Source: an optimization exercise on an open RTL-to-GDS flow (aim: small area). Production flows keep margins and buffers that such runs may drop. In this exercise RTL edits were held to simulation tests only and were not proved equivalent to the original. Not every run is shown, and edits may drop behaviour that the tests do not exercise.

**flow/config.mk**
```make
export PLATFORM = sky130hd
export DESIGN_NAME = top_module
export DESIGN_NICKNAME = top_module
export VERILOG_FILES = /design/flow/design.v
export SDC_FILE = /design/flow/constraint.sdc
export NUM_CORES = 4
export LEC_CHECK = 0
export ABC_AREA = 1
export CAP_MARGIN = 20
export CORE_MARGIN = 2
export CORE_UTILIZATION = 45
export SLEW_MARGIN = 20
```
**flow/constraint.sdc**
```tcl
create_clock -name core_clock -period 400.0 [get_ports {clk_100MHz}]
set_input_delay 80.0000 -clock core_clock [delete_from_list [all_inputs] [get_ports {clk_100MHz}]]
set_output_delay 80.0000 -clock core_clock [all_outputs]
set_load 0.01 [all_outputs]
```
**flow/design.v**
```verilog
module hx711_data_module(   
    input  wire clk_100MHz,      
    input  wire rst,             
    input  wire DOUT,            
    output reg PD_SCK,              
    output wire signed [23:0] RAW_VAL,  
    output wire DATA_VALID       
);
    parameter CLKS_PER_HALF_CYCLE = 5;
    typedef enum logic [1:0] {
        IDLE         = 2'b00,  
        READING_BITS = 2'b01,  
        NEXT_CONV    = 2'b10,  
        CLEANUP      = 2'b11   
    } state_t;
    state_t state;         
    reg [4:0]  bit_index;  
    reg [23:0] read_val;   
    reg [3:0]  counter;    
    always_ff @(posedge clk_100MHz) begin  
        if (rst) begin  
            state     <= IDLE;
            bit_index <= 5'b00000;
            counter   <= 4'b0;
            read_val  <= 24'b0;
            PD_SCK    <= 1'b0;
        end else
        case(state)
            IDLE: begin
                bit_index <= 0;
                counter   <= 0;
                PD_SCK <= 1'b0;  
                if (DOUT == 1'b0) begin  
                    state <= READING_BITS;  
                end
                else begin  
                    state <= IDLE;  
                end
            end
            READING_BITS: begin
                counter <= counter + 4'd1;
                if (PD_SCK == 1'b0) begin
                    if (counter >= CLKS_PER_HALF_CYCLE) begin
                        counter <= 0;      
                        PD_SCK <= 1'b1;    
                    end
                end
                else begin
                    if (counter == 1) begin
                        read_val <= {read_val[22:0], DOUT};   
                    end
                    if (counter >= CLKS_PER_HALF_CYCLE) begin 
                        counter <= 0;
                        PD_SCK <= 1'b0;    
                        bit_index <= bit_index + 5'd1;  
                        if (bit_index == 23) begin
                            state <= NEXT_CONV;   
                        end
                    end
                end
            end
            NEXT_CONV: begin
                counter <= counter + 4'd1;
                if (PD_SCK == 1'b0) begin
                    if (counter >= CLKS_PER_HALF_CYCLE) begin
                        counter <= 0;  
                        PD_SCK <= 1'b1;     
                    end
                end
                else begin
                    if (counter >= CLKS_PER_HALF_CYCLE) begin
                        counter <= 0;
                        PD_SCK <= 1'b0;     
                        state <= CLEANUP;  
                    end
                end
            end
            CLEANUP: begin
                PD_SCK <= 1'b0;  
                counter   <= 0;
                bit_index <= 0;
                state <= IDLE;  
            end
            default: state <= IDLE;  
        endcase
    end
    assign RAW_VAL    = read_val;  
    assign DATA_VALID = (state == CLEANUP);  
endmodule
module get_tare_and_calibration(  
    input  wire        clk_100MHz,      
    input  wire        rst,             
    input  wire        tare_button,     
    input  wire        calib_button,    
    input  wire        DATA_VALID,      
    input  wire signed [23:0] RAW_VAL,  
    output reg  signed [23:0] TARE,           
    output reg  signed [23:0] CALIBRATE_VAL   
);
    reg [2:0] counter;
    reg       slow_clk;
    always @(posedge clk_100MHz) begin
        if (rst) begin
            counter  <= 0;
            slow_clk <= 0;
        end else if (counter >= 3'd7) begin  
            counter  <= 0;   
            slow_clk <= ~slow_clk;    
        end else begin 
            counter <= counter + 3'd1;  
        end
    end
    wire slow_en = (counter >= 3'd7) & ~slow_clk;  
    reg t_dff0, t_dff1, t_dff2;
    always @(posedge clk_100MHz) begin
        if (rst) begin
            t_dff0 <= 0;
            t_dff1 <= 0;
            t_dff2 <= 0;
        end else if (slow_en) begin
            t_dff0 <= tare_button;
            t_dff1 <= t_dff0;
            t_dff2 <= t_dff1;
        end
    end
    wire tare_pulse_slow = t_dff1 & ~t_dff2;  
    reg c_dff0, c_dff1, c_dff2;
    always @(posedge clk_100MHz) begin
        if (rst) begin
            c_dff0 <= 0;
            c_dff1 <= 0;
            c_dff2 <= 0;
        end else if (slow_en) begin
            c_dff0 <= calib_button;
            c_dff1 <= c_dff0;
            c_dff2 <= c_dff1;
        end
    end
    wire calib_pulse_slow = c_dff1 & ~c_dff2;  
    reg t_sync0, t_sync1;  
    reg c_sync0, c_sync1;  
    always @(posedge clk_100MHz) begin  
        if (rst) begin
            t_sync0 <= 0;
            t_sync1 <= 0;
            c_sync0 <= 0;
            c_sync1 <= 0;
        end else begin
            t_sync0 <= tare_pulse_slow;  
            t_sync1 <= t_sync0;  
            c_sync0 <= calib_pulse_slow;  
            c_sync1 <= c_sync0;  
        end
    end
    wire tare_pulse  = t_sync0 & ~t_sync1;  
    wire calib_pulse = c_sync0 & ~c_sync1;  
    reg signed [23:0] last_raw_val;
    always @(posedge clk_100MHz) begin  
        if (rst) begin
            last_raw_val <= 24'sd0;
        end else if (DATA_VALID) begin
            last_raw_val <= RAW_VAL;  
        end
    end
    always @(posedge clk_100MHz) begin
        if (rst) begin
            TARE          <= 24'sd0;  
            CALIBRATE_VAL <= 24'sd100000;  
        end else begin
            if (tare_pulse) begin  
                TARE <= last_raw_val;  
            end
            if (calib_pulse) begin  
                if ((last_raw_val - TARE) != 24'sd0)  
                    CALIBRATE_VAL <= last_raw_val - TARE;  
            end
        end
    end
endmodule
module output_calibrated_weight(input clk, 
                                input rst,
                                input signed [23:0] TARE,
                                input signed [23:0] CALIBRATE_VAL,
                                input signed [23:0] RAW_VAL,
                                output [24:0] CALIBRATED_OUTPUT,
                                output [2:0] DP_LOC
    );
    reg signed [38:0] big_calibrated_output, big_tare, big_calibrate, big_raw;
    parameter signed [38:0]calibration_mass = 5;
    always@(posedge clk) begin
        if (rst) begin
            big_tare <= 0;
            big_calibrate <= 39'sd100000;  
            big_raw <= 0;
            big_calibrated_output <= 0;
        end else begin
            big_tare <= TARE;  
            big_calibrate <= CALIBRATE_VAL;  
            big_raw <= RAW_VAL;  
            big_calibrated_output <= ((big_raw-big_tare)*(calibration_mass*10000))/(big_calibrate);
        end
    end
    assign CALIBRATED_OUTPUT = big_calibrated_output[24]?{1'b1, ~big_calibrated_output[23:0]}:big_calibrated_output[24:0];
    assign DP_LOC = 4;  
endmodule
module signed_bcd_driver(
                        input CLK,
                        input RST,
                        input [24:0] SIGNED_INT_DISPLAY,
                        output reg [7:0]segment,
                        output reg [7:0]anode
    );
    parameter TICKS_PER_DIGIT = 3;
    localparam [2:0] DECIMAL_LOCATION = 3;
    reg [1:0] TICK_COUNT;  
    reg NEGATIVE;  
    reg [2:0] selected_digit;  
    reg [3:0] active_segment;  
    reg [27:0]bcd;  
    integer i, j;  
    always @(posedge CLK) begin  
        if (RST) begin
            TICK_COUNT <= 0;
            selected_digit <= 0;  
            active_segment <= 0;  
            anode <= 8'b11111111;  
        end
        else if(TICK_COUNT < TICKS_PER_DIGIT) begin  
            TICK_COUNT <= TICK_COUNT + 2'd1;
        end
        else begin
            TICK_COUNT <= 0;  
            selected_digit <= (selected_digit > 7) ? 3'd0 : selected_digit + 3'd1;  
            case(selected_digit)  
                3'b000: begin
                    active_segment <= bcd[3:0];
                    anode <= 8'b11111110;
                end
                3'b001: begin
                    active_segment <= bcd[7:4];
                    anode <= 8'b11111101;
                end
                3'b010: begin
                    active_segment <= bcd[11:8];
                    anode <= 8'b11111011;
                end
                3'b011: begin
                    active_segment <= bcd[15:12];
                    anode <= 8'b11110111;
                end
                3'b100: begin
                    active_segment <= bcd[19:16];
                    anode <= 8'b11101111;
                end
                3'b101: begin
                    active_segment <= bcd[23:20];
                    anode <= 8'b11011111;
                end
                3'b110: begin
                    active_segment <= bcd[27:24];
                    anode <= 8'b10111111;
                end
                3'b111: begin
                    active_segment <= NEGATIVE?4'b1010:4'b1011;
                    anode <= 8'b01111111;
                end
            endcase
        end
    end
    always @(posedge CLK) begin
        if (RST) begin
            segment <= 8'b11111111;  
        end else begin
        case(active_segment)
            4'b0000: segment <= 8'b00000011;  
            4'b0001: segment <= 8'b10011111;  
            4'b0010: segment <= 8'b00100101;  
            4'b0011: segment <= 8'b00001101;  
            4'b0100: segment <= 8'b10011001;  
            4'b0101: segment <= 8'b01001001;  
            4'b0110: segment <= 8'b01000001;  
            4'b0111: segment <= 8'b00011111;  
            4'b1000: segment <= 8'b00000001;  
            4'b1001: segment <= 8'b00001001;  
            4'b1010: segment <= 8'b11111101;  
            default: segment <= 8'b11111111;  
       endcase 
        if ((selected_digit == DECIMAL_LOCATION) && (selected_digit != 3'b000)) begin
                if (DECIMAL_LOCATION != 3'b000)
                    segment[0] <= 1'b0;  
                else
                    segment[0] <= 1'b1;  
        end
        end
end
    always @* begin
        NEGATIVE = SIGNED_INT_DISPLAY[24];
        bcd=0;		 	
        for (i=0;i<24;i=i+1) begin					                 
           for (j=0; (j<7) && (i >= 3*j+3+j/3); j=j+1)
               if (bcd[4*j +: 4] >= 4'd5) bcd[4*j +: 4] = bcd[4*j +: 4] + 4'd3;
           bcd = {bcd[26:0],SIGNED_INT_DISPLAY[23-i]};	 
        end
    end 
endmodule
module UARTtx(
    input wire clk_100MHz,      
    input wire rst,             
    input wire signed [24:0] WEIGHTED,   
    output reg tx  
);
    reg baud_tick;  
    typedef enum logic [1:0] {
	   IDLE_BIT	    = 2'b00,  
	   START_BIT    = 2'b01,  
	   DATA_BIT	    = 2'b10,  
	   STOP_BIT	    = 2'b11   
       } bit_state_t;
       bit_state_t state_bit;  
    typedef enum logic [3:0] {
        IDLE_BYTE    = 4'b0000,  
        SEND0        = 4'b0001,  
        WAIT0_DONE   = 4'b0010,  
	    SEND1	     = 4'b0011,  
	    WAIT1_DONE   = 4'b0100,  
	    SEND2        = 4'b0101,  
	    WAIT2_DONE   = 4'b0110,  
	    SEND3        = 4'b0111,  
	    WAIT3_DONE   = 4'b1000   
	    } byte_state_t;
	    byte_state_t state_byte;  
    parameter int DIV = 8;  
    reg [3:0] cnt;	 
    reg [2:0] bit_index;  
    reg [24:0] latched_weight;  
    wire [7:0] byte0 = latched_weight[7:0];  
    wire [7:0] byte1 = latched_weight[15:8];  
    wire [7:0] byte2 = latched_weight[23:16];  
    wire [7:0] byte3 = {7'b0, latched_weight[24]};  
    reg [7:0] load_byte;  
    always_ff @(posedge clk_100MHz) begin  
      if (rst) begin  
        tx <= 1'b1;
        baud_tick <= 1'b0;
        state_bit <= IDLE_BIT;
        state_byte <= IDLE_BYTE;
        cnt <= 4'b0;
        bit_index <= 3'b0;
        latched_weight <= 25'b0;
        load_byte <= 8'b0;
      end else begin
        if (cnt == DIV-1) begin 
            cnt <= 0;  
            baud_tick <= 1;  
        end
        else begin
	        cnt <= cnt + 4'd1;  
	        baud_tick <= 0;  
        end
	    if (baud_tick) begin  
	        case (state_bit)  
	            IDLE_BIT: begin  
	                tx <= 1;  
		        end		
		        START_BIT: begin  
                    tx <= 0;  
		            state_bit <= DATA_BIT;  
		            bit_index <= 0;  
		        end
		        DATA_BIT: begin  
		            tx <= load_byte[bit_index];  
		            if (bit_index == 7)  
			            state_bit <= STOP_BIT;  
		            else
			            bit_index <= bit_index + 3'd1;  
		        end
		        STOP_BIT: begin  
		            tx <= 1;  
		            state_bit <= IDLE_BIT;  
		        end
	        endcase
	        case (state_byte)
		        IDLE_BYTE: begin  
		            if (state_bit == IDLE_BIT)   
			            state_byte <= SEND0;  
		            else
			            state_byte <= IDLE_BYTE;  
			            latched_weight <= WEIGHTED;  
		        end       
		        SEND0: begin  
		            if (state_bit == IDLE_BIT) begin  
		                load_byte <= byte0;  
		                state_bit <= START_BIT;  
		                state_byte <= WAIT0_DONE;  
		            end
		        end
		        WAIT0_DONE: begin  
                    if (state_bit == IDLE_BIT)  
			            state_byte <= SEND1;  
		        end
		        SEND1: begin  
		            if (state_bit == IDLE_BIT) begin  
		                load_byte <= byte1;  
		                state_bit <= START_BIT;  
		                state_byte <= WAIT1_DONE;  
		            end
		        end
		        WAIT1_DONE: begin  
		            if (state_bit == IDLE_BIT)  
			            state_byte <= SEND2;  
		        end
		        SEND2: begin  
		            if (state_bit == IDLE_BIT) begin  
		                load_byte <= byte2;  
		                state_bit <= START_BIT;  
		                state_byte <= WAIT2_DONE;  
		            end
		        end
		        WAIT2_DONE: begin  
		            if (state_bit == IDLE_BIT)  
			            state_byte <= SEND3;  
		            end
	            SEND3: begin  
		            if (state_bit == IDLE_BIT) begin  
		                load_byte <= byte3;  
		                state_bit <= START_BIT;  
		                state_byte <= WAIT3_DONE;  
		            end
		        end
		        WAIT3_DONE: begin  
		            if (state_bit == IDLE_BIT)  
			            state_byte <= IDLE_BYTE;  
		        end
		    endcase
        end
      end
    end
endmodule
module top_module(
    input wire clk_100MHz,
    input wire rst,
    input wire DOUT,
    input wire tare_button,       
    input wire calib_button,      
    output wire PD_SCK,
    output wire [7:0] SEG,
    output wire [7:0] AN,
    output wire TX
);
    wire signed [23:0] RAW_VAL;
    wire DATA_VALID; 
    wire signed [24:0] CALIBRATED_OUTPUT;
    wire [2:0] DP_LOC;
    wire signed [23:0] TARE;
    wire signed [23:0] CALIBRATE_VAL;
    hx711_data_module HX711(
        clk_100MHz, 
        rst,
        DOUT, 
        PD_SCK, 
        RAW_VAL, 
        DATA_VALID
    );
    output_calibrated_weight CALC_WEIGHT(
        clk_100MHz, 
        rst,
        TARE, 
        CALIBRATE_VAL, 
        RAW_VAL, 
        CALIBRATED_OUTPUT, 
        DP_LOC
    );
    signed_bcd_driver DISPLAY(
        clk_100MHz, 
        rst,
        CALIBRATED_OUTPUT, 
        SEG, 
        AN
    );
    get_tare_and_calibration GET_TARE_CAL(
        clk_100MHz, 
        rst,
        tare_button, 
        calib_button, 
        DATA_VALID, 
        RAW_VAL, 
        TARE,
        CALIBRATE_VAL
    );
    UARTtx UART(
        clk_100MHz, 
        rst,
        CALIBRATED_OUTPUT, 
        TX
    );
endmodule
```
**flow/run.sh**
```bash
#!/bin/bash
# synth_recipe.tcl (not shown) runs the flow's synth.tcl, then flattens the netlist and writes it again
# the make line also repeats each setting of config.mk as NAME=value (left out here)
make -C /OpenROAD-flow-scripts/flow DESIGN_CONFIG=/design/flow/config.mk WORK_HOME=/design/flow/orfs CLKGATE_MAP_FILE= SYNTH_SCRIPT=/design/flow/synth_recipe.tcl finish
```
Figure 1. M1 wires (run 1).
Supply wires on this layer in grey. Cells faint in the background.
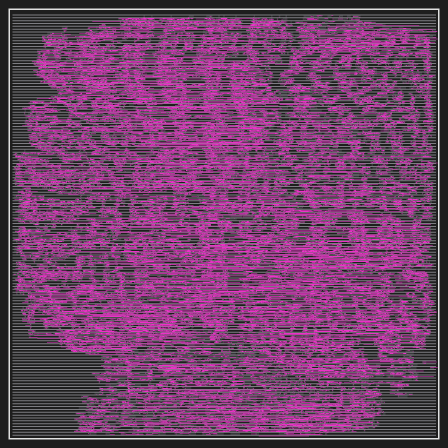
wire length on this layer: 110 mm
share of all routed wire: 48%
longest straight run: 129 microns
main direction: horizontal
nets with wire on the layer: 13032

Figure 2. A small window of the routed layout (run 1).
Region (189, 107) to (219, 137) microns. Cells in grey, sequential cells in the stronger grey; small squares are vias.
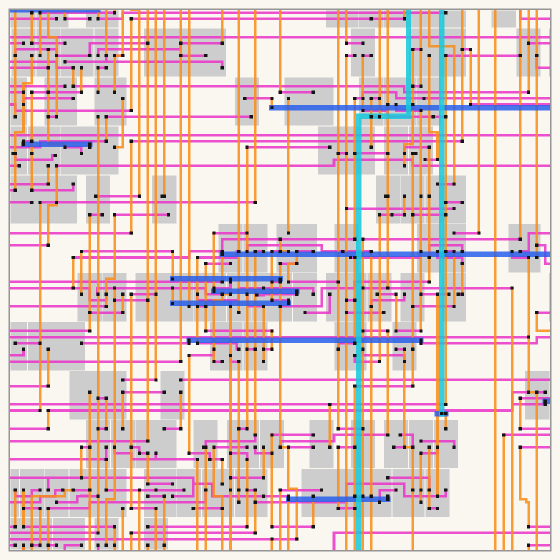
[orange] M2
[blue] M3
[magenta] M1
[cyan] M4
sequential cells in the window: 0
most frequent: nand2_1 (24), inv_1 (13)
cells with their middle in the window: 81

Figure 3. The whole layout, all layers (run 1).
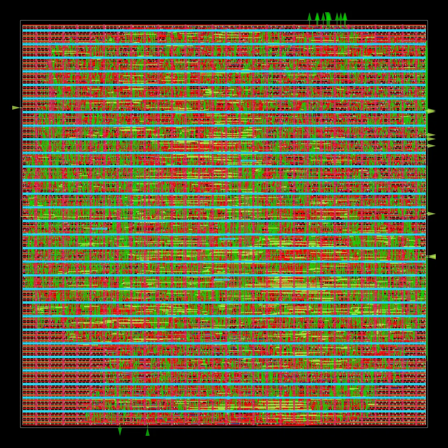
WL final: 229000 microns
Finished Layout Cells: 14600
die height: 407 microns
final instance area: 77500 sq um

==> summary.md, run 1 <==
| Metric | Value |
|---|---|
| Status | `timing/DRC/antenna clean` |
| Vias per cell | `5.27` |
| Global-route wire length before repair | `369000 microns` |
| H-Tree Level Count | `2` |
| Worst skew pair latency | `0.61 ns` |
| Register share of the cell area | `7.54%` |
| Proportion of layout cells with a drive suffix above 1 | `5.17%` |
| Hold-fix buffers, CTS | `0` |
| Cell taking the most area after synthesis | `ha_1` |
| GR Util met1 | `37.3%` |
| Worst path depth | `938` |
| Unrepaired setup endpoints after global routing | `no` |
| Top_reg_cell synth | `dfxtp_1` |
| Global route overflow | `0` |
| Yosys warns | `5` |
| Fraction of standard cell area in multi-input logic | `76.1%` |
| Worst EP arrival | `128.17 ns` |
| Worst-Margin Slew | `1.15 ns` |
| Worst Setup End Kind | `flop` |
| Worst setup margin | `272.29 ns` |
| R2R Path Start | `CALC_WEIGHT.big_tare[2]$_SDFF_PP0_` |
| Largest stage delay, worst path | `0.93 ns` |
| CP endpoint | `CALC_WEIGHT.big_calibrated_output[24]$_SDFF_PP0_` |
--- run 2 (changed files replaced; the others as in run 1) ---
==> flow/design.v <==
module hx711_data_module(
    input  wire clk_100MHz,
    input  wire rst,
    input  wire [1:0] phase,
    input  wire DOUT,
    output reg  PD_SCK,
    output wire signed [23:0] RAW_VAL,
    output wire DATA_VALID,
    output reg  RAW_PEND           
);
    parameter CLKS_PER_HALF_CYCLE = 5;
    localparam [1:0] IDLE = 2'b00, READING_BITS = 2'b01, NEXT_CONV = 2'b10, CLEANUP = 2'b11;
    reg [1:0]  state;
    reg [4:0]  bit_index;
    reg [2:0]  counter;
    reg [23:0] read_val;
    reg        pend_bit;
    wire half_done = (counter >= CLKS_PER_HALF_CYCLE);
    wire shift_now = (state == READING_BITS) & PD_SCK & (counter == 3'd1);
    wire apply     = (phase == 2'd0);
    always @(posedge clk_100MHz) begin
        if (rst) begin
            read_val <= 24'b0;
            RAW_PEND <= 1'b0;
        end else if (apply) begin
            RAW_PEND <= 1'b0;
            if (shift_now | RAW_PEND)
                read_val <= {read_val[22:0], shift_now ? DOUT : pend_bit};
        end else if (shift_now) begin
            RAW_PEND <= 1'b1;
        end
        if (shift_now) pend_bit <= DOUT;
    end
    always @(posedge clk_100MHz) begin
        if (rst) begin
            state     <= IDLE;
            bit_index <= 5'd0;
            counter   <= 3'd0;
            PD_SCK    <= 1'b0;
        end else
        case (state)
            IDLE: begin
                bit_index <= 5'd0;
                counter   <= 3'd0;
                PD_SCK    <= 1'b0;
                if (!DOUT) state <= READING_BITS;
            end
            READING_BITS, NEXT_CONV: begin
                counter <= counter + 3'd1;
                if (half_done) begin
                    counter <= 3'd0;
                    PD_SCK  <= ~PD_SCK;
                    if (PD_SCK) begin
                        if (state == NEXT_CONV) state <= CLEANUP;
                        else begin
                            bit_index <= bit_index + 5'd1;
                            if (bit_index == 5'd23) state <= NEXT_CONV;
                        end
                    end
                end
            end
            CLEANUP: begin
                PD_SCK    <= 1'b0;
                counter   <= 3'd0;
                bit_index <= 5'd0;
                state     <= IDLE;
            end
        endcase
    end
    assign RAW_VAL    = read_val;
    assign DATA_VALID = (state == CLEANUP);
endmodule
module get_tare_and_calibration(
    input  wire        clk_100MHz,
    input  wire        rst,
    input  wire [3:0]  T,
    input  wire        tare_button,
    input  wire        calib_button,
    input  wire        DATA_VALID,
    input  wire signed [23:0] RAW_VAL,
    output reg  signed [23:0] TARE,
    output reg  signed [23:0] CALIBRATE_VAL
);
    wire slow_en = (T == 4'd7);
    wire upd     = (T == 4'd12);
    reg t_dff0, t_dff1, t_dff2;
    reg c_dff0, c_dff1, c_dff2;
    always @(posedge clk_100MHz) begin
        if (rst) begin
            {t_dff0, t_dff1, t_dff2} <= 3'b0;
            {c_dff0, c_dff1, c_dff2} <= 3'b0;
        end else if (slow_en) begin
            {t_dff0, t_dff1, t_dff2} <= {tare_button, t_dff0, t_dff1};
            {c_dff0, c_dff1, c_dff2} <= {calib_button, c_dff0, c_dff1};
        end
    end
    wire tare_pulse  = upd & t_dff1 & ~t_dff2;
    wire calib_pulse = upd & c_dff1 & ~c_dff2;
    reg [2:0] dv_d;
    reg signed [23:0] last_raw_val;
    always @(posedge clk_100MHz) begin
        if (rst) begin
            dv_d         <= 3'b0;
            last_raw_val <= 24'sd0;
        end else begin
            dv_d <= {dv_d[1:0], DATA_VALID};
            if (dv_d[2]) last_raw_val <= RAW_VAL;
        end
    end
    reg [23:0] new_cal;
    reg c;
    integer i;
    always @* begin
        c = 1'b1;
        for (i = 0; i < 24; i = i + 1) begin
            new_cal[i] = last_raw_val[i] ^ ~TARE[i] ^ c;
            c = (last_raw_val[i] & ~TARE[i]) | (c & (last_raw_val[i] ^ ~TARE[i]));
        end
    end
    always @(posedge clk_100MHz) begin
        if (rst) begin
            TARE          <= 24'sd0;
            CALIBRATE_VAL <= 24'sd100000;
        end else begin
            if (tare_pulse) TARE <= last_raw_val;
            if (calib_pulse && new_cal != 24'd0) CALIBRATE_VAL <= new_cal;
        end
    end
endmodule
module output_calibrated_weight(
    input  wire clk,
    input  wire clr,                  
    input  wire [1:0] phase,
    input  wire signed [23:0] TARE,
    input  wire signed [23:0] CALIBRATE_VAL,
    input  wire signed [23:0] RAW_VAL,
    output reg  [24:0] CALIBRATED_OUTPUT
);
    function automatic [34:0] add35(input [34:0] a, input [34:0] b, input cin);
        reg c; integer i;
        begin
            c = cin;
            for (i = 0; i < 35; i = i + 1) begin
                add35[i] = a[i] ^ b[i] ^ c;
                c = (a[i] & b[i]) | (c & (a[i] ^ b[i]));
            end
        end
    endfunction
    function automatic [24:0] add25(input [24:0] a, input [24:0] b, input cin);
        reg c; integer i;
        begin
            c = cin;
            for (i = 0; i < 25; i = i + 1) begin
                add25[i] = a[i] ^ b[i] ^ c;
                c = (a[i] & b[i]) | (c & (a[i] ^ b[i]));
            end
        end
    endfunction
    wire [34:0] d  = add35({{11{RAW_VAL[23]}}, RAW_VAL}, ~{{11{TARE[23]}}, TARE}, 1'b1);
    wire [34:0] d3 = add35(d, {d[33:0], 1'b0}, 1'b0);
    wire [34:0] d5 = add35(d, {d[32:0], 2'b0}, 1'b0);
    wire [34:0] e  = add35({d3[24:0], 10'b0}, {d3[30:0], 4'b0}, 1'b0);
    wire [34:0] Np = add35(e, d5, 1'b0);
    wire        sN = Np[34];
    reg [34:0] absN;
    reg        ci;
    integer i;
    always @* begin
        ci = sN;
        for (i = 0; i < 35; i = i + 1) begin
            absN[i] = Np[i] ^ sN ^ ci;
            ci = ci & (Np[i] ^ sN);
        end
    end
    wire [39:0] X = {1'b0, absN, 4'b0};
    wire [9:0] xin = (phase == 2'd1) ? X[39:30] :
                     (phase == 2'd2) ? X[29:20] :
                     (phase == 2'd3) ? X[19:10] : X[9:0];
    wire        sD   = CALIBRATE_VAL[23];
    wire [24:0] Dext = {sD, CALIBRATE_VAL};
    reg  [24:0] rem_q;    
    reg  [13:0] q_hi;     
    reg [24:0] r;
    reg [9:0]  qb;
    reg        sub;
    integer k;
    always @* begin
        r = (phase == 2'd1) ? 25'd0 : rem_q;
        for (k = 9; k >= 0; k = k - 1) begin
            sub   = ~(r[24] ^ sD);
            qb[k] = sub;
            r = add25({r[23:0], xin[k]}, Dext ^ {25{sub}}, sub);
        end
    end
    wire        rneg = r[24];
    wire        inc  = rneg & (sD ^ sN);
    wire [23:0] y    = {q_hi, qb} ^ {24{sN}};
    reg  [23:0] yi;
    reg         cy;
    integer m;
    always @* begin
        cy = inc;
        for (m = 0; m < 24; m = m + 1) begin
            yi[m] = y[m] ^ cy;
            cy = cy & y[m];
        end
    end
    wire [24:0] Q = {yi, ~rneg};
    wire [24:0] W = {Q[24], Q[23:0] ^ {24{Q[24]}}};
    always @(posedge clk) begin
        rem_q <= r;
        q_hi  <= {q_hi[3:0], qb};
        if (clr) CALIBRATED_OUTPUT <= 25'd0;
        else if (phase == 2'd0) CALIBRATED_OUTPUT <= W;
    end
endmodule
module signed_bcd_driver(
    input  wire       CLK,
    input  wire       RST,
    input  wire       RST_D,
    input  wire [4:0] T,
    input  wire [24:0] SIGNED_INT_DISPLAY,
    output reg  [7:0] segment,
    output reg  [7:0] anode
);
    reg started4;   
    reg started5;   
    always @(posedge CLK) begin
        if (RST | RST_D) begin
            started4 <= 1'b0;
            started5 <= 1'b0;
        end else begin
            if (T[1:0] == 2'd3) started4 <= 1'b1;
            if (T[1:0] == 2'd0) started5 <= 1'b1;
        end
    end
    wire [27:0] st [0:24];
    assign st[0] = 28'd0;
    genvar gi, gj;
    generate for (gi = 0; gi < 24; gi = gi + 1) begin : g_step
        wire [27:0] adj;
        for (gj = 0; gj < 7; gj = gj + 1) begin : g_dig
            if (gi >= 3*gj+3+gj/3) begin : g_add
                bcd_add3 u_add3(.a(st[gi][4*gj +: 4]), .o(adj[4*gj +: 4]));
            end else begin : g_keep
                assign adj[4*gj +: 4] = st[gi][4*gj +: 4];
            end
        end
        assign st[gi+1] = {adj[26:0], SIGNED_INT_DISPLAY[23-gi]};
    end endgenerate
    wire [27:0] bcd = st[24];
    wire [4:0]  tm5   = T - 5'd5;
    wire [2:0]  sel   = tm5[4:2];
    wire [31:0] codes = {3'b101, ~SIGNED_INT_DISPLAY[24], bcd};
    wire [3:0]  dig   = started5 ? codes[4*sel +: 4] : 4'd0;
    always @* begin
        case (dig)
            4'b0000: segment = 8'b00000011;
            4'b0001: segment = 8'b10011111;
            4'b0010: segment = 8'b00100101;
            4'b0011: segment = 8'b00001101;
            4'b0100: segment = 8'b10011001;
            4'b0101: segment = 8'b01001001;
            4'b0110: segment = 8'b01000001;
            4'b0111: segment = 8'b00011111;
            4'b1000: segment = 8'b00000001;
            4'b1001: segment = 8'b00001001;
            4'b1010: segment = 8'b11111101;
            default: segment = 8'b11111111;
        endcase
        if (T >= 5'd13 && T <= 5'd16) segment[0] = 1'b0;
        if (RST_D) segment = 8'b11111111;
        anode = started4 ? ~(8'd1 << (T[4:2] - 3'd1)) : 8'b11111111;
    end
endmodule
module bcd_add3(input wire [3:0] a, output wire [3:0] o);
    wire g = a[3] | (a[2] & (a[1] | a[0]));
    assign o[3] = g;
    assign o[2] = (a[2] & ~a[1] & ~a[0]) | (a[3] & a[0]);
    assign o[1] = a[1] ^ (g & ~a[0]);
    assign o[0] = a[0] ^ g;
endmodule
module UARTtx(
    input  wire clk_100MHz,
    input  wire rst,
    input  wire rst_d,
    input  wire [2:0] T,
    input  wire raw_pend,
    input  wire [24:0] WEIGHTED,
    output reg  tx
);
    reg [5:0]  fc;      
    reg [24:0] sr;      
    reg        fix;
    wire tick = (T == 3'd0) & ~rst_d;
    wire [3:0] pos = (fc >= 6'd37) ? fc - 6'd36 : (fc >= 6'd25) ? fc - 6'd24 :
                     (fc >= 6'd13) ? fc - 6'd12 : fc[3:0];    
    wire start_bit = (fc != 6'd0) & (pos == 4'd2);
    wire data_bit  = (fc != 6'd0) & (pos >= 4'd3) & (pos <= 4'd10);
    always @(posedge clk_100MHz) begin
        if (rst) begin
            tx  <= 1'b1;
            fc  <= 6'd0;
            fix <= 1'b0;
        end else begin
            if (T == 3'd6) fix <= raw_pend;
            if (tick) begin
                fc <= (fc == 6'd48) ? 6'd0 : fc + 6'd1;
                tx <= start_bit ? 1'b0 : data_bit ? sr[0] : 1'b1;
            end
        end
        if (fc == 6'd1 && (T == 3'd1 || (T == 3'd5 && fix)))
            sr <= WEIGHTED;
        else if (tick && data_bit)
            sr <= {1'b0, sr[24:1]};
    end
endmodule
module top_module(
    input wire clk_100MHz,
    input wire rst,
    input wire DOUT,
    input wire tare_button,
    input wire calib_button,
    output wire PD_SCK,
    output wire [7:0] SEG,
    output wire [7:0] AN,
    output wire TX
);
    reg [4:0] T;      
    reg       rst_d;  
    always @(posedge clk_100MHz) begin
        rst_d <= rst;
        if (rst) T <= 5'd0;
        else     T <= T + 5'd1;
    end
    wire signed [23:0] RAW_VAL;
    wire        DATA_VALID;
    wire        RAW_PEND;
    wire signed [23:0] TARE;
    wire signed [23:0] CALIBRATE_VAL;
    wire [24:0] CALIBRATED_OUTPUT;
    hx711_data_module HX711(
        .clk_100MHz(clk_100MHz), .rst(rst), .phase(T[1:0]), .DOUT(DOUT),
        .PD_SCK(PD_SCK), .RAW_VAL(RAW_VAL), .DATA_VALID(DATA_VALID), .RAW_PEND(RAW_PEND)
    );
    get_tare_and_calibration GET_TARE_CAL(
        .clk_100MHz(clk_100MHz), .rst(rst), .T(T[3:0]),
        .tare_button(tare_button), .calib_button(calib_button),
        .DATA_VALID(DATA_VALID), .RAW_VAL(RAW_VAL),
        .TARE(TARE), .CALIBRATE_VAL(CALIBRATE_VAL)
    );
    output_calibrated_weight CALC_WEIGHT(
        .clk(clk_100MHz), .clr(rst | rst_d), .phase(T[1:0]),
        .TARE(TARE), .CALIBRATE_VAL(CALIBRATE_VAL), .RAW_VAL(RAW_VAL),
        .CALIBRATED_OUTPUT(CALIBRATED_OUTPUT)
    );
    signed_bcd_driver DISPLAY(
        .CLK(clk_100MHz), .RST(rst), .RST_D(rst_d), .T(T),
        .SIGNED_INT_DISPLAY(CALIBRATED_OUTPUT), .segment(SEG), .anode(AN)
    );
    UARTtx UART(
        .clk_100MHz(clk_100MHz), .rst(rst), .rst_d(rst_d), .T(T[2:0]),
        .raw_pend(RAW_PEND), .WEIGHTED(CALIBRATED_OUTPUT), .tx(TX)
    );
endmodule
==> flow/config.mk <==
export PLATFORM = sky130hd
export DESIGN_NAME = top_module
export DESIGN_NICKNAME = top_module
export VERILOG_FILES = /design/flow/design.v
export SDC_FILE = /design/flow/constraint.sdc
export NUM_CORES = 4
export LEC_CHECK = 0
export ABC_AREA = 1
export CAP_MARGIN = 20
export CORE_MARGIN = 2
export CORE_UTILIZATION = 45
export CTS_BUF_LIST = sky130_fd_sc_hd__clkbuf_4
export CTS_CLUSTER_SIZE = 30
export SLEW_MARGIN = 20
Figure 4. Where the registers sit (run 2).
Scale bar: 50 microns. Other sequential cells in the stronger grey, the rest of the logic in the fainter grey.
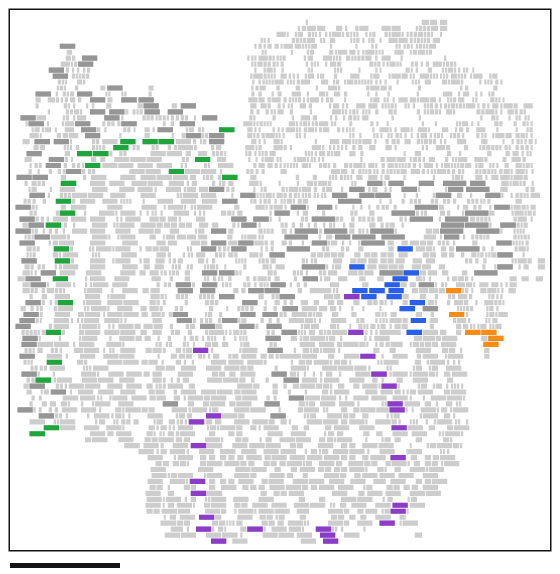
[orange] UART.fc | placed flops: 6 | where: middle right
[green] GET_TARE_CAL.TARE | placed flops: 24
[blue] CALC_WEIGHT.q_hi | placed flops: 14 | where: middle right
[purple] CALC_WEIGHT.rem_q | placed flops: 25

Figure 5. The whole layout, all layers (run 2).
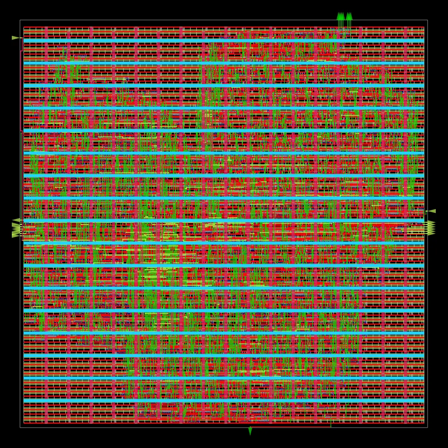
WL final: 57900 microns
Die X: 246 microns
Ports: 23

==> run 2 against run 1 <==
Maximum frequency down 0.30%. Non-clock buffer count down 46. Sequential cell count is 69 lower. Global-route usage decreased by 6.6 points. Routed wire length fell by 75%. Critical path depth fell by 506. Worst hold slack got worse by 0.026 ns. Worst setup slack worse by 0.38 ns. Sequential share of layout area rose by 9.1 points. Critical endpoint is now CALC_WEIGHT.CALIBRATED_OUTPUT[19]$_SDFFE_PP0P_. Highest routed layer is now met4.
==> summary.md, run 2 <==
| Metric | Value |
|---|---|
| Proportion of layout cells with a drive suffix above 1 | `7.27% (+2.1 points)` |
| CP endpoint | `CALC_WEIGHT.CALIBRATED_OUTPUT[19]$_SDFFE_PP0P_` |
| Status | `timing/DRC/antenna clean` |
| Minimum clock period | `128.09 ns` |
| Total GRT Usage | `20.1%` |
| TritonCTS buffer count | `69` |
| Post-Syn Area | `26400 sq um` |
| R2R Path Start | `HX711.read_val[0]$_SDFFE_PP0P_` |
| Initial antenna violation count | `2` |
| Finished Layout Cells | `3876 (-73%)` |
| Unrepaired setup endpoints after global routing | `no` |
| Largest cell class | `multi-input combinational cells` |
| Worst Setup End Kind | `flop` |
| Worst setup margin | `271.91 ns (-0.384 ns)` |
| Global-route wire length before repair | `98100 microns (-73%)` |
| WL met2 | `27900 microns` |
| Hpwl dp | `47500 microns` |
| M3 GR Usage | `3.30%` |
| Vias per cell | `4.97 (-5.7%)` |
| Mapped Cells | `3032` |
| Initial DRC count | `910` |
| CTS Sinks | `223` |
| Global route overflow | `0 (unchanged)` |
| Fraction of standard cell area in multi-input logic | `68.7% (-7.4 points)` |
| Worst Hold Depth | `0` |
| Worst path depth | `432 (-54%)` |
| Endpoints failing setup | `0` |
| Top_reg_cell synth | `dfxtp_1` |
| Reg area | `4710 sq um` |
| Ant diodes | `3` |
| Utilization after layout | `48.9%` |
| CTS max path bufs | `3` |
| H-Tree Level Count | `3 (+1)` |
| Routing usage on met2 | `34.6%` |
| Adder-Cell Fraction of Synth Area | `37.4%` |
| Worst-Margin Slew | `1.04 ns (-0.115 ns)` |
| Cell taking the most area after synthesis | `fa_1` |
| Area of the multi-input gates | `19500 sq um` |
| Largest family of logic cells by synthesized area | `adder cells` |
| Core area | `57900 sq um` |
| Post-synth top cells | `507 x inv_1, 463 x nand2_1, 389 x fa_1` |
| Yosys warns | `6 (+1)` |
| Worst EP arrival | `128.73 ns (+0.56 ns)` |
| Hold-fix buffers, CTS | `0 (unchanged)` |
| Critical path's top delay family | `adder cells` |
| PortBufs | `22` |
| Final instance area | `28300 sq um (-63%)` |
| Final hold viol count | `0` |
| Register share of the cell area | `16.6% (+9.1 points)` |
| Worst skew pair latency | `0.80 ns (+0.19 ns)` |
| Largest stage delay, worst path | `0.72 ns (-0.21 ns)` |
| CTS resizes | `0` |
Figure 6. I/O pins on the die edge (run 2).
Scale bar: 50 microns. Pins as bars across the die edge, other pins in grey.
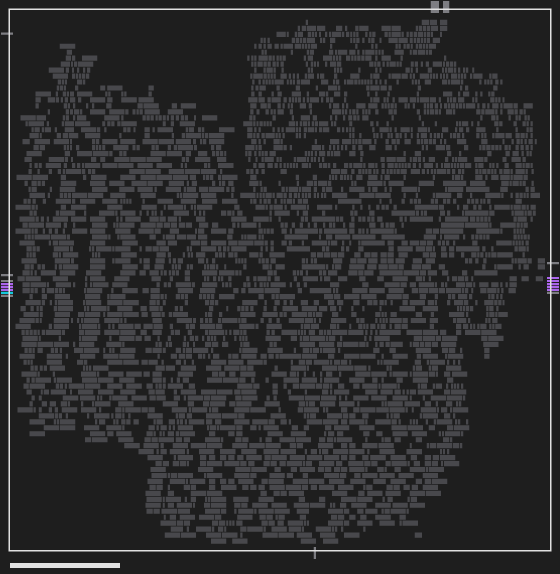
[cyan] tare_button | pins: 1 | direction: input | edge: left
[purple] AN | pins: 8 | direction: output | edge: 5 right, 3 left
all pins by edge: 8 left, 7 right, 7 top, 1 bottom

Figure 7. M1 wires (run 2).
Supply wires on this layer in grey. Cells faint in the background.
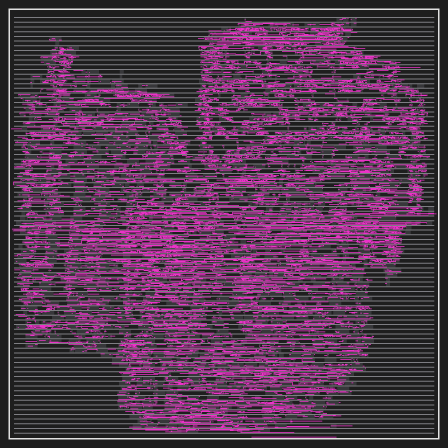
GR Util met1: 25.8%
Vias: 19300

--- run 3 (diff from run 2) ---
--- a/flow/config.mk
+++ b/flow/config.mk
@@ -11,4 +11,2 @@
 export CORE_UTILIZATION = 45
-export CTS_BUF_LIST = sky130_fd_sc_hd__clkbuf_4
-export CTS_CLUSTER_SIZE = 30
 export SLEW_MARGIN = 20
Figure 8. M1 wires (run 3).
Supply wires on this layer in grey. Cells faint in the background.
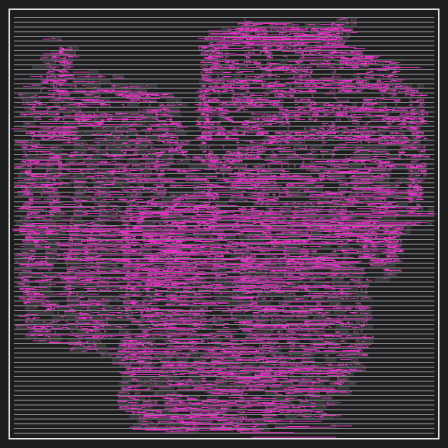
nets with wire on the layer: 3363
main direction: horizontal

Figure 9. The whole layout, all layers (run 3).
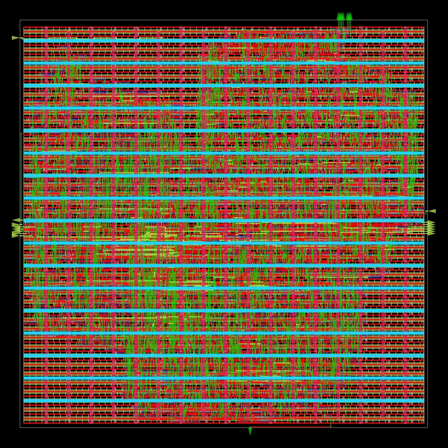
die area: 60700 sq um
final instance area: 28500 sq um

==> run 3 against run 2 <==
Still clean. Global-route usage fell by 0.35 points. Non-clock buffer count did not move. Die area did not move. Via count fell by 1.7%. Routed wire length fell by 0.55%. First-iteration DRC count rose by 0.22%. Worst setup slack got worse by 0.049 ns. Worst hold slack got worse by 0.020 ns. Synthesized cell count did not move. Register-to-register slack got worse by 0.05 ns. Critical endpoint unchanged.
==> summary.md, run 3 <==
| Metric | Value |
|---|---|
| Status | `timing/DRC/antenna clean` |
| CTS max path bufs | `3 (unchanged)` |
| Proportion of layout cells with a drive suffix above 1 | `5.33% (-1.9 points)` |
| Mapped Cells | `3032 (unchanged)` |
| WL met2 | `27900 microns (-0.10%)` |
| Largest stage delay, worst path | `0.70 ns (-0.02 ns)` |
| Hpwl dp | `47500 microns (unchanged)` |
| GR Util met1 | `26.1% (+0.32 points)` |
| R2R Path Start | `HX711.read_val[0]$_SDFFE_PP0P_` |
| Largest cell class | `multi-input combinational cells` |
| Global-route wire length before repair | `97500 microns (-0.59%)` |
| TritonCTS buffer count | `28 (-59%)` |
| Die X | `246 microns (unchanged)` |
| Area of the multi-input gates | `19500 sq um (unchanged)` |
| Initial DRC count | `912 (+0.22%)` |
| WL final | `57600 microns (-0.55%)` |
| Worst skew pair latency | `0.57 ns (-0.23 ns)` |
| Adder-Cell Fraction of Synth Area | `37.4% (unchanged)` |
| Yosys warns | `6 (unchanged)` |
| Worst Hold Depth | `0 (unchanged)` |
| Hold-fix buffers, CTS | `0 (unchanged)` |
| Vias | `18900 (-1.7%)` |
| Total GRT Usage | `19.8% (-0.35 points)` |
| M3 GR Usage | `2.08% (-1.2 points)` |
| Initial antenna violation count | `0 (-2)` |
| Largest family of logic cells by synthesized area | `adder cells` |
Figure 10. Where the registers sit (run 3).
Scale bar: 50 microns. Other sequential cells in the stronger grey, the rest of the logic in the fainter grey.
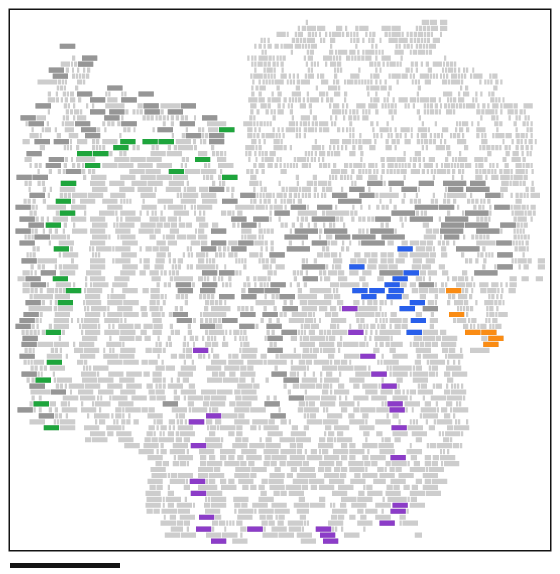
Reg area: 4710 sq um
register share of the cell area: 16.6%
utilization after layout: 49.2%

Figure 11. A small window of the routed layout (run 3).
Region (108, 59) to (138, 89) microns. Cells in grey, sequential cells in the stronger grey; small squares are vias.
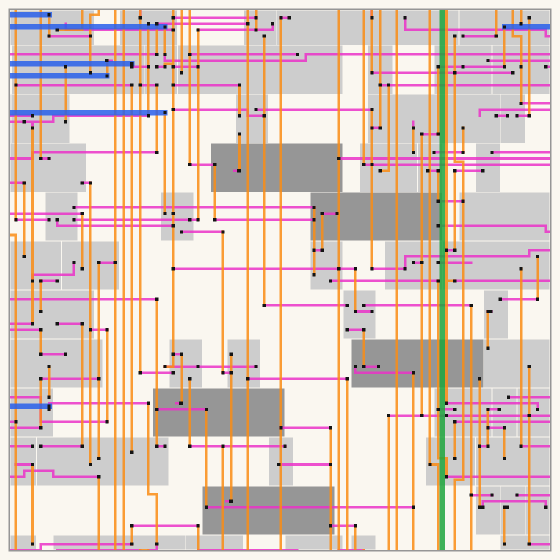
[blue] M3
[magenta] M1
[orange] M2
[green] M4
sequential cells in the window: 5
most frequent: fa_1 (11), xor2_1 (9), inv_1 (8)
cells with their middle in the window: 46
netlist names of flops here include: GET_TARE_CAL.CALIBRATE_VAL (5)

--- run 4 (diff from run 3) ---
--- a/flow/design.v
+++ b/flow/design.v
@@ -75,2 +75,3 @@
     input  wire        rst,
+    input  wire        rst_d,           
     input  wire [3:0]  T,
@@ -101,9 +102,5 @@
     always @(posedge clk_100MHz) begin
-        if (rst) begin
-            dv_d         <= 3'b0;
-            last_raw_val <= 24'sd0;
-        end else begin
-            dv_d <= {dv_d[1:0], DATA_VALID};
-            if (dv_d[2]) last_raw_val <= RAW_VAL;
-        end
+        if (rst) dv_d <= 3'b0;
+        else     dv_d <= {dv_d[1:0], DATA_VALID};
+        if (dv_d[2] | rst_d) last_raw_val <= RAW_VAL;
     end
@@ -131,3 +128,2 @@
     input  wire clk,
-    input  wire clr,                  
     input  wire [1:0] phase,
@@ -136,3 +132,3 @@
     input  wire signed [23:0] RAW_VAL,
-    output reg  [24:0] CALIBRATED_OUTPUT
+    output wire [24:0] CALIBRATED_OUTPUT
 );
@@ -159,6 +155,6 @@
     wire [34:0] d  = add35({{11{RAW_VAL[23]}}, RAW_VAL}, ~{{11{TARE[23]}}, TARE}, 1'b1);
-    wire [34:0] d3 = add35(d, {d[33:0], 1'b0}, 1'b0);
-    wire [34:0] d5 = add35(d, {d[32:0], 2'b0}, 1'b0);
-    wire [34:0] e  = add35({d3[24:0], 10'b0}, {d3[30:0], 4'b0}, 1'b0);
-    wire [34:0] Np = add35(e, d5, 1'b0);
+    wire [34:0] d3 = add35({{10{d[24]}}, d[24:0]}, {{9{d[24]}}, d[24:0], 1'b0}, 1'b0);
+    wire [34:0] d5 = add35({{10{d[24]}}, d[24:0]}, {{8{d[24]}}, d[24:0], 2'b0}, 1'b0);
+    wire [34:0] e  = add35({d3[24:0], 10'b0}, {{4{d3[26]}}, d3[26:0], 4'b0}, 1'b0);
+    wire [34:0] Np = add35(e, {{7{d5[27]}}, d5[27:0]}, 1'b0);
     wire        sN = Np[34];
@@ -208,3 +204,3 @@
     wire [24:0] Q = {yi, ~rneg};
-    wire [24:0] W = {Q[24], Q[23:0] ^ {24{Q[24]}}};
+    assign CALIBRATED_OUTPUT = {Q[24], Q[23:0] ^ {24{Q[24]}}};
     always @(posedge clk) begin
@@ -212,4 +208,2 @@
         q_hi  <= {q_hi[3:0], qb};
-        if (clr) CALIBRATED_OUTPUT <= 25'd0;
-        else if (phase == 2'd0) CALIBRATED_OUTPUT <= W;
     end
@@ -226,31 +220,46 @@
     reg started4;   
-    reg started5;   
     always @(posedge CLK) begin
-        if (RST | RST_D) begin
-            started4 <= 1'b0;
-            started5 <= 1'b0;
-        end else begin
-            if (T[1:0] == 2'd3) started4 <= 1'b1;
-            if (T[1:0] == 2'd0) started5 <= 1'b1;
-        end
+        if (RST | RST_D)         started4 <= 1'b0;
+        else if (T[1:0] == 2'd3) started4 <= 1'b1;
     end
-    wire [27:0] st [0:24];
-    assign st[0] = 28'd0;
+    wire [24:0] st [0:24];
+    assign st[0] = 25'd0;
     genvar gi, gj;
     generate for (gi = 0; gi < 24; gi = gi + 1) begin : g_step
-        wire [27:0] adj;
-        for (gj = 0; gj < 7; gj = gj + 1) begin : g_dig
+        wire [24:0] adj;
+        for (gj = 0; gj < 2; gj = gj + 1) begin : g_dig
+            if (gi >= (gj == 0 ? 9 : 19)) begin : g_add
+                b1000_fix u_fix(.a(st[gi][10*gj +: 10]), .o(adj[10*gj +: 10]));
+            end else begin : g_keep
+                assign adj[10*gj +: 10] = st[gi][10*gj +: 10];
+            end
+        end
+        assign adj[24:20] = st[gi][24:20];
+        assign st[gi+1] = {adj[23:0], SIGNED_INT_DISPLAY[23-gi]};
+    end endgenerate
+    wire [2:0] sel = T[4:2] - 3'd1;
+    wire [9:0] b  = (sel <= 3'd2) ? st[24][9:0] :
+                    (sel <= 3'd5) ? st[24][19:10] : {5'd0, st[24][24:20]};
+    wire [1:0] p  = (sel == 3'd0 || sel == 3'd3 || sel == 3'd6) ? 2'd0 :
+                    (sel == 3'd1 || sel == 3'd4) ? 2'd1 : 2'd2;
+    wire [11:0] s2 [0:10];
+    assign s2[0] = 12'd0;
+    generate for (gi = 0; gi < 10; gi = gi + 1) begin : g_s2
+        wire [11:0] adj;
+        for (gj = 0; gj < 3; gj = gj + 1) begin : g_d2
             if (gi >= 3*gj+3+gj/3) begin : g_add
-                bcd_add3 u_add3(.a(st[gi][4*gj +: 4]), .o(adj[4*gj +: 4]));
+                bcd_add3 u_add3(.a(s2[gi][4*gj +: 4]), .o(adj[4*gj +: 4]));
             end else begin : g_keep
-                assign adj[4*gj +: 4] = st[gi][4*gj +: 4];
+                assign adj[4*gj +: 4] = s2[gi][4*gj +: 4];
             end
         end
-        assign st[gi+1] = {adj[26:0], SIGNED_INT_DISPLAY[23-gi]};
+        assign s2[gi+1] = {adj[10:0], b[9-gi]};
     end endgenerate
-    wire [27:0] bcd = st[24];
-    wire [4:0]  tm5   = T - 5'd5;
-    wire [2:0]  sel   = tm5[4:2];
-    wire [31:0] codes = {3'b101, ~SIGNED_INT_DISPLAY[24], bcd};
-    wire [3:0]  dig   = started5 ? codes[4*sel +: 4] : 4'd0;
+    wire [3:0] code = (sel == 3'd7) ? {3'b101, ~SIGNED_INT_DISPLAY[24]} :
+                      (p == 2'd0) ? s2[10][3:0] : (p == 2'd1) ? s2[10][7:4] : s2[10][11:8];
+    reg  [3:0] dig;      
+    always @(posedge CLK) begin
+        if (RST | RST_D)         dig <= 4'd0;
+        else if (T[1:0] == 2'd0) dig <= code;
+    end
     always @* begin
@@ -272,5 +281,16 @@
         if (RST_D) segment = 8'b11111111;
-        anode = started4 ? ~(8'd1 << (T[4:2] - 3'd1)) : 8'b11111111;
+        anode = started4 ? ~(8'd1 << sel) : 8'b11111111;
     end
 endmodule
+module b1000_fix(input wire [9:0] a, output wire [9:0] o);
+    wire g  = a[9] | (a[8] & a[7] & a[6] & a[5] & a[4] & (a[3] | a[2]));
+    wire c3 = a[2] & g;
+    wire c4 = (a[3] & g) | (c3 & (a[3] | g));
+    wire c5 = a[4] & c4;
+    wire c6 = a[5] & c5;
+    wire c7 = a[6] & c6;
+    wire c8 = a[7] & c7;
+    assign o = {g, a[8] ^ c8, a[7] ^ c7, a[6] ^ c6, a[5] ^ c5, a[4] ^ c4,
+                a[3] ^ g ^ c3, a[2] ^ g, a[1:0]};
+endmodule
 module bcd_add3(input wire [3:0] a, output wire [3:0] o);
@@ -291,10 +311,11 @@
 );
-    reg [5:0]  fc;      
+    reg        fs;      
+    reg [3:0]  pc;      
+    reg [1:0]  bc;      
     reg [24:0] sr;      
     reg        fix;
-    wire tick = (T == 3'd0) & ~rst_d;
-    wire [3:0] pos = (fc >= 6'd37) ? fc - 6'd36 : (fc >= 6'd25) ? fc - 6'd24 :
-                     (fc >= 6'd13) ? fc - 6'd12 : fc[3:0];    
-    wire start_bit = (fc != 6'd0) & (pos == 4'd2);
-    wire data_bit  = (fc != 6'd0) & (pos >= 4'd3) & (pos <= 4'd10);
+    wire tick      = (T == 3'd0) & ~rst_d;
+    wire start_bit = ~fs & (pc == 4'd2);
+    wire data_bit  = ~fs & (pc >= 4'd3) & (pc <= 4'd10);
+    wire byte_end  = (pc == 4'd12);
     always @(posedge clk_100MHz) begin
@@ -302,3 +323,3 @@
             tx  <= 1'b1;
-            fc  <= 6'd0;
+            fs  <= 1'b1;
             fix <= 1'b0;
@@ -307,7 +328,12 @@
             if (tick) begin
-                fc <= (fc == 6'd48) ? 6'd0 : fc + 6'd1;
                 tx <= start_bit ? 1'b0 : data_bit ? sr[0] : 1'b1;
+                if (fs | byte_end) fs <= ~fs & (bc == 2'd3);
             end
         end
-        if (fc == 6'd1 && (T == 3'd1 || (T == 3'd5 && fix)))
+        if (tick) begin
+            pc <= (fs | byte_end) ? 4'd1 : pc + 4'd1;
+            if (fs) bc <= 2'd0;
+            else if (byte_end) bc <= bc + 2'd1;
+        end
+        if ((tick && fs) || (~fs && pc == 4'd1 && bc == 2'd0 && T == 3'd4 && fix))
             sr <= WEIGHTED;
@@ -346,3 +372,3 @@
     get_tare_and_calibration GET_TARE_CAL(
-        .clk_100MHz(clk_100MHz), .rst(rst), .T(T[3:0]),
+        .clk_100MHz(clk_100MHz), .rst(rst), .rst_d(rst_d), .T(T[3:0]),
         .tare_button(tare_button), .calib_button(calib_button),
@@ -352,3 +378,3 @@
     output_calibrated_weight CALC_WEIGHT(
-        .clk(clk_100MHz), .clr(rst | rst_d), .phase(T[1:0]),
+        .clk(clk_100MHz), .phase(T[1:0]),
         .TARE(TARE), .CALIBRATE_VAL(CALIBRATE_VAL), .RAW_VAL(RAW_VAL),
--- a/flow/config.mk
+++ b/flow/config.mk
@@ -10,3 +10,7 @@
 export CORE_MARGIN = 2
-export CORE_UTILIZATION = 45
+export CORE_UTILIZATION = 70
+export CTS_BUF_LIST = sky130_fd_sc_hd__clkbuf_8
+export CTS_CLUSTER_DIAMETER = 60
+export CTS_CLUSTER_SIZE = 16
+export PLACE_DENSITY = 0.8
 export SLEW_MARGIN = 20
Figure 12. A small window of the routed layout (run 4).
Region (80, 42) to (110, 72) microns. Cells in grey, sequential cells in the stronger grey; small squares are vias.
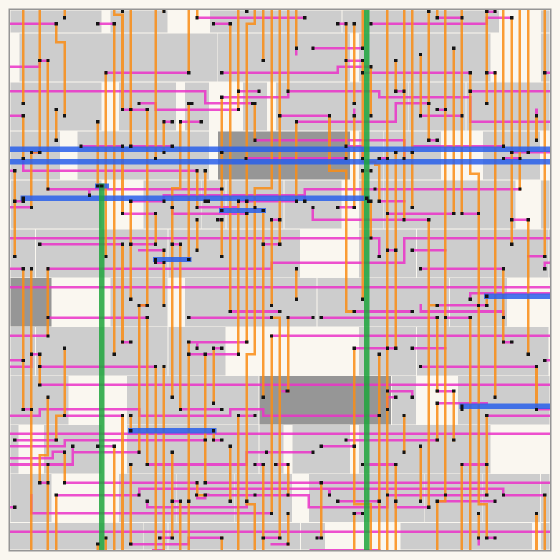
[orange] M2
[blue] M3
[green] M4
[magenta] M1
cells with their middle in the window: 57
most frequent: xor2_1 (22), fa_1 (21), inv_1 (7)
netlist names of flops here include: CALC_WEIGHT.rem_q (2)
sequential cells in the window: 2

Figure 13. Where the registers sit (run 4).
Scale bar: 50 microns. Other sequential cells in the stronger grey, the rest of the logic in the fainter grey.
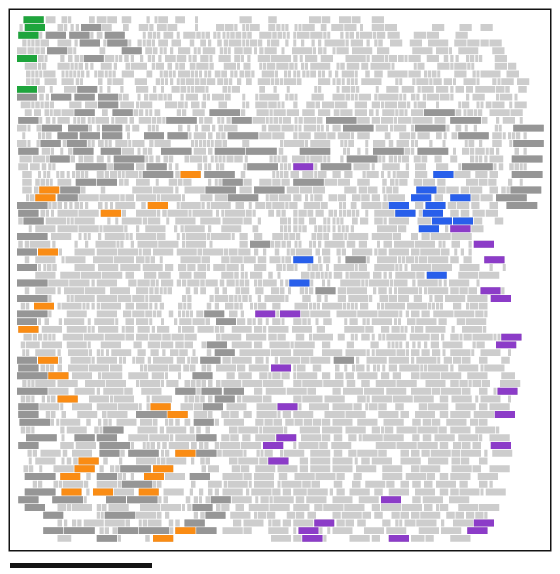
[blue] CALC_WEIGHT.q_hi | placed flops: 14
[purple] CALC_WEIGHT.rem_q | placed flops: 25
[orange] GET_TARE_CAL.TARE | placed flops: 24
[green] HX711.bit_index | placed flops: 5 | where: upper left
not coloured: 141

==> run 4 against run 3 <==
Still clean. Area after synthesis fell by 8.7%. Via count fell by 14%. Largest cell class unchanged.
==> summary.md, run 4 <==
| Metric | Value |
|---|---|
| Die X | `190 microns (-23%)` |
| Worst Hold Depth | `0 (unchanged)` |
| Status | `timing/DRC/antenna clean` |
| Hold-fix buffers, CTS | `0 (unchanged)` |
| Largest stage delay, worst path | `0.62 ns (-0.08 ns)` |
| TritonCTS buffer count | `25 (-11%)` |
| Total GRT Usage | `29.8% (+10 points)` |
| Largest cell class | `multi-input combinational cells` |
| M3 GR Usage | `3.86% (+1.8 points)` |
| R2R Path Start | `HX711.read_val[0]$_SDFFE_PP0P_` |
| Mapped Cells | `2489 (-18%)` |
| Global-route wire length before repair | `85700 microns (-12%)` |
| Initial antenna violation count | `0 (unchanged)` |
| Area of the multi-input gates | `17500 sq um (-10%)` |
| Post-CTS Setup Bufs | `0` |
| Largest family of logic cells by synthesized area | `adder cells` |
| Initial DRC count | `956 (+4.8%)` |
| Utilization after layout | `73.8% (+25 points)` |
| Yosys warns | `6 (unchanged)` |
| Vias | `16300 (-14%)` |
| Final instance area | `25300 sq um (-11%)` |
| Register share of the cell area | `18.7% (+2.2 points)` |
| GR Util met1 | `38.8% (+13 points)` |
| Reg area | `4730 sq um (+0.42%)` |
| Hpwl dp | `40300 microns (-15%)` |
| Worst skew pair latency | `0.64 ns (+0.07 ns)` |
| Placed Instances | `2908` |
| Adder-Cell Fraction of Synth Area | `43.0% (+5.5 points)` |
Figure 14. The whole layout, all layers (run 4).
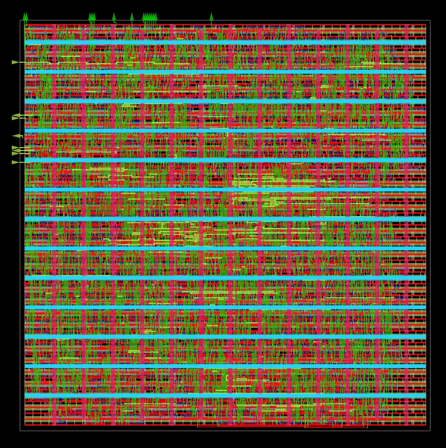
die height: 190 microns
WL final: 49600 microns

Figure 15. M1 wires (run 4).
Supply wires on this layer in grey. Cells faint in the background.
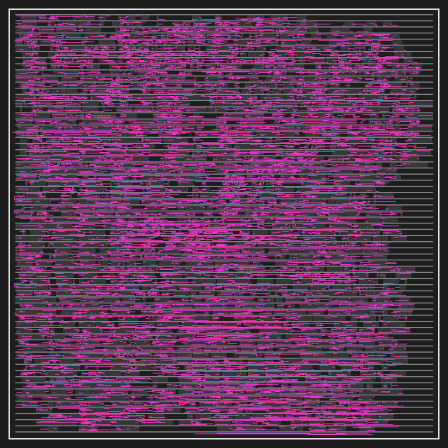
main direction: horizontal
longest straight run: 66.7 microns
wire length on this layer: 21.0 mm
share of all routed wire: 42%
nets with wire on the layer: 2869

--- run 5 (diff from run 4) ---
--- a/flow/config.mk
+++ b/flow/config.mk
@@ -10,3 +10,3 @@
 export CORE_MARGIN = 2
-export CORE_UTILIZATION = 70
+export CORE_UTILIZATION = 45
 export CTS_BUF_LIST = sky130_fd_sc_hd__clkbuf_8
@@ -14,3 +14,2 @@
 export CTS_CLUSTER_SIZE = 16
-export PLACE_DENSITY = 0.8
 export SLEW_MARGIN = 20
Figure 16. M1 wires (run 5).
Supply wires on this layer in grey. Cells faint in the background.
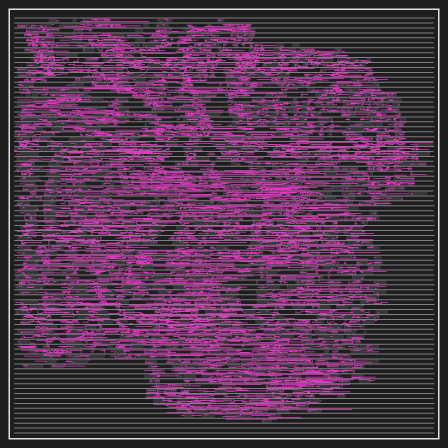
Vias: 15900
WL final: 51300 microns
GR Util met1: 26.4%

Figure 17. The whole layout, all layers (run 5).
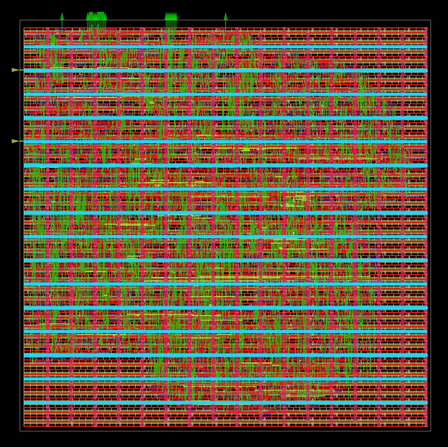
FP Rows: 84
final instance area: 25700 sq um
die area: 55500 sq um
Die X: 236 microns

==> run 5 against run 4 <==
Largest cell class unchanged. Global-route usage is 11 points lower. Still clean on timing, DRC and antenna. Sequential share of layout area is 0.27 points lower. Sequential cell count stayed put. Critical path type unchanged. Design area is 1.5% higher. Highest routed layer unchanged. First-iteration DRC count is 20% lower.
==> summary.md, run 5 <==
| Metric | Value |
|---|---|
| Utilization after layout | `48.7% (-25 points)` |
| Worst skew pair latency | `0.64 ns (about the same)` |
| Area of the multi-input gates | `17500 sq um (about the same)` |
| Status | `timing/DRC/antenna clean` |
| Largest stage delay, worst path | `0.68 ns (+0.06 ns)` |
| Largest cell class | `multi-input combinational cells` |
| Worst Hold Depth | `0 (unchanged)` |
| TritonCTS buffer count | `28 (+12%)` |
| Register share of the cell area | `18.4% (-0.27 points)` |
| Placed Instances | `3138 (+7.9%)` |
| Hpwl dp | `41800 microns (+3.7%)` |
| Largest family of logic cells by synthesized area | `adder cells` |
| Hold-fix buffers, CTS | `0 (unchanged)` |
| Adder-Cell Fraction of Synth Area | `43.0% (unchanged)` |
| WL met2 | `25100 microns` |
| Total GRT Usage | `19.3% (-11 points)` |
| Post-CTS Setup Bufs | `0 (unchanged)` |
| Initial DRC count | `765 (-20%)` |
| Yosys warns | `6 (unchanged)` |
| FFs & Latches | `209` |
| M3 GR Usage | `1.92% (-1.9 points)` |
| Initial antenna violation count | `0 (unchanged)` |
| Synth top area share | `32.3%` |
Figure 18. Where the registers sit (run 5).
Scale bar: 50 microns. Other sequential cells in the stronger grey, the rest of the logic in the fainter grey.
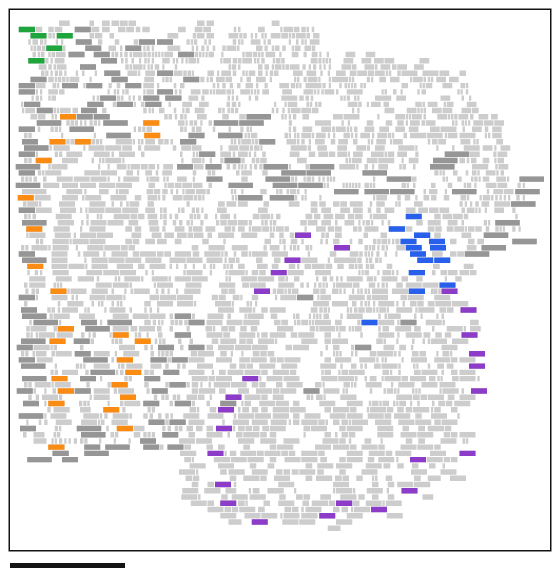
[blue] CALC_WEIGHT.q_hi | placed flops: 14 | where: middle right
[orange] GET_TARE_CAL.TARE | placed flops: 24
[green] HX711.bit_index | placed flops: 5 | where: upper left
[purple] CALC_WEIGHT.rem_q | placed flops: 25

Figure 19. A small window of the routed layout (run 5).
Region (103, 56) to (133, 86) microns. Cells in grey, sequential cells in the stronger grey; small squares are vias.
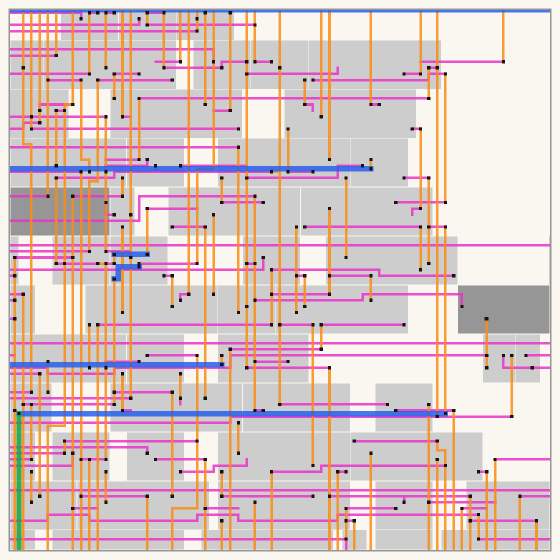

--- run 6 (diff from run 5) ---
--- a/flow/config.mk
+++ b/flow/config.mk
@@ -11,5 +11,5 @@
 export CORE_UTILIZATION = 45
-export CTS_BUF_LIST = sky130_fd_sc_hd__clkbuf_8
-export CTS_CLUSTER_DIAMETER = 60
-export CTS_CLUSTER_SIZE = 16
+export CTS_BUF_LIST = sky130_fd_sc_hd__clkbuf_16
+export CTS_CLUSTER_DIAMETER = 100
+export CTS_CLUSTER_SIZE = 30
 export SLEW_MARGIN = 20
Figure 20. M1 wires (run 6).
Supply wires on this layer in grey. Cells faint in the background.
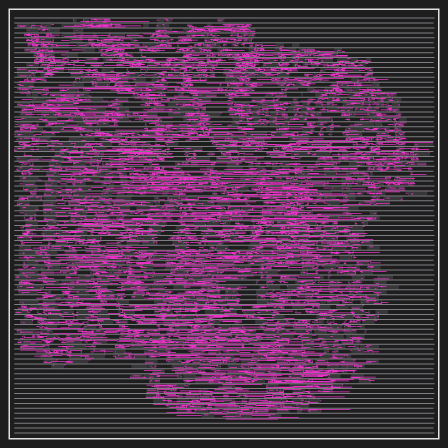
longest straight run: 82.8 microns
wire length on this layer: 24.1 mm

Figure 21. I/O pins on the die edge (run 6).
Scale bar: 50 microns. Pins as bars across the die edge, other pins in grey.
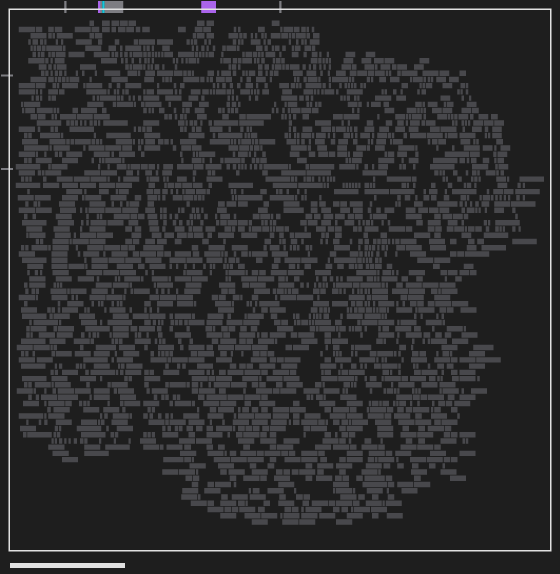
[cyan] tare_button | pins: 1 | direction: input | edge: top
[purple] AN | pins: 8 | direction: output | edge: top
all pins by edge: 21 top, 2 left

==> run 6 against run 5 <==
Clock-buffer cell count is 13 lower. Non-clock buffer count unchanged. Die area unchanged.
==> summary.md, run 6 <==
| Metric | Value |
|---|---|
| Post-CTS Setup Bufs | `0 (unchanged)` |
| Finished Layout Cells | `3164` |
| Status | `timing/DRC/antenna clean` |
| ClkCell Share | `2.18%` |
| Yosys warns | `6 (unchanged)` |
| Max Slew Vio Count | `0` |
| Largest net degree at the start of global routing | `69` |
| Largest family of logic cells by synthesized area | `adder cells` |
| Hpwl dp | `41800 microns (unchanged)` |
| Endpoints failing setup | `0` |
| Worst Hold Path EP | `CALC_WEIGHT.q_hi[11]$_DFF_P_` |
| Hold-fix buffers, CTS | `0 (unchanged)` |
| Die area | `55500 sq um (unchanged)` |
| Vias per cell | `5.03` |
| CTS tree | `yes` |
| Initial DRT Pass Iterations | `5` |
| FP Rows | `84 (unchanged)` |
| Vias | `15900 (-0.14%)` |
| Clock root cell | `clkbuf_16` |
| Post-synthesis async set-or-reset flop share | `0%` |
| M3 GR Usage | `1.95% (+0.023 points)` |
| Reg2reg setup slack | `241.09 ns` |
| Initial antenna violation count | `0 (unchanged)` |
| Area of the multi-input gates | `17500 sq um (unchanged)` |
| Die X | `236 microns (unchanged)` |
| TritonCTS buffer count | `15 (-46%)` |
| Met3 WL | `1340 microns` |
| CTS Sinks | `209` |
| PortBufs | `22` |
| Register share of the cell area | `18.5% (+0.078 points)` |
| Adder-Cell Fraction of Synth Area | `43.0% (unchanged)` |
| Proportion of layout cells with a drive suffix above 1 | `4.93%` |
| Total GRT Usage | `19.2% (-0.034 points)` |
| WL met2 | `25200 microns (+0.37%)` |
| Largest stage delay, worst path | `0.68 ns (about the same)` |
| Initial DRC count | `683 (-11%)` |
| Synth top area share | `32.3% (unchanged)` |
| Worst skew pair latency | `0.54 ns (-0.10 ns)` |
| Final hold viol count | `0` |
| HP Start | `CALC_WEIGHT.q_hi[1]$_DFF_P_` |
| Largest cell class | `multi-input combinational cells` |
| CTS max path bufs | `3` |
| #MultiIn Comb | `1779` |
| Ant diodes | `0` |
| Placed Instances | `3138 (unchanged)` |
| GR Util met1 | `26.4% (-0.047 points)` |
| Worst Hold Depth | `0 (unchanged)` |
| Top-count cell post-synth | `inv_1` |
| FFs & Latches | `209 (unchanged)` |
Figure 22. Where the registers sit (run 6).
Scale bar: 50 microns. Other sequential cells in the stronger grey, the rest of the logic in the fainter grey.
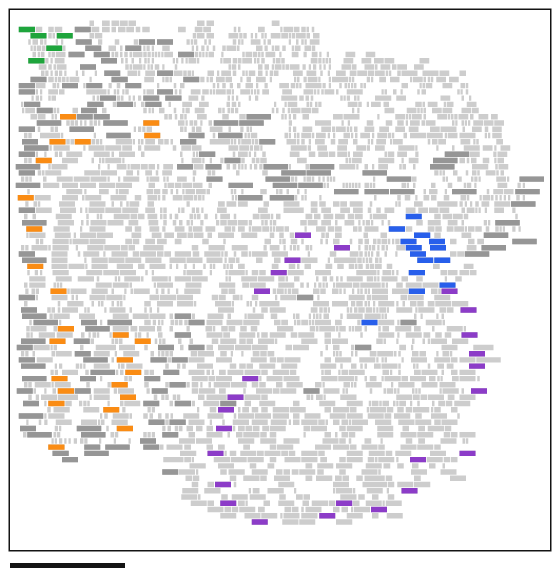
[orange] GET_TARE_CAL.TARE | placed flops: 24
[green] HX711.bit_index | placed flops: 5 | where: upper left
[blue] CALC_WEIGHT.q_hi | placed flops: 14 | where: middle right
[purple] CALC_WEIGHT.rem_q | placed flops: 25
not coloured: 141

Figure 23. The whole layout, all layers (run 6).
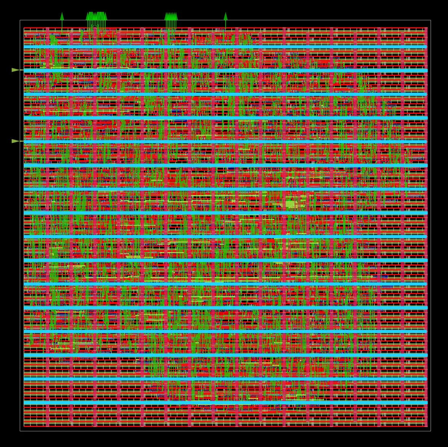
final instance area: 25600 sq um
die height: 236 microns
utilization after layout: 48.5%
WL final: 51300 microns

--- run 7 (diff from run 6) ---
==> flow/flow/run.sh (new file) <==
#!/bin/bash
# Layout flow: the standard synthesis, unchanged; then the combinational
# cells of its netlist are mapped again by ABC with an area-oriented mapper
# (flip-flops, full and half adders and tie cells are kept as they are, with
# their names); then the standard flow from floorplan to finish.
set -euo pipefail
R=$PWD/orfs/results/$FLOW_PLATFORM/top_module/base
L=$PWD/orfs/logs/$FLOW_PLATFORM/top_module/base
LIB=$FLOW_HOME/platforms/$FLOW_PLATFORM/lib/sky130_fd_sc_hd__tt_025C_1v80.lib
YOSYS=$FLOW_HOME/../tools/install/yosys/bin/yosys
[ -x "$YOSYS" ] || YOSYS=yosys

# 1. standard synthesis (writes 1_2_yosys.v)
bash standard.sh "$R/1_2_yosys.v" > std_synth.log 2>&1
cp "$R/1_2_yosys.v" "$R/1_2_yosys_std.v"

# 2. re-map the combinational logic
KEEP=$(grep -o 'sky130_fd_sc_hd__[a-z0-9_]*' "$R/1_2_yosys_std.v" | sort -u |
       grep -E '__(df|edf|sdf|dl|fa_|ha_|conb)' | tr '\n' ' ')
DU=$(grep -o -- '-dont_use [A-Za-z0-9_]*' "$L/1_2_yosys.log" | sort -u | tr '\n' ' ')
sed -e "s#@LIB@#$LIB#g" -e "s#@KEEP@#$KEEP#g" -e "s#@DU@#$DU#g" \
    -e "s#@IN@#$R/1_2_yosys_std.v#g" -e "s#@OUT@#$R/1_2_yosys.v#g" \
    -e "s#@ABC@#$PWD/flow/area.abc#g" flow/remap.ys > remap_run.ys
"$YOSYS" -l remap.log remap_run.ys > /dev/null 2>&1
sed -e "s#@LIB@#$LIB#g" -e "s#@OUT@#$R/1_2_yosys.v#g" flow/stat.ys > stat_run.ys
"$YOSYS" -l remap_stat.log stat_run.ys > /dev/null 2>&1

# 3. standard flow on the re-mapped netlist
bash standard.sh > std_finish.log 2>&1
==> flow/flow/area.abc (new file) <==
strash
dch -f
amap
topo
==> flow/flow/remap.ys (new file) <==
# cells as their functions, except the ones kept as they are
read_liberty -ignore_miss_func @LIB@
read_verilog @IN@
hierarchy -top top_module
setattr -mod -set keep_hierarchy 1 @KEEP@
flatten top_module
opt_clean top_module
abc -script @ABC@ -liberty @LIB@ @DU@ top_module
opt_clean -purge top_module
hilomap -singleton -hicell sky130_fd_sc_hd__conb_1 HI -locell sky130_fd_sc_hd__conb_1 LO top_module
insbuf -buf sky130_fd_sc_hd__buf_4 A X top_module
opt_clean -purge top_module
select top_module
write_verilog -noattr -nohex -nodec -selected @OUT@
==> flow/flow/stat.ys (new file) <==
read_liberty -lib @LIB@
read_verilog @OUT@
hierarchy -top top_module
check -assert
stat -liberty @LIB@
==> flow/standard.sh (new file) <==
#!/bin/bash
# synth_recipe.tcl (not shown) runs the flow's synth.tcl, then flattens the netlist and writes it again
# the make line also repeats each setting of config.mk as NAME=value (left out here)
make -C /OpenROAD-flow-scripts/flow DESIGN_CONFIG=/design/flow/config.mk WORK_HOME=/design/flow/orfs CLKGATE_MAP_FILE= SYNTH_SCRIPT=/design/flow/synth_recipe.tcl "${@:-finish}"
removed: flow/run.sh
Figure 24. Where the registers sit (run 7).
Scale bar: 50 microns. Other sequential cells in the stronger grey, the rest of the logic in the fainter grey.
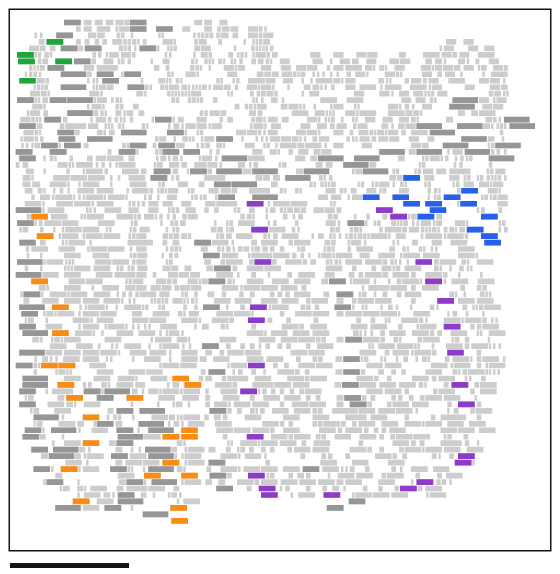
[green] HX711.bit_index | placed flops: 5 | where: upper left
[blue] CALC_WEIGHT.q_hi | placed flops: 14
[orange] GET_TARE_CAL.TARE | placed flops: 24
[purple] CALC_WEIGHT.rem_q | placed flops: 25

Figure 25. I/O pins on the die edge (run 7).
Scale bar: 50 microns. Pins as bars across the die edge, other pins in grey.
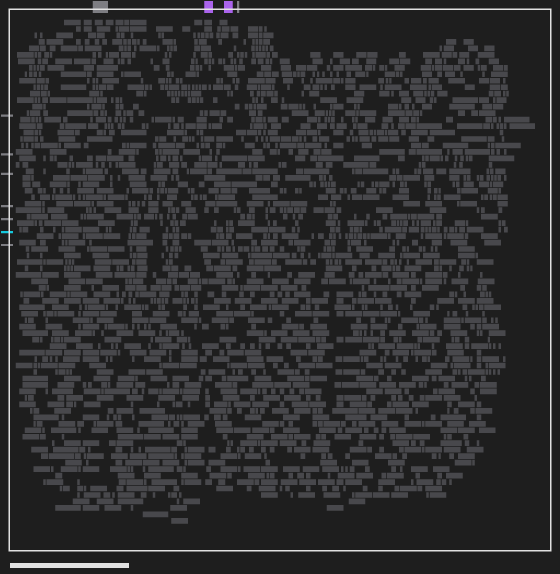
[purple] AN | pins: 8 | direction: output | edge: top
[cyan] tare_button | pins: 1 | direction: input | edge: left
all pins by edge: 16 top, 7 left

==> run 7 against run 6 <==
Still clean. Worst setup slack got worse by 5.2 ns. Die area shrank 7.3%.
==> summary.md, run 7 <==
| Metric | Value |
|---|---|
| Status | `timing/DRC/antenna clean` |
| Worst Hold Path EP | `CALC_WEIGHT.q_hi[12]$_DFF_P_` |
| Die X | `227 microns (-3.7%)` |
| Area of the multi-input gates | `16100 sq um (-8.1%)` |
| Endpoints failing setup | `0 (unchanged)` |
| Final period util | `41.0%` |
| Max Slew Vio Count | `0 (unchanged)` |
| CTS Sinks | `209 (unchanged)` |
| Worst skew pair latency | `0.52 ns (-0.02 ns)` |
| PortBufs | `22 (unchanged)` |
| Initial DRC count | `1088 (+59%)` |
| Register share of the cell area | `19.6% (+1.1 points)` |
| TritonCTS buffer count | `14 (-1)` |
| GR Util met1 | `29.8% (+3.4 points)` |
| Total GRT Usage | `22.2% (+3.0 points)` |
| Minimum clock period | `164.12 ns` |
| Reg2reg setup slack | `235.88 ns (-5.22 ns)` |
| Vias per cell | `5.70 (+13%)` |
| WL met2 | `26800 microns (+6.6%)` |
| Yosys warns | `6 (unchanged)` |
| Worst path depth | `596` |
| Final hold viol count | `0 (unchanged)` |
| ClkCell Share | `2.22% (+0.047 points)` |
| Hpwl dp | `43000 microns (+3.0%)` |
| Hold-fix buffers, CTS | `0 (unchanged)` |
| Die height | `227 microns (-3.7%)` |
| FFs & Latches | `209 (unchanged)` |
| WL final | `54700 microns (+6.6%)` |
| Clock root cell | `clkbuf_16` |
| Ant diodes | `0 (unchanged)` |
| Placed Instances | `2916 (-7.1%)` |
| #MultiIn Comb | `1592 (-11%)` |
| Post-CTS Setup Bufs | `0 (unchanged)` |
| Initial antenna violation count | `0 (unchanged)` |
| CTS tree | `yes` |
| CTS max path bufs | `3 (unchanged)` |
| Initial DRT Pass Iterations | `5 (unchanged)` |
| M3 GR Usage | `2.70% (+0.75 points)` |
| FP Rows | `81 (-3.6%)` |
| Vias | `16800 (+5.3%)` |
| HP Start | `CALC_WEIGHT.q_hi[2]$_DFF_P_` |
| Proportion of layout cells with a drive suffix above 1 | `2.94% (-2.0 points)` |
| Utilization after layout | `49.3% (+0.82 points)` |
| Met3 WL | `2890 microns (+120%)` |
| Largest net degree at the start of global routing | `86 (+25%)` |
Figure 26. The whole layout, all layers (run 7).
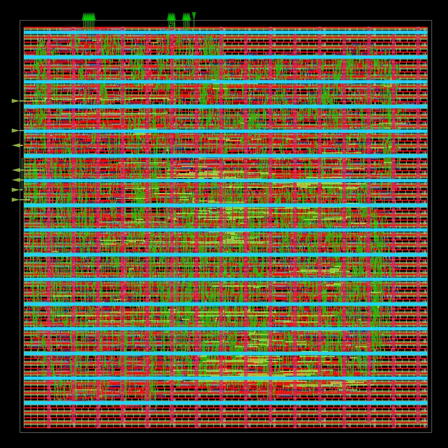
final instance area: 24100 sq um
die area: 51500 sq um
Finished Layout Cells: 2940

Figure 27. M1 wires (run 7).
Supply wires on this layer in grey. Cells faint in the background.
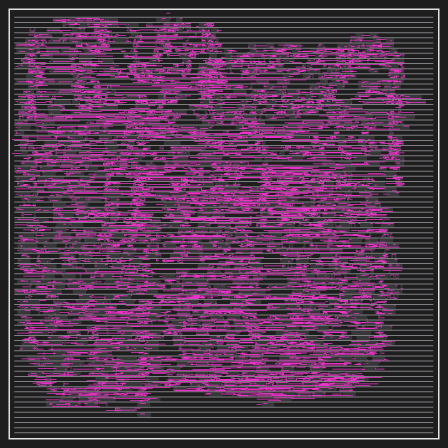
share of all routed wire: 44%
longest straight run: 77.7 microns
wire length on this layer: 23.8 mm
main direction: horizontal
nets with wire on the layer: 2589

--- run 8 (diff from run 7) ---
--- a/flow/flow/run.sh
+++ b/flow/flow/run.sh
@@ -3,3 +3,3 @@
 # cells of its netlist are mapped again by ABC with an area-oriented mapper
-# (flip-flops, full and half adders and tie cells are kept as they are, with
+# (flip-flops, full adders and tie cells are kept as they are, with
 # their names); then the standard flow from floorplan to finish.
@@ -18,3 +18,3 @@
 KEEP=$(grep -o 'sky130_fd_sc_hd__[a-z0-9_]*' "$R/1_2_yosys_std.v" | sort -u |
-       grep -E '__(df|edf|sdf|dl|fa_|ha_|conb)' | tr '\n' ' ')
+       grep -E '__(df|edf|sdf|dl|fa_|conb)' | tr '\n' ' ')
 DU=$(grep -o -- '-dont_use [A-Za-z0-9_]*' "$L/1_2_yosys.log" | sort -u | tr '\n' ' ')
Figure 28. A small window of the routed layout (run 8).
Region (96, 52) to (126, 82) microns. Cells in grey, sequential cells in the stronger grey; small squares are vias.
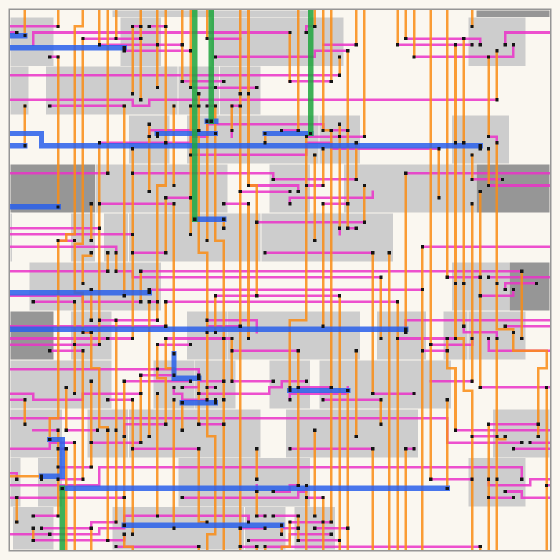
[green] M4
[blue] M3
[orange] M2
[magenta] M1
cells with their middle in the window: 43
sequential cells in the window: 2
netlist names of flops here include: CALC_WEIGHT.rem_q (1), GET_TARE_CAL.CALIBRATE_VAL (1)
most frequent: fa_1 (15), o22ai_1 (15), a221oi_1 (4)

Figure 29. I/O pins on the die edge (run 8).
Scale bar: 50 microns. Pins as bars across the die edge, other pins in grey.
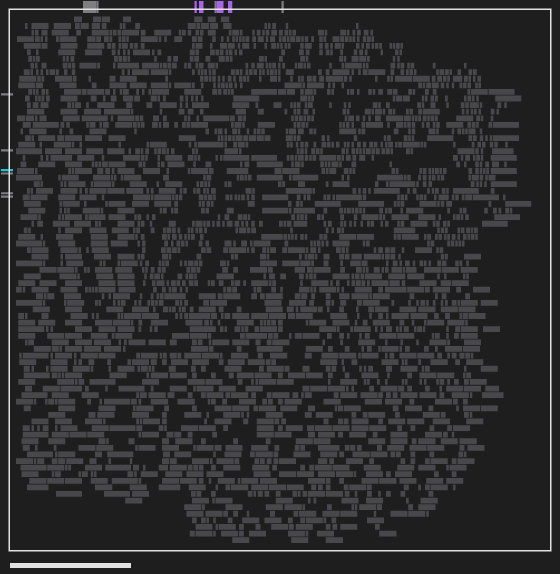
[cyan] tare_button | pins: 1 | direction: input | edge: left
[purple] AN | pins: 8 | direction: output | edge: top
all pins by edge: 17 top, 6 left

==> run 8 against run 7 <==
Still clean. Routed wire length grew 4.4%. Final cell count rose by 5.6%. Utilization decreased by 0.24 points. Sequential cell count is the same. Clock skew rose by 0.015 ns. Clock-buffer cell count grew 1. Via count up 6.7%.
==> summary.md, run 8 <==
| Metric | Value |
|---|---|
| Worst path depth | `604 (+1.3%)` |
| CTS tree | `yes` |
| TritonCTS buffer count | `16 (+2)` |
| PortBufs | `22 (unchanged)` |
| Endpoints failing setup | `0 (unchanged)` |
| Clock root cell | `clkbuf_16` |
| #MultiIn Comb | `1774 (+11%)` |
| Avg Inst Size Synth | `8.89 sq um` |
| CTS max path bufs | `3 (unchanged)` |
| Ant diodes | `0 (unchanged)` |
| Initial DRT Pass Iterations | `7 (+2)` |
| CTS resizes | `0` |
| Hpwl dp | `44500 microns (+3.5%)` |
| FFs & Latches | `209 (unchanged)` |
| WL met2 | `27900 microns (+3.8%)` |
| Final hold viol count | `0 (unchanged)` |
| Post-CTS Setup Bufs | `0 (unchanged)` |
| Area of the multi-input gates | `15200 sq um (-5.6%)` |
| Yosys warns | `6 (unchanged)` |
| Reg2reg setup slack | `239.21 ns (+3.33 ns)` |
| Hold-fix buffers, CTS | `0 (unchanged)` |
| M3 GR Usage | `2.34% (-0.35 points)` |
| Initial DRC count | `1279 (+18%)` |
| Placed Instances | `3076 (+5.5%)` |
| Max Slew Vio Count | `0 (unchanged)` |
| Vias | `17900 (+6.7%)` |
| Slew Limit Headroom | `32.5%` |
| GR Util met1 | `32.6% (+2.7 points)` |
| Final instance area | `23300 sq um (-3.4%)` |
| Total GRT Usage | `23.4% (+1.2 points)` |
| Critical Path Start | `HX711.read_val[0]$_SDFFE_PP0P_` |
| Met3 WL | `2590 microns (-10%)` |
| HP Start | `CALC_WEIGHT.q_hi[2]$_DFF_P_` |
| Utilization after layout | `49.0% (-0.24 points)` |
| Initial antenna violation count | `0 (unchanged)` |
| Worst path bufs/invs | `116` |
| Status | `timing/DRC/antenna clean` |
| Final period util | `40.2% (-0.83 points)` |
| ClkCell Share | `2.51% (+0.28 points)` |
| Initial Util | `45.3%` |
| CTS Sinks | `209 (unchanged)` |
| Minimum clock period | `160.79 ns (-3.33 ns)` |
| Register share of the cell area | `20.3% (+0.68 points)` |
| Proportion of layout cells with a drive suffix above 1 | `2.89% (-0.051 points)` |
| Largest net degree at the start of global routing | `74 (-14%)` |
| Vias per cell | `5.76 (+1.0%)` |
| Worst Hold Path EP | `CALC_WEIGHT.q_hi[12]$_DFF_P_` |
| Worst skew pair latency | `0.56 ns (+0.04 ns)` |
Figure 30. The whole layout, all layers (run 8).
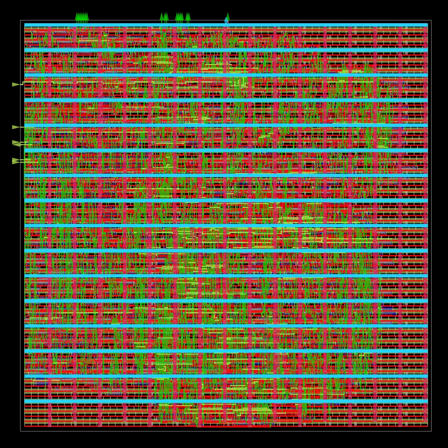
Finished Layout Cells: 3104
Die X: 223 microns
FP Rows: 80
WL final: 57100 microns
die area: 49700 sq um

Figure 31. M1 wires (run 8).
Supply wires on this layer in grey. Cells faint in the background.
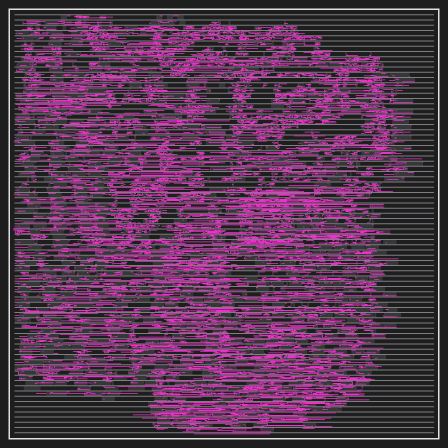
longest straight run: 67.6 microns
wire length on this layer: 25.5 mm
nets with wire on the layer: 2642
main direction: horizontal
share of all routed wire: 45%

--- run 9 (diff from run 8) ---
--- a/flow/design.v
+++ b/flow/design.v
@@ -36,4 +36,2 @@
             state     <= IDLE;
-            bit_index <= 5'd0;
-            counter   <= 3'd0;
             PD_SCK    <= 1'b0;
@@ -102,4 +100,3 @@
     always @(posedge clk_100MHz) begin
-        if (rst) dv_d <= 3'b0;
-        else     dv_d <= {dv_d[1:0], DATA_VALID};
+        dv_d <= {dv_d[1:0], DATA_VALID};
         if (dv_d[2] | rst_d) last_raw_val <= RAW_VAL;
@@ -321,2 +318,3 @@
     always @(posedge clk_100MHz) begin
+        if (T == 3'd6) fix <= raw_pend;    
         if (rst) begin
@@ -324,5 +322,3 @@
             fs  <= 1'b1;
-            fix <= 1'b0;
         end else begin
-            if (T == 3'd6) fix <= raw_pend;
             if (tick) begin
--- a/flow/config.mk
+++ b/flow/config.mk
@@ -14,2 +14,3 @@
 export CTS_CLUSTER_SIZE = 30
+export GPL_TIMING_DRIVEN = 0
 export SLEW_MARGIN = 20
Figure 32. Where the registers sit (run 9).
Scale bar: 50 microns. Other sequential cells in the stronger grey, the rest of the logic in the fainter grey.
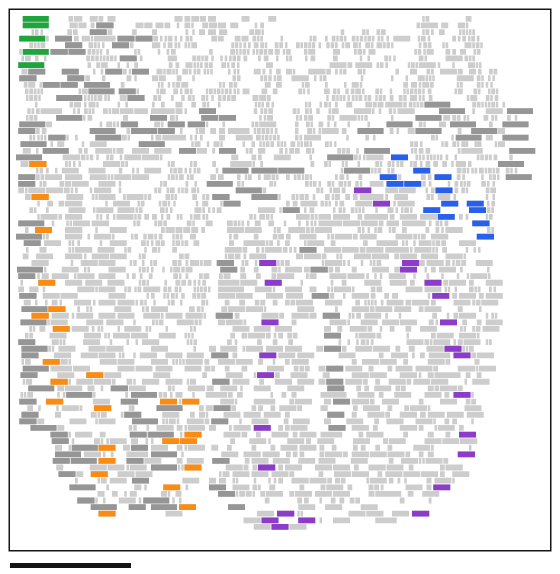
[green] HX711.bit_index | placed flops: 5 | where: upper left
[blue] CALC_WEIGHT.q_hi | placed flops: 14
[orange] GET_TARE_CAL.TARE | placed flops: 24
[purple] CALC_WEIGHT.rem_q | placed flops: 25

Figure 33. The whole layout, all layers (run 9).
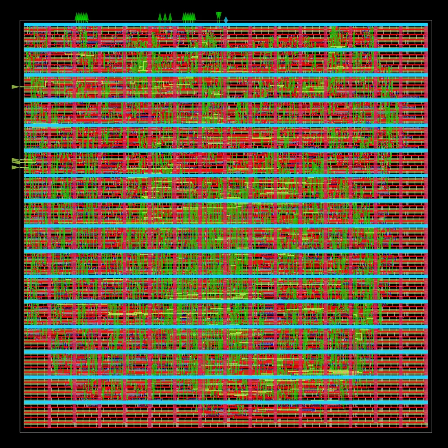
final instance area: 23600 sq um
Die X: 223 microns
WL final: 55200 microns
utilization after layout: 49.7%

==> run 9 against run 8 <==
Design area is 1.2% higher. Critical path depth is 10 lower. Sequential share of layout area is 0.14 points higher. Synthesized cell count is 1.9% lower. Register-to-register slack worse by 2.0 ns. Maximum frequency is 1.3% lower. Final cell count is 1.4% lower. Routed wire length is 3.3% lower. Non-clock buffer count is 1 lower. Clock-buffer cell count is 1 lower. Sequential cell count stayed put. Critical path type unchanged. Highest routed layer unchanged.
==> summary.md, run 9 <==
| Metric | Value |
|---|---|
| Status | `timing/DRC/antenna clean` |
| Initial DRT Pass Iterations | `7 (unchanged)` |
| CTS resizes | `0 (unchanged)` |
| Vias | `17700 (-1.3%)` |
| Max Slew Vio Count | `0 (unchanged)` |
| Total GRT Usage | `23.0% (-0.40 points)` |
| M3 GR Usage | `2.33% (-0.017 points)` |
| Final hold viol count | `0 (unchanged)` |
| CTS max path bufs | `3 (unchanged)` |
| Avg Inst Size Synth | `9.04 sq um (+1.7%)` |
| Clock root cell | `clkbuf_16` |
| Yosys warns | `6 (unchanged)` |
| Register share of the cell area | `20.4% (+0.14 points)` |
| Worst path bufs/invs | `93 (-20%)` |
| Ant diodes | `0 (unchanged)` |
| #MultiIn Comb | `1781 (+0.39%)` |
| Initial Util | `45.3% (about the same)` |
| Worst skew pair latency | `0.53 ns (-0.03 ns)` |
| WL met2 | `27000 microns (-3.2%)` |
| Reg2reg setup slack | `237.17 ns (-2.04 ns)` |
| Final period util | `40.7% (+0.51 points)` |
| Vias per cell | `5.76 (about the same)` |
| Worst Hold Path EP | `GET_TARE_CAL.dv_d[1]$_DFF_P_` |
| Die area | `49600 sq um (-0.22%)` |
Figure 34. A small window of the routed layout (run 9).
Region (96, 52) to (126, 82) microns. Cells in grey, sequential cells in the stronger grey; small squares are vias.
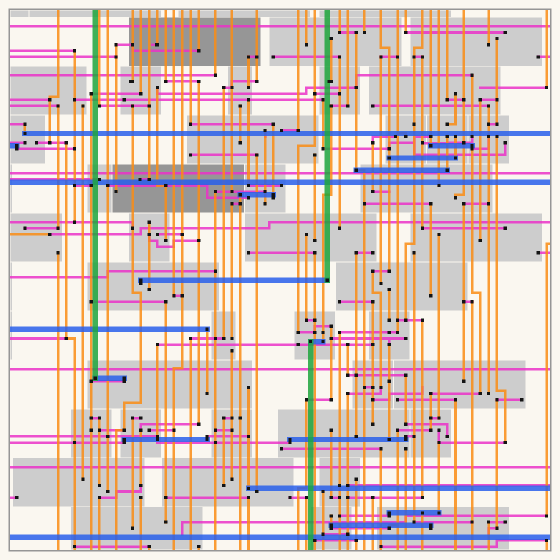

Figure 35. I/O pins on the die edge (run 9).
Scale bar: 50 microns. Pins as bars across the die edge, other pins in grey.
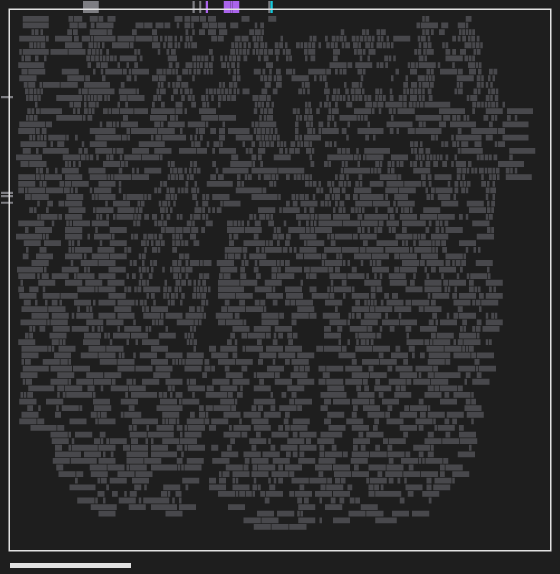
PortBufs: 22
die height: 223 microns

--- run 10 (diff from run 9) ---
--- a/flow/config.mk
+++ b/flow/config.mk
@@ -14,3 +14,2 @@
 export CTS_CLUSTER_SIZE = 30
-export GPL_TIMING_DRIVEN = 0
 export SLEW_MARGIN = 20
Figure 36. A small window of the routed layout (run 10).
Region (96, 52) to (126, 82) microns. Cells in grey, sequential cells in the stronger grey; small squares are vias.
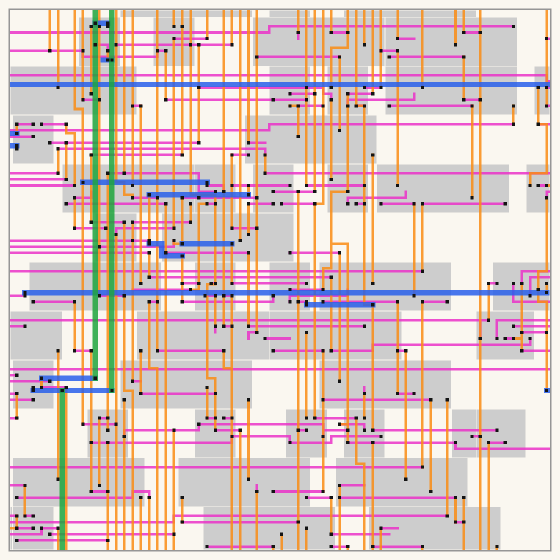
[blue] M3
[orange] M2
[magenta] M1
[green] M4
sequential cells in the window: 0
cells with their middle in the window: 40
most frequent: fa_1 (19), o22ai_1 (17), o221ai_1 (2)

Figure 37. Where the registers sit (run 10).
Scale bar: 50 microns. Other sequential cells in the stronger grey, the rest of the logic in the fainter grey.
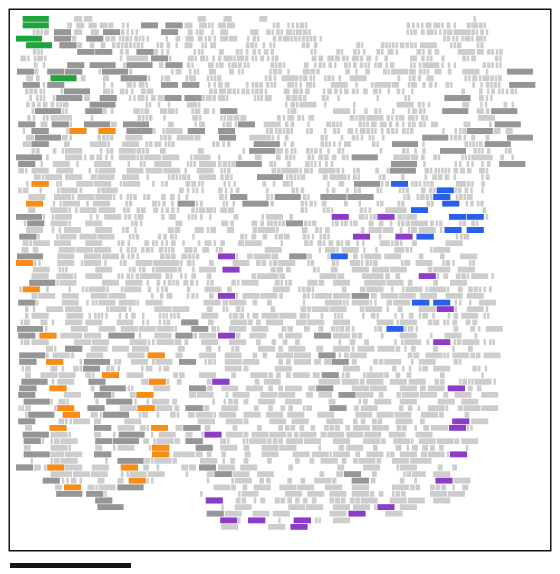
register share of the cell area: 20.8%
utilization after layout: 49.0%
Reg area: 4820 sq um

==> run 10 against run 9 <==
Still clean. Register-to-register slack improved by 2.6 ns. Final cell count barely moved. Worst hold slack better by 0.0029 ns. First-iteration DRC count up 8.3%. Design area decreased by 1.5%. Utilization fell by 0.76 points. Sequential cell count unchanged. Non-clock buffer count grew 2. Clock skew up 0.0090 ns. Routed wire length up 3.6%.
==> summary.md, run 10 <==
| Metric | Value |
|---|---|
| Worst Hold Path EP | `GET_TARE_CAL.dv_d[2]$_DFF_P_` |
| Vias | `17500 (-1.1%)` |
| Yosys warns | `6 (unchanged)` |
| Initial Util | `45.3% (unchanged)` |
| Unrepaired setup endpoints after global routing | `no` |
| Die height | `223 microns (unchanged)` |
| Total GRT Usage | `23.8% (+0.73 points)` |
| CTS resizes | `0 (unchanged)` |
| Max Slew Vio Count | `0 (unchanged)` |
| Clock root cell | `clkbuf_16` |
| Ant diodes | `0 (unchanged)` |
| Final hold viol count | `0 (unchanged)` |
| Worst skew pair latency | `0.52 ns (about the same)` |
| Met3 WL | `3320 microns` |
| Die area | `49600 sq um (unchanged)` |
| Die X | `223 microns (unchanged)` |
| M3 GR Usage | `3.95% (+1.6 points)` |
| CTS max path bufs | `3 (unchanged)` |
| Worst path bufs/invs | `96 (+3.2%)` |
| WL met2 | `27800 microns (+3.1%)` |
| Status | `timing/DRC/antenna clean` |
| Initial DRT Pass Iterations | `5 (-2)` |
| Vias per cell | `5.70 (-1.1%)` |
| Final instance area | `23200 sq um (-1.5%)` |
| Avg Inst Size Synth | `9.04 sq um (unchanged)` |
Figure 38. M1 wires (run 10).
Supply wires on this layer in grey. Cells faint in the background.
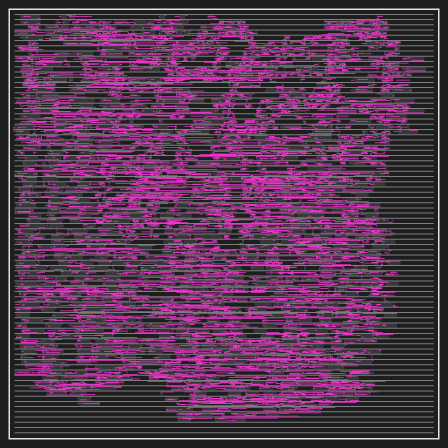
nets with wire on the layer: 2622
main direction: horizontal

Figure 39. I/O pins on the die edge (run 10).
Scale bar: 50 microns. Pins as bars across the die edge, other pins in grey.
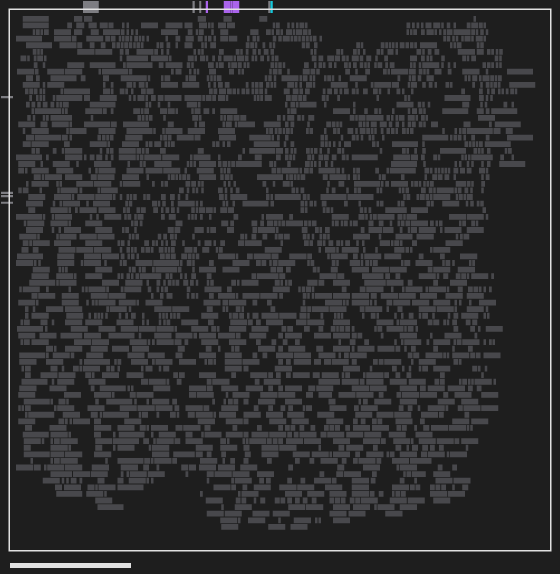

--- run 11 (diff from run 10) ---
==> flow/flow/area.abc (replaced) <==
strash
dch
amap
topo
Figure 40. M1 wires (run 11).
Supply wires on this layer in grey. Cells faint in the background.
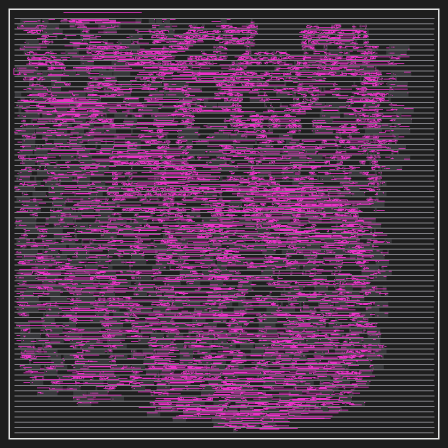
share of all routed wire: 43%
wire length on this layer: 24.5 mm
main direction: horizontal
longest straight run: 64.9 microns

Figure 41. The whole layout, all layers (run 11).
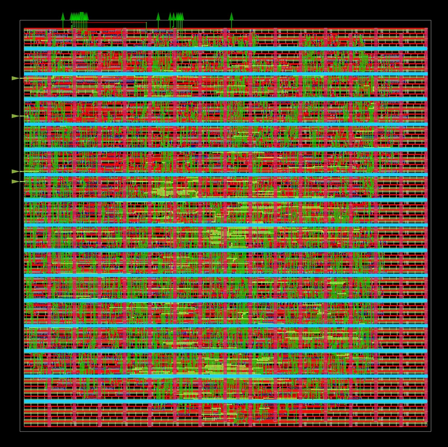
FP Rows: 79
Die X: 222 microns

==> run 11 against run 10 <==
Still clean. Area after synthesis is 0.49% lower. Synthesized cell count is 0.97% lower. Critical path type unchanged.
==> summary.md, run 11 <==
| Metric | Value |
|---|---|
| Ant diodes | `1 (+1)` |
| Unrepaired setup endpoints after global routing | `no` |
| Met3 WL | `3100 microns (-6.6%)` |
| Die area | `49300 sq um (-0.48%)` |
| Yosys warns | `6 (unchanged)` |
| Avg Inst Size Synth | `9.08 sq um (+0.48%)` |
| Worst path bufs/invs | `111 (+16%)` |
| Utilization after layout | `49.5% (+0.49 points)` |
| Status | `timing/DRC/antenna clean` |
| Final hold viol count | `0 (unchanged)` |
| Initial Util | `45.8% (+0.45 points)` |
| Initial DRT Pass Iterations | `5 (unchanged)` |
| Vias | `17400 (-0.21%)` |
| CTS resizes | `0 (unchanged)` |
| Vias per cell | `5.76 (+1.0%)` |
| Max Slew Vio Count | `0 (unchanged)` |
| Total GRT Usage | `23.2% (-0.56 points)` |
| Reg area | `4820 sq um (unchanged)` |
| Worst Hold Path EP | `GET_TARE_CAL.dv_d[1]$_DFF_P_` |
| WL met2 | `27700 microns (-0.44%)` |
| M3 GR Usage | `3.67% (-0.28 points)` |
| CTS max path bufs | `3 (unchanged)` |
| Worst skew pair latency | `0.54 ns (+0.02 ns)` |
Figure 42. I/O pins on the die edge (run 11).
Scale bar: 50 microns. Pins as bars across the die edge, other pins in grey.
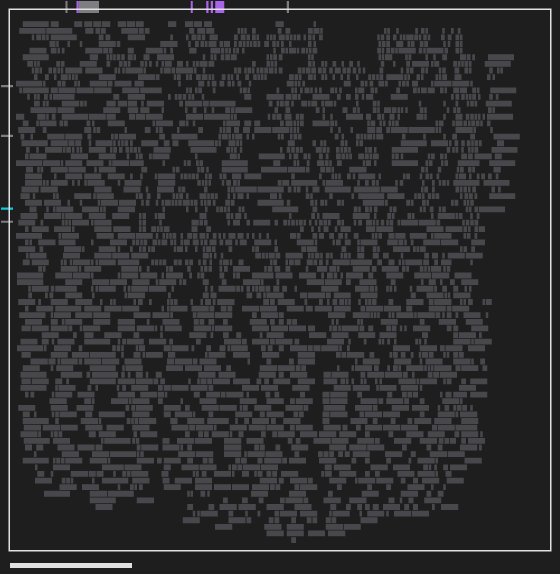
[purple] AN | pins: 8 | direction: output | edge: top
[cyan] tare_button | pins: 1 | direction: input | edge: left
all pins by edge: 19 top, 4 left

Figure 43. Where the registers sit (run 11).
Scale bar: 50 microns. Other sequential cells in the stronger grey, the rest of the logic in the fainter grey.
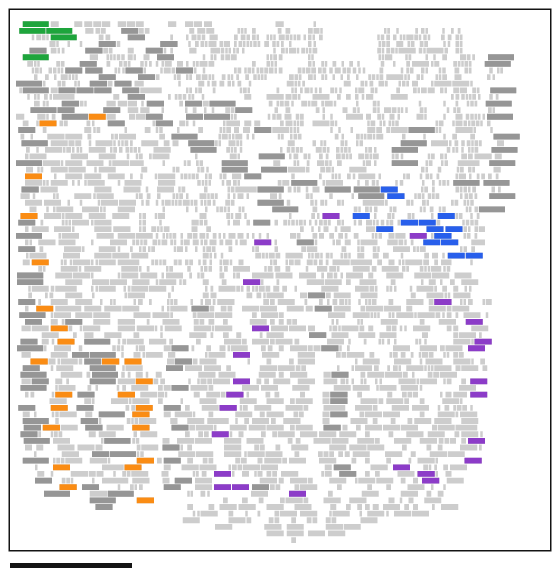
[green] HX711.bit_index | placed flops: 5 | where: upper left
[blue] CALC_WEIGHT.q_hi | placed flops: 14 | where: middle right
[orange] GET_TARE_CAL.TARE | placed flops: 24
[purple] CALC_WEIGHT.rem_q | placed flops: 25
not coloured: 141

--- run 12 (diff from run 11) ---
==> flow/flow/area.abc (replaced) <==
strash
dch -f
amap
topo
--- a/flow/config.mk
+++ b/flow/config.mk
@@ -8,3 +8,3 @@
 export ABC_AREA = 1
-export CAP_MARGIN = 20
+export CAP_MARGIN = 0
 export CORE_MARGIN = 2
@@ -14,2 +14,2 @@
 export CTS_CLUSTER_SIZE = 30
-export SLEW_MARGIN = 20
+export SLEW_MARGIN = 0
Figure 44. I/O pins on the die edge (run 12).
Scale bar: 50 microns. Pins as bars across the die edge, other pins in grey.
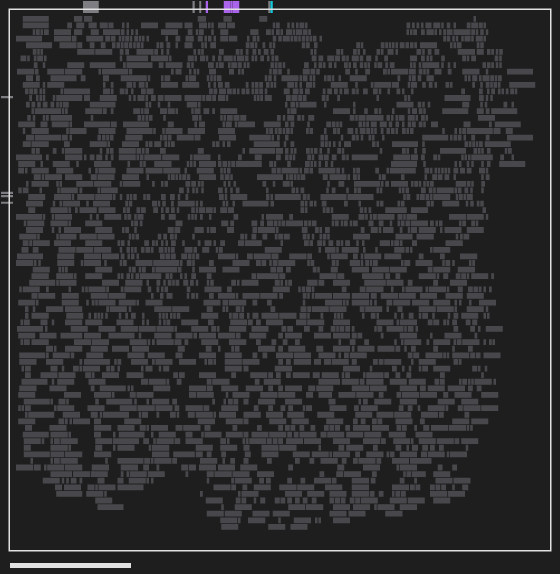
Die X: 223 microns

Figure 45. A small window of the routed layout (run 12).
Region (96, 52) to (126, 82) microns. Cells in grey, sequential cells in the stronger grey; small squares are vias.
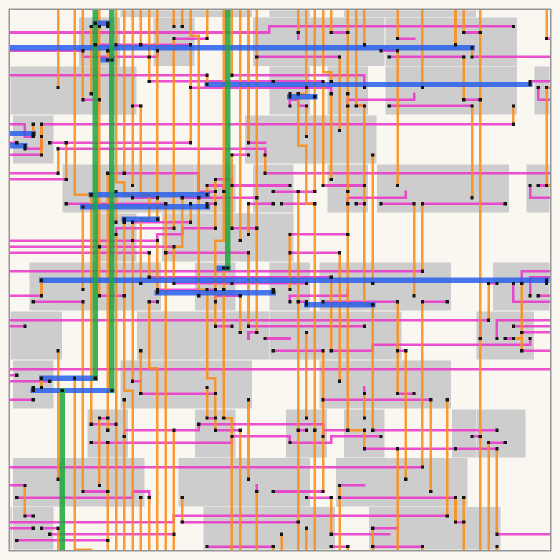
[magenta] M1
[orange] M2
[blue] M3
[green] M4
most frequent: fa_1 (19), o22ai_1 (17), o221ai_1 (2)
cells with their middle in the window: 40
sequential cells in the window: 0

==> run 12 against run 11 <==
Sequential cell count is the same. Synthesized cell count grew 0.98%. Non-clock buffer count grew 6. Area after synthesis grew 0.49%.
==> summary.md, run 12 <==
| Metric | Value |
|---|---|
| Status | `timing/DRC/antenna clean` |
| Fin Hold WS | `0.338 ns` |
| M3 GR Usage | `3.95% (+0.28 points)` |
| Worst setup margin | `239.75 ns` |
| Initial DRT Pass Iterations | `5 (unchanged)` |
| Ant diodes | `0 (-1)` |
| Vias per cell | `5.69 (-1.2%)` |
| FFs & Latches | `209` |
| CTS resizes | `0 (unchanged)` |
| TritonCTS buffer count | `14` |
| Reg area | `4820 sq um (unchanged)` |
| Unrepaired setup endpoints after global routing | `no` |
| Avg Inst Size Synth | `9.04 sq um (-0.48%)` |
| ClkCell Share | `2.09%` |
| Clock root cell | `clkbuf_16` |
| Worst Hold Path EP | `GET_TARE_CAL.dv_d[2]$_DFF_P_` |
| FP Rows | `80 (+1.3%)` |
| Proportion of layout cells with a drive suffix above 1 | `2.86%` |
| Inverters, non-clock | `381` |
| Final GP Congestion | `0.872` |
| Initial Util | `45.3% (-0.45 points)` |
| Worst path bufs/invs | `96 (-14%)` |
| Worst skew pair latency | `0.53 ns (about the same)` |
| Crit path required time | `400.39 ns` |
| Post-route DRC | `0` |
| Clock buffer count | `15` |
| TNS Setup | `0 ns` |
| Ports | `23` |
| Total GRT Usage | `23.8% (+0.56 points)` |
| Clk_skew | `0.0413 ns` |
| Yosys warns | `6 (unchanged)` |
| Area of the multi-input gates | `15300 sq um` |
| Reg2reg setup slack | `239.75 ns` |
| Largest cell class | `multi-input combinational cells` |
| Die area | `49600 sq um (+0.48%)` |
| Initial DRC count | `1164` |
| Placed Instances | `3039` |
| H-Tree Level Count | `1` |
| Met3 WL | `3240 microns (+4.6%)` |
| Final hold viol count | `0 (unchanged)` |
| Max Slew Vio Count | `0 (unchanged)` |
| PortBufs | `22` |
| WL met2 | `27800 microns (+0.38%)` |
| Remaining antenna violation count | `0` |
| Biggest regs | `CALC_WEIGHT.rem_q (25), UART.sr (25)` |
| Worst Setup End Kind | `flop` |
| Metal-1 WL | `24900 microns` |
| CTS max path bufs | `3 (unchanged)` |
| Hpwl dp | `44300 microns` |
| Final period util | `40.1%` |
Figure 46. M1 wires (run 12).
Supply wires on this layer in grey. Cells faint in the background.
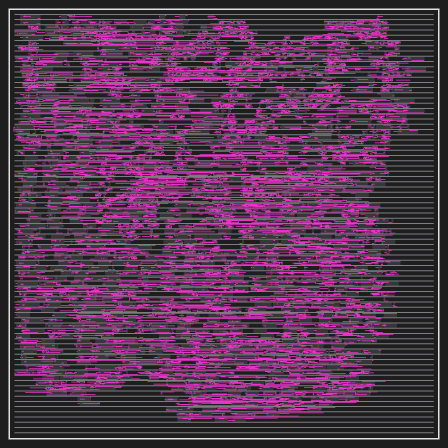
Vias: 17400
WL final: 57200 microns

Figure 47. Where the registers sit (run 12).
Scale bar: 50 microns. Other sequential cells in the stronger grey, the rest of the logic in the fainter grey.
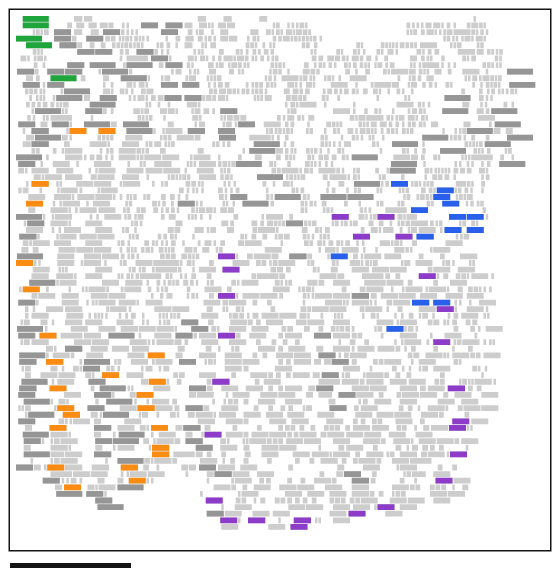
utilization after layout: 49.0%
register share of the cell area: 20.8%

--- run 13 (diff from run 12) ---
--- a/flow/design.v
+++ b/flow/design.v
@@ -79,2 +79,4 @@
     input  wire signed [23:0] RAW_VAL,
+    input  wire [23:0] new_cal,         
+    output reg  signed [23:0] last_raw_val,
     output reg  signed [23:0] TARE,
@@ -98,3 +100,2 @@
     reg [2:0] dv_d;
-    reg signed [23:0] last_raw_val;
     always @(posedge clk_100MHz) begin
@@ -103,12 +104,2 @@
     end
-    reg [23:0] new_cal;
-    reg c;
-    integer i;
-    always @* begin
-        c = 1'b1;
-        for (i = 0; i < 24; i = i + 1) begin
-            new_cal[i] = last_raw_val[i] ^ ~TARE[i] ^ c;
-            c = (last_raw_val[i] & ~TARE[i]) | (c & (last_raw_val[i] ^ ~TARE[i]));
-        end
-    end
     always @(posedge clk_100MHz) begin
@@ -129,2 +120,4 @@
     input  wire signed [23:0] RAW_VAL,
+    input  wire signed [23:0] LAST,
+    output wire [23:0] NEW_CAL,
     output wire [24:0] CALIBRATED_OUTPUT
@@ -151,3 +144,5 @@
     endfunction
-    wire [34:0] d  = add35({{11{RAW_VAL[23]}}, RAW_VAL}, ~{{11{TARE[23]}}, TARE}, 1'b1);
+    wire [23:0] minuend = (phase == 2'd0) ? LAST : RAW_VAL;
+    wire [34:0] d  = add35({{11{minuend[23]}}, minuend}, ~{{11{TARE[23]}}, TARE}, 1'b1);
+    assign NEW_CAL = d[23:0];
     wire [34:0] d3 = add35({{10{d[24]}}, d[24:0]}, {{9{d[24]}}, d[24:0], 1'b0}, 1'b0);
@@ -167,2 +162,8 @@
     end
+    reg        sN_q;
+    reg  [5:0] absN_lo;
+    always @(posedge clk) begin
+        sN_q    <= sN;
+        absN_lo <= absN[5:0];
+    end
     wire [39:0] X = {1'b0, absN, 4'b0};
@@ -170,3 +171,3 @@
                      (phase == 2'd2) ? X[29:20] :
-                     (phase == 2'd3) ? X[19:10] : X[9:0];
+                     (phase == 2'd3) ? X[19:10] : {absN_lo, 4'b0};
     wire        sD   = CALIBRATE_VAL[23];
@@ -188,4 +189,4 @@
     wire        rneg = r[24];
-    wire        inc  = rneg & (sD ^ sN);
-    wire [23:0] y    = {q_hi, qb} ^ {24{sN}};
+    wire        inc  = rneg & (sD ^ sN_q);
+    wire [23:0] y    = {q_hi, qb} ^ {24{sN_q}};
     reg  [23:0] yi;
@@ -363,2 +364,4 @@
     wire [24:0] CALIBRATED_OUTPUT;
+    wire signed [23:0] LAST;
+    wire [23:0] NEW_CAL;
     hx711_data_module HX711(
@@ -370,4 +373,4 @@
         .tare_button(tare_button), .calib_button(calib_button),
-        .DATA_VALID(DATA_VALID), .RAW_VAL(RAW_VAL),
-        .TARE(TARE), .CALIBRATE_VAL(CALIBRATE_VAL)
+        .DATA_VALID(DATA_VALID), .RAW_VAL(RAW_VAL), .new_cal(NEW_CAL),
+        .last_raw_val(LAST), .TARE(TARE), .CALIBRATE_VAL(CALIBRATE_VAL)
     );
@@ -376,3 +379,3 @@
         .TARE(TARE), .CALIBRATE_VAL(CALIBRATE_VAL), .RAW_VAL(RAW_VAL),
-        .CALIBRATED_OUTPUT(CALIBRATED_OUTPUT)
+        .LAST(LAST), .NEW_CAL(NEW_CAL), .CALIBRATED_OUTPUT(CALIBRATED_OUTPUT)
     );
==> flow/flow/area.abc (replaced) <==
strash
dch
amap
topo
--- a/flow/config.mk
+++ b/flow/config.mk
@@ -8,3 +8,3 @@
 export ABC_AREA = 1
-export CAP_MARGIN = 0
+export CAP_MARGIN = 20
 export CORE_MARGIN = 2
@@ -14,2 +14,2 @@
 export CTS_CLUSTER_SIZE = 30
-export SLEW_MARGIN = 0
+export SLEW_MARGIN = 20
Figure 48. The whole layout, all layers (run 13).
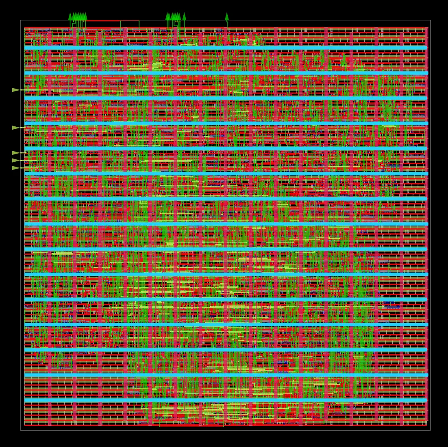
Die X: 222 microns
die height: 222 microns
utilization after layout: 49.4%

Figure 49. M1 wires (run 13).
Supply wires on this layer in grey. Cells faint in the background.
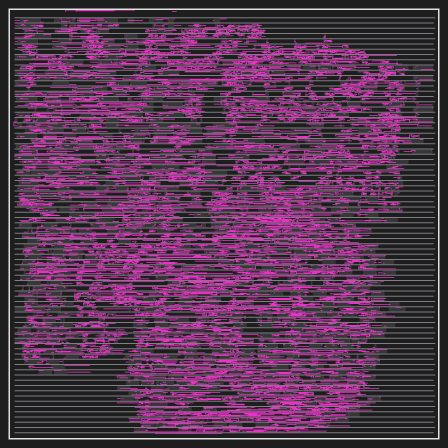
share of all routed wire: 44%
longest straight run: 65.3 microns
nets with wire on the layer: 2609
wire length on this layer: 25.7 mm
main direction: horizontal

==> run 13 against run 12 <==
Via count increased by 2.5%. Final cell count decreased by 0.56%. Still clean on timing, DRC and antenna. Area after synthesis down 0.89%. Die area is 0.87% lower.
==> summary.md, run 13 <==
| Metric | Value |
|---|---|
| Post-route DRC | `0 (unchanged)` |
| Ant diodes | `0 (unchanged)` |
| Clock buffer count | `15 (unchanged)` |
| Final hold viol count | `0 (unchanged)` |
| ClkCell Share | `2.05% (-0.042 points)` |
| TritonCTS buffer count | `14 (unchanged)` |
| Crit path required time | `400.45 ns (+0.06 ns)` |
| Status | `timing/DRC/antenna clean` |
| Worst Setup End Kind | `flop` |
| Total GRT Usage | `24.4% (+0.63 points)` |
| M3 GR Usage | `3.67% (-0.28 points)` |
| Worst Hold Path EP | `GET_TARE_CAL.dv_d[2]$_DFF_P_` |
| Vias | `17900 (+2.5%)` |
| Clk_skew | `0.0411 ns (-0.000152 ns)` |
| Biggest regs | `CALC_WEIGHT.rem_q (25), UART.sr (25)` |
| Max Slew Vio Count | `0 (unchanged)` |
| Final period util | `40.2% (+0.18 points)` |
| Reg2reg setup slack | `239.01 ns (-0.74 ns)` |
| Die area | `49100 sq um (-0.87%)` |
| Clock root cell | `clkbuf_16` |
| Inverters, non-clock | `410 (+7.6%)` |
| TNS Setup | `0 ns (unchanged)` |
| PortBufs | `22 (unchanged)` |
| Area of the multi-input gates | `14800 sq um (-2.8%)` |
| Initial Util | `45.7% (+0.36 points)` |
| Remaining antenna violation count | `0 (unchanged)` |
| Largest cell class | `multi-input combinational cells` |
| Initial DRC count | `1282 (+10%)` |
| CTS max path bufs | `3 (unchanged)` |
| Yosys warns | `6 (unchanged)` |
| Avg Inst Size Synth | `8.99 sq um (-0.51%)` |
| WL met2 | `27500 microns (-1.2%)` |
| Metal-1 WL | `25700 microns (+3.1%)` |
| Worst skew pair latency | `0.53 ns (about the same)` |
| Worst path bufs/invs | `104 (+8.3%)` |
| Unrepaired setup endpoints after global routing | `no` |
| Placed Instances | `3022 (-0.56%)` |
| FFs & Latches | `216 (+3.3%)` |
| Hpwl dp | `44700 microns (+0.96%)` |
| WL final | `58300 microns (+2.1%)` |
| Proportion of layout cells with a drive suffix above 1 | `2.95% (+0.093 points)` |
| Vias per cell | `5.86 (+3.1%)` |
Figure 50. I/O pins on the die edge (run 13).
Scale bar: 50 microns. Pins as bars across the die edge, other pins in grey.
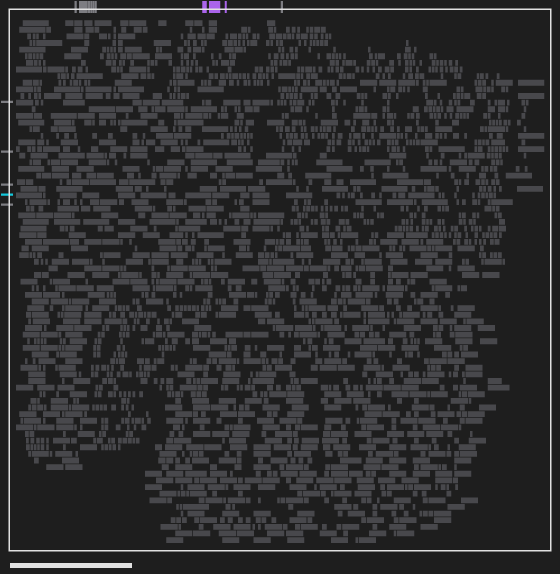

Figure 51. Where the registers sit (run 13).
Scale bar: 50 microns. Other sequential cells in the stronger grey, the rest of the logic in the fainter grey.
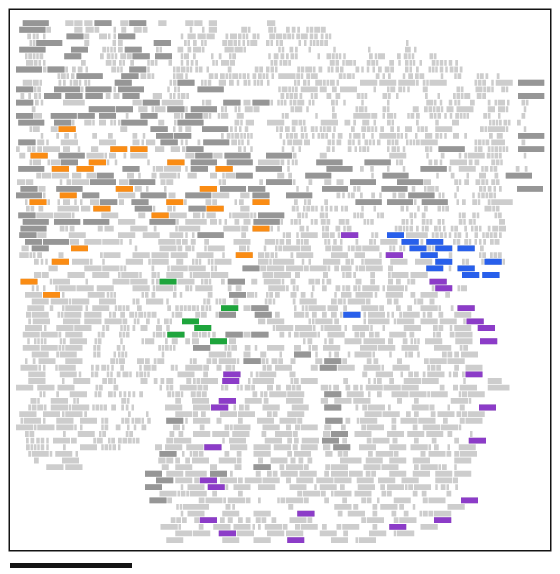
register share of the cell area: 21.6%
Reg area: 4960 sq um


==> screenshots <==
I/O pins on the die edge.
panel A
Scale bar: 50 microns. Pins as bars across the die edge, other pins in grey.
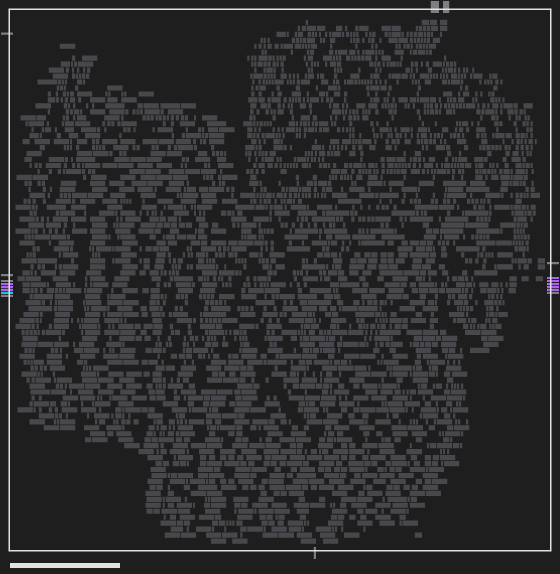
panel B
Scale bar: 100 microns. Pins as bars across the die edge, other pins in grey.
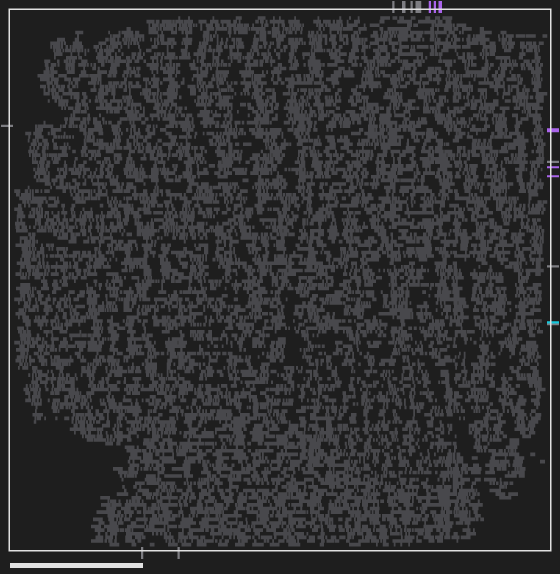
panel C
Scale bar: 50 microns. Pins as bars across the die edge, other pins in grey.
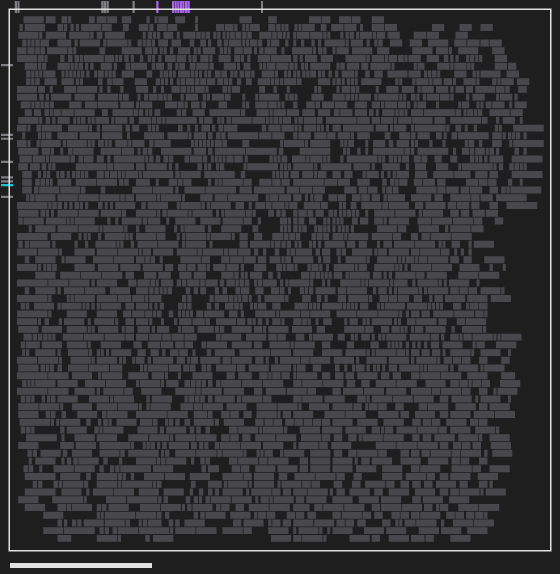
panel D
Scale bar: 50 microns. Pins as bars across the die edge, other pins in grey.
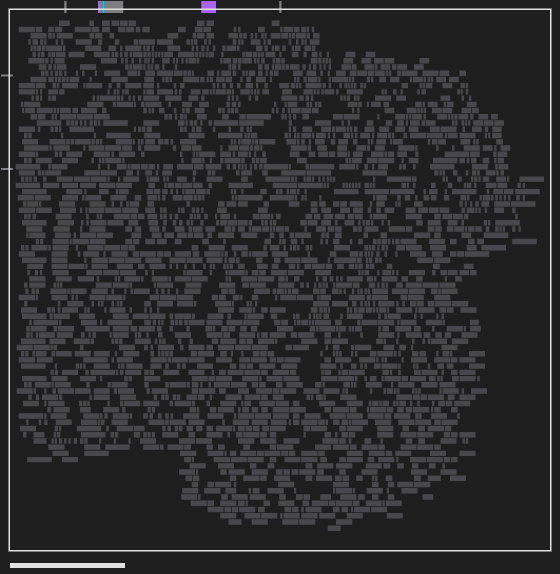
- panel A = run 3
- panel D = run 5
- panel B = run 1
- panel C = run 4

## afterwards: timing with drivers on the ports
No port has a modelled driver above. Below, the same layouts with a new extraction and two added sets of constraints.
Step 1: set_driving_cell puts a clkbuf_16 on clk_100MHz and a buf_2 on each other input, an assumption about the parent block.
Step 2 adds t to the input delays and takes it off the output delays; t is the mean of the earliest and latest rising clock arrival at the registers after step 1. Input paths then give back, and output paths get back, about the clock's delay inside the block.
a / b / c = no drivers / after step 1 / after step 2; a / b = the first two.
| run | t (ns) | slack for setup (ns) | slew at the worst register clock pin (ns) | pins driven straight from the clock port |
|---|---|---|---|---|
| run 1 | 0.673 | 272.290 / 272.290 / 272.290 | 0.07 / 0.07 | 1 |
| run 2 | 0.824 | 271.906 / 271.906 / 271.906 | 0.07 / 0.07 | 1 |
| run 3 | 0.615 | 271.857 / 271.857 / 271.857 | 0.06 / 0.06 | 1 |
| run 4 | 0.671 | 241.023 / 241.023 / 241.023 | 0.11 / 0.11 | 1 |
| run 5 | 0.672 | 241.332 / 241.332 / 241.332 | 0.11 / 0.11 | 1 |
| run 6 | 0.576 | 241.094 / 241.094 / 241.094 | 0.11 / 0.11 | 1 |
| run 7 | 0.564 | 235.879 / 235.879 / 235.879 | 0.11 / 0.11 | 1 |
| run 8 | 0.586 | 239.208 / 239.208 / 239.208 | 0.11 / 0.11 | 1 |
| run 9 | 0.565 | 237.169 / 237.169 / 237.169 | 0.11 / 0.11 | 1 |
| run 10 | 0.559 | 239.737 / 239.737 / 239.737 | 0.11 / 0.11 | 1 |
| run 11 | 0.571 | 235.595 / 235.595 / 235.595 | 0.11 / 0.11 | 1 |
| run 12 | 0.559 | 239.749 / 239.749 / 239.749 | 0.11 / 0.11 | 1 |
| run 13 | 0.565 | 239.011 / 239.011 / 239.011 | 0.12 / 0.12 | 1 |
After both steps every run listed still meets setup and hold.
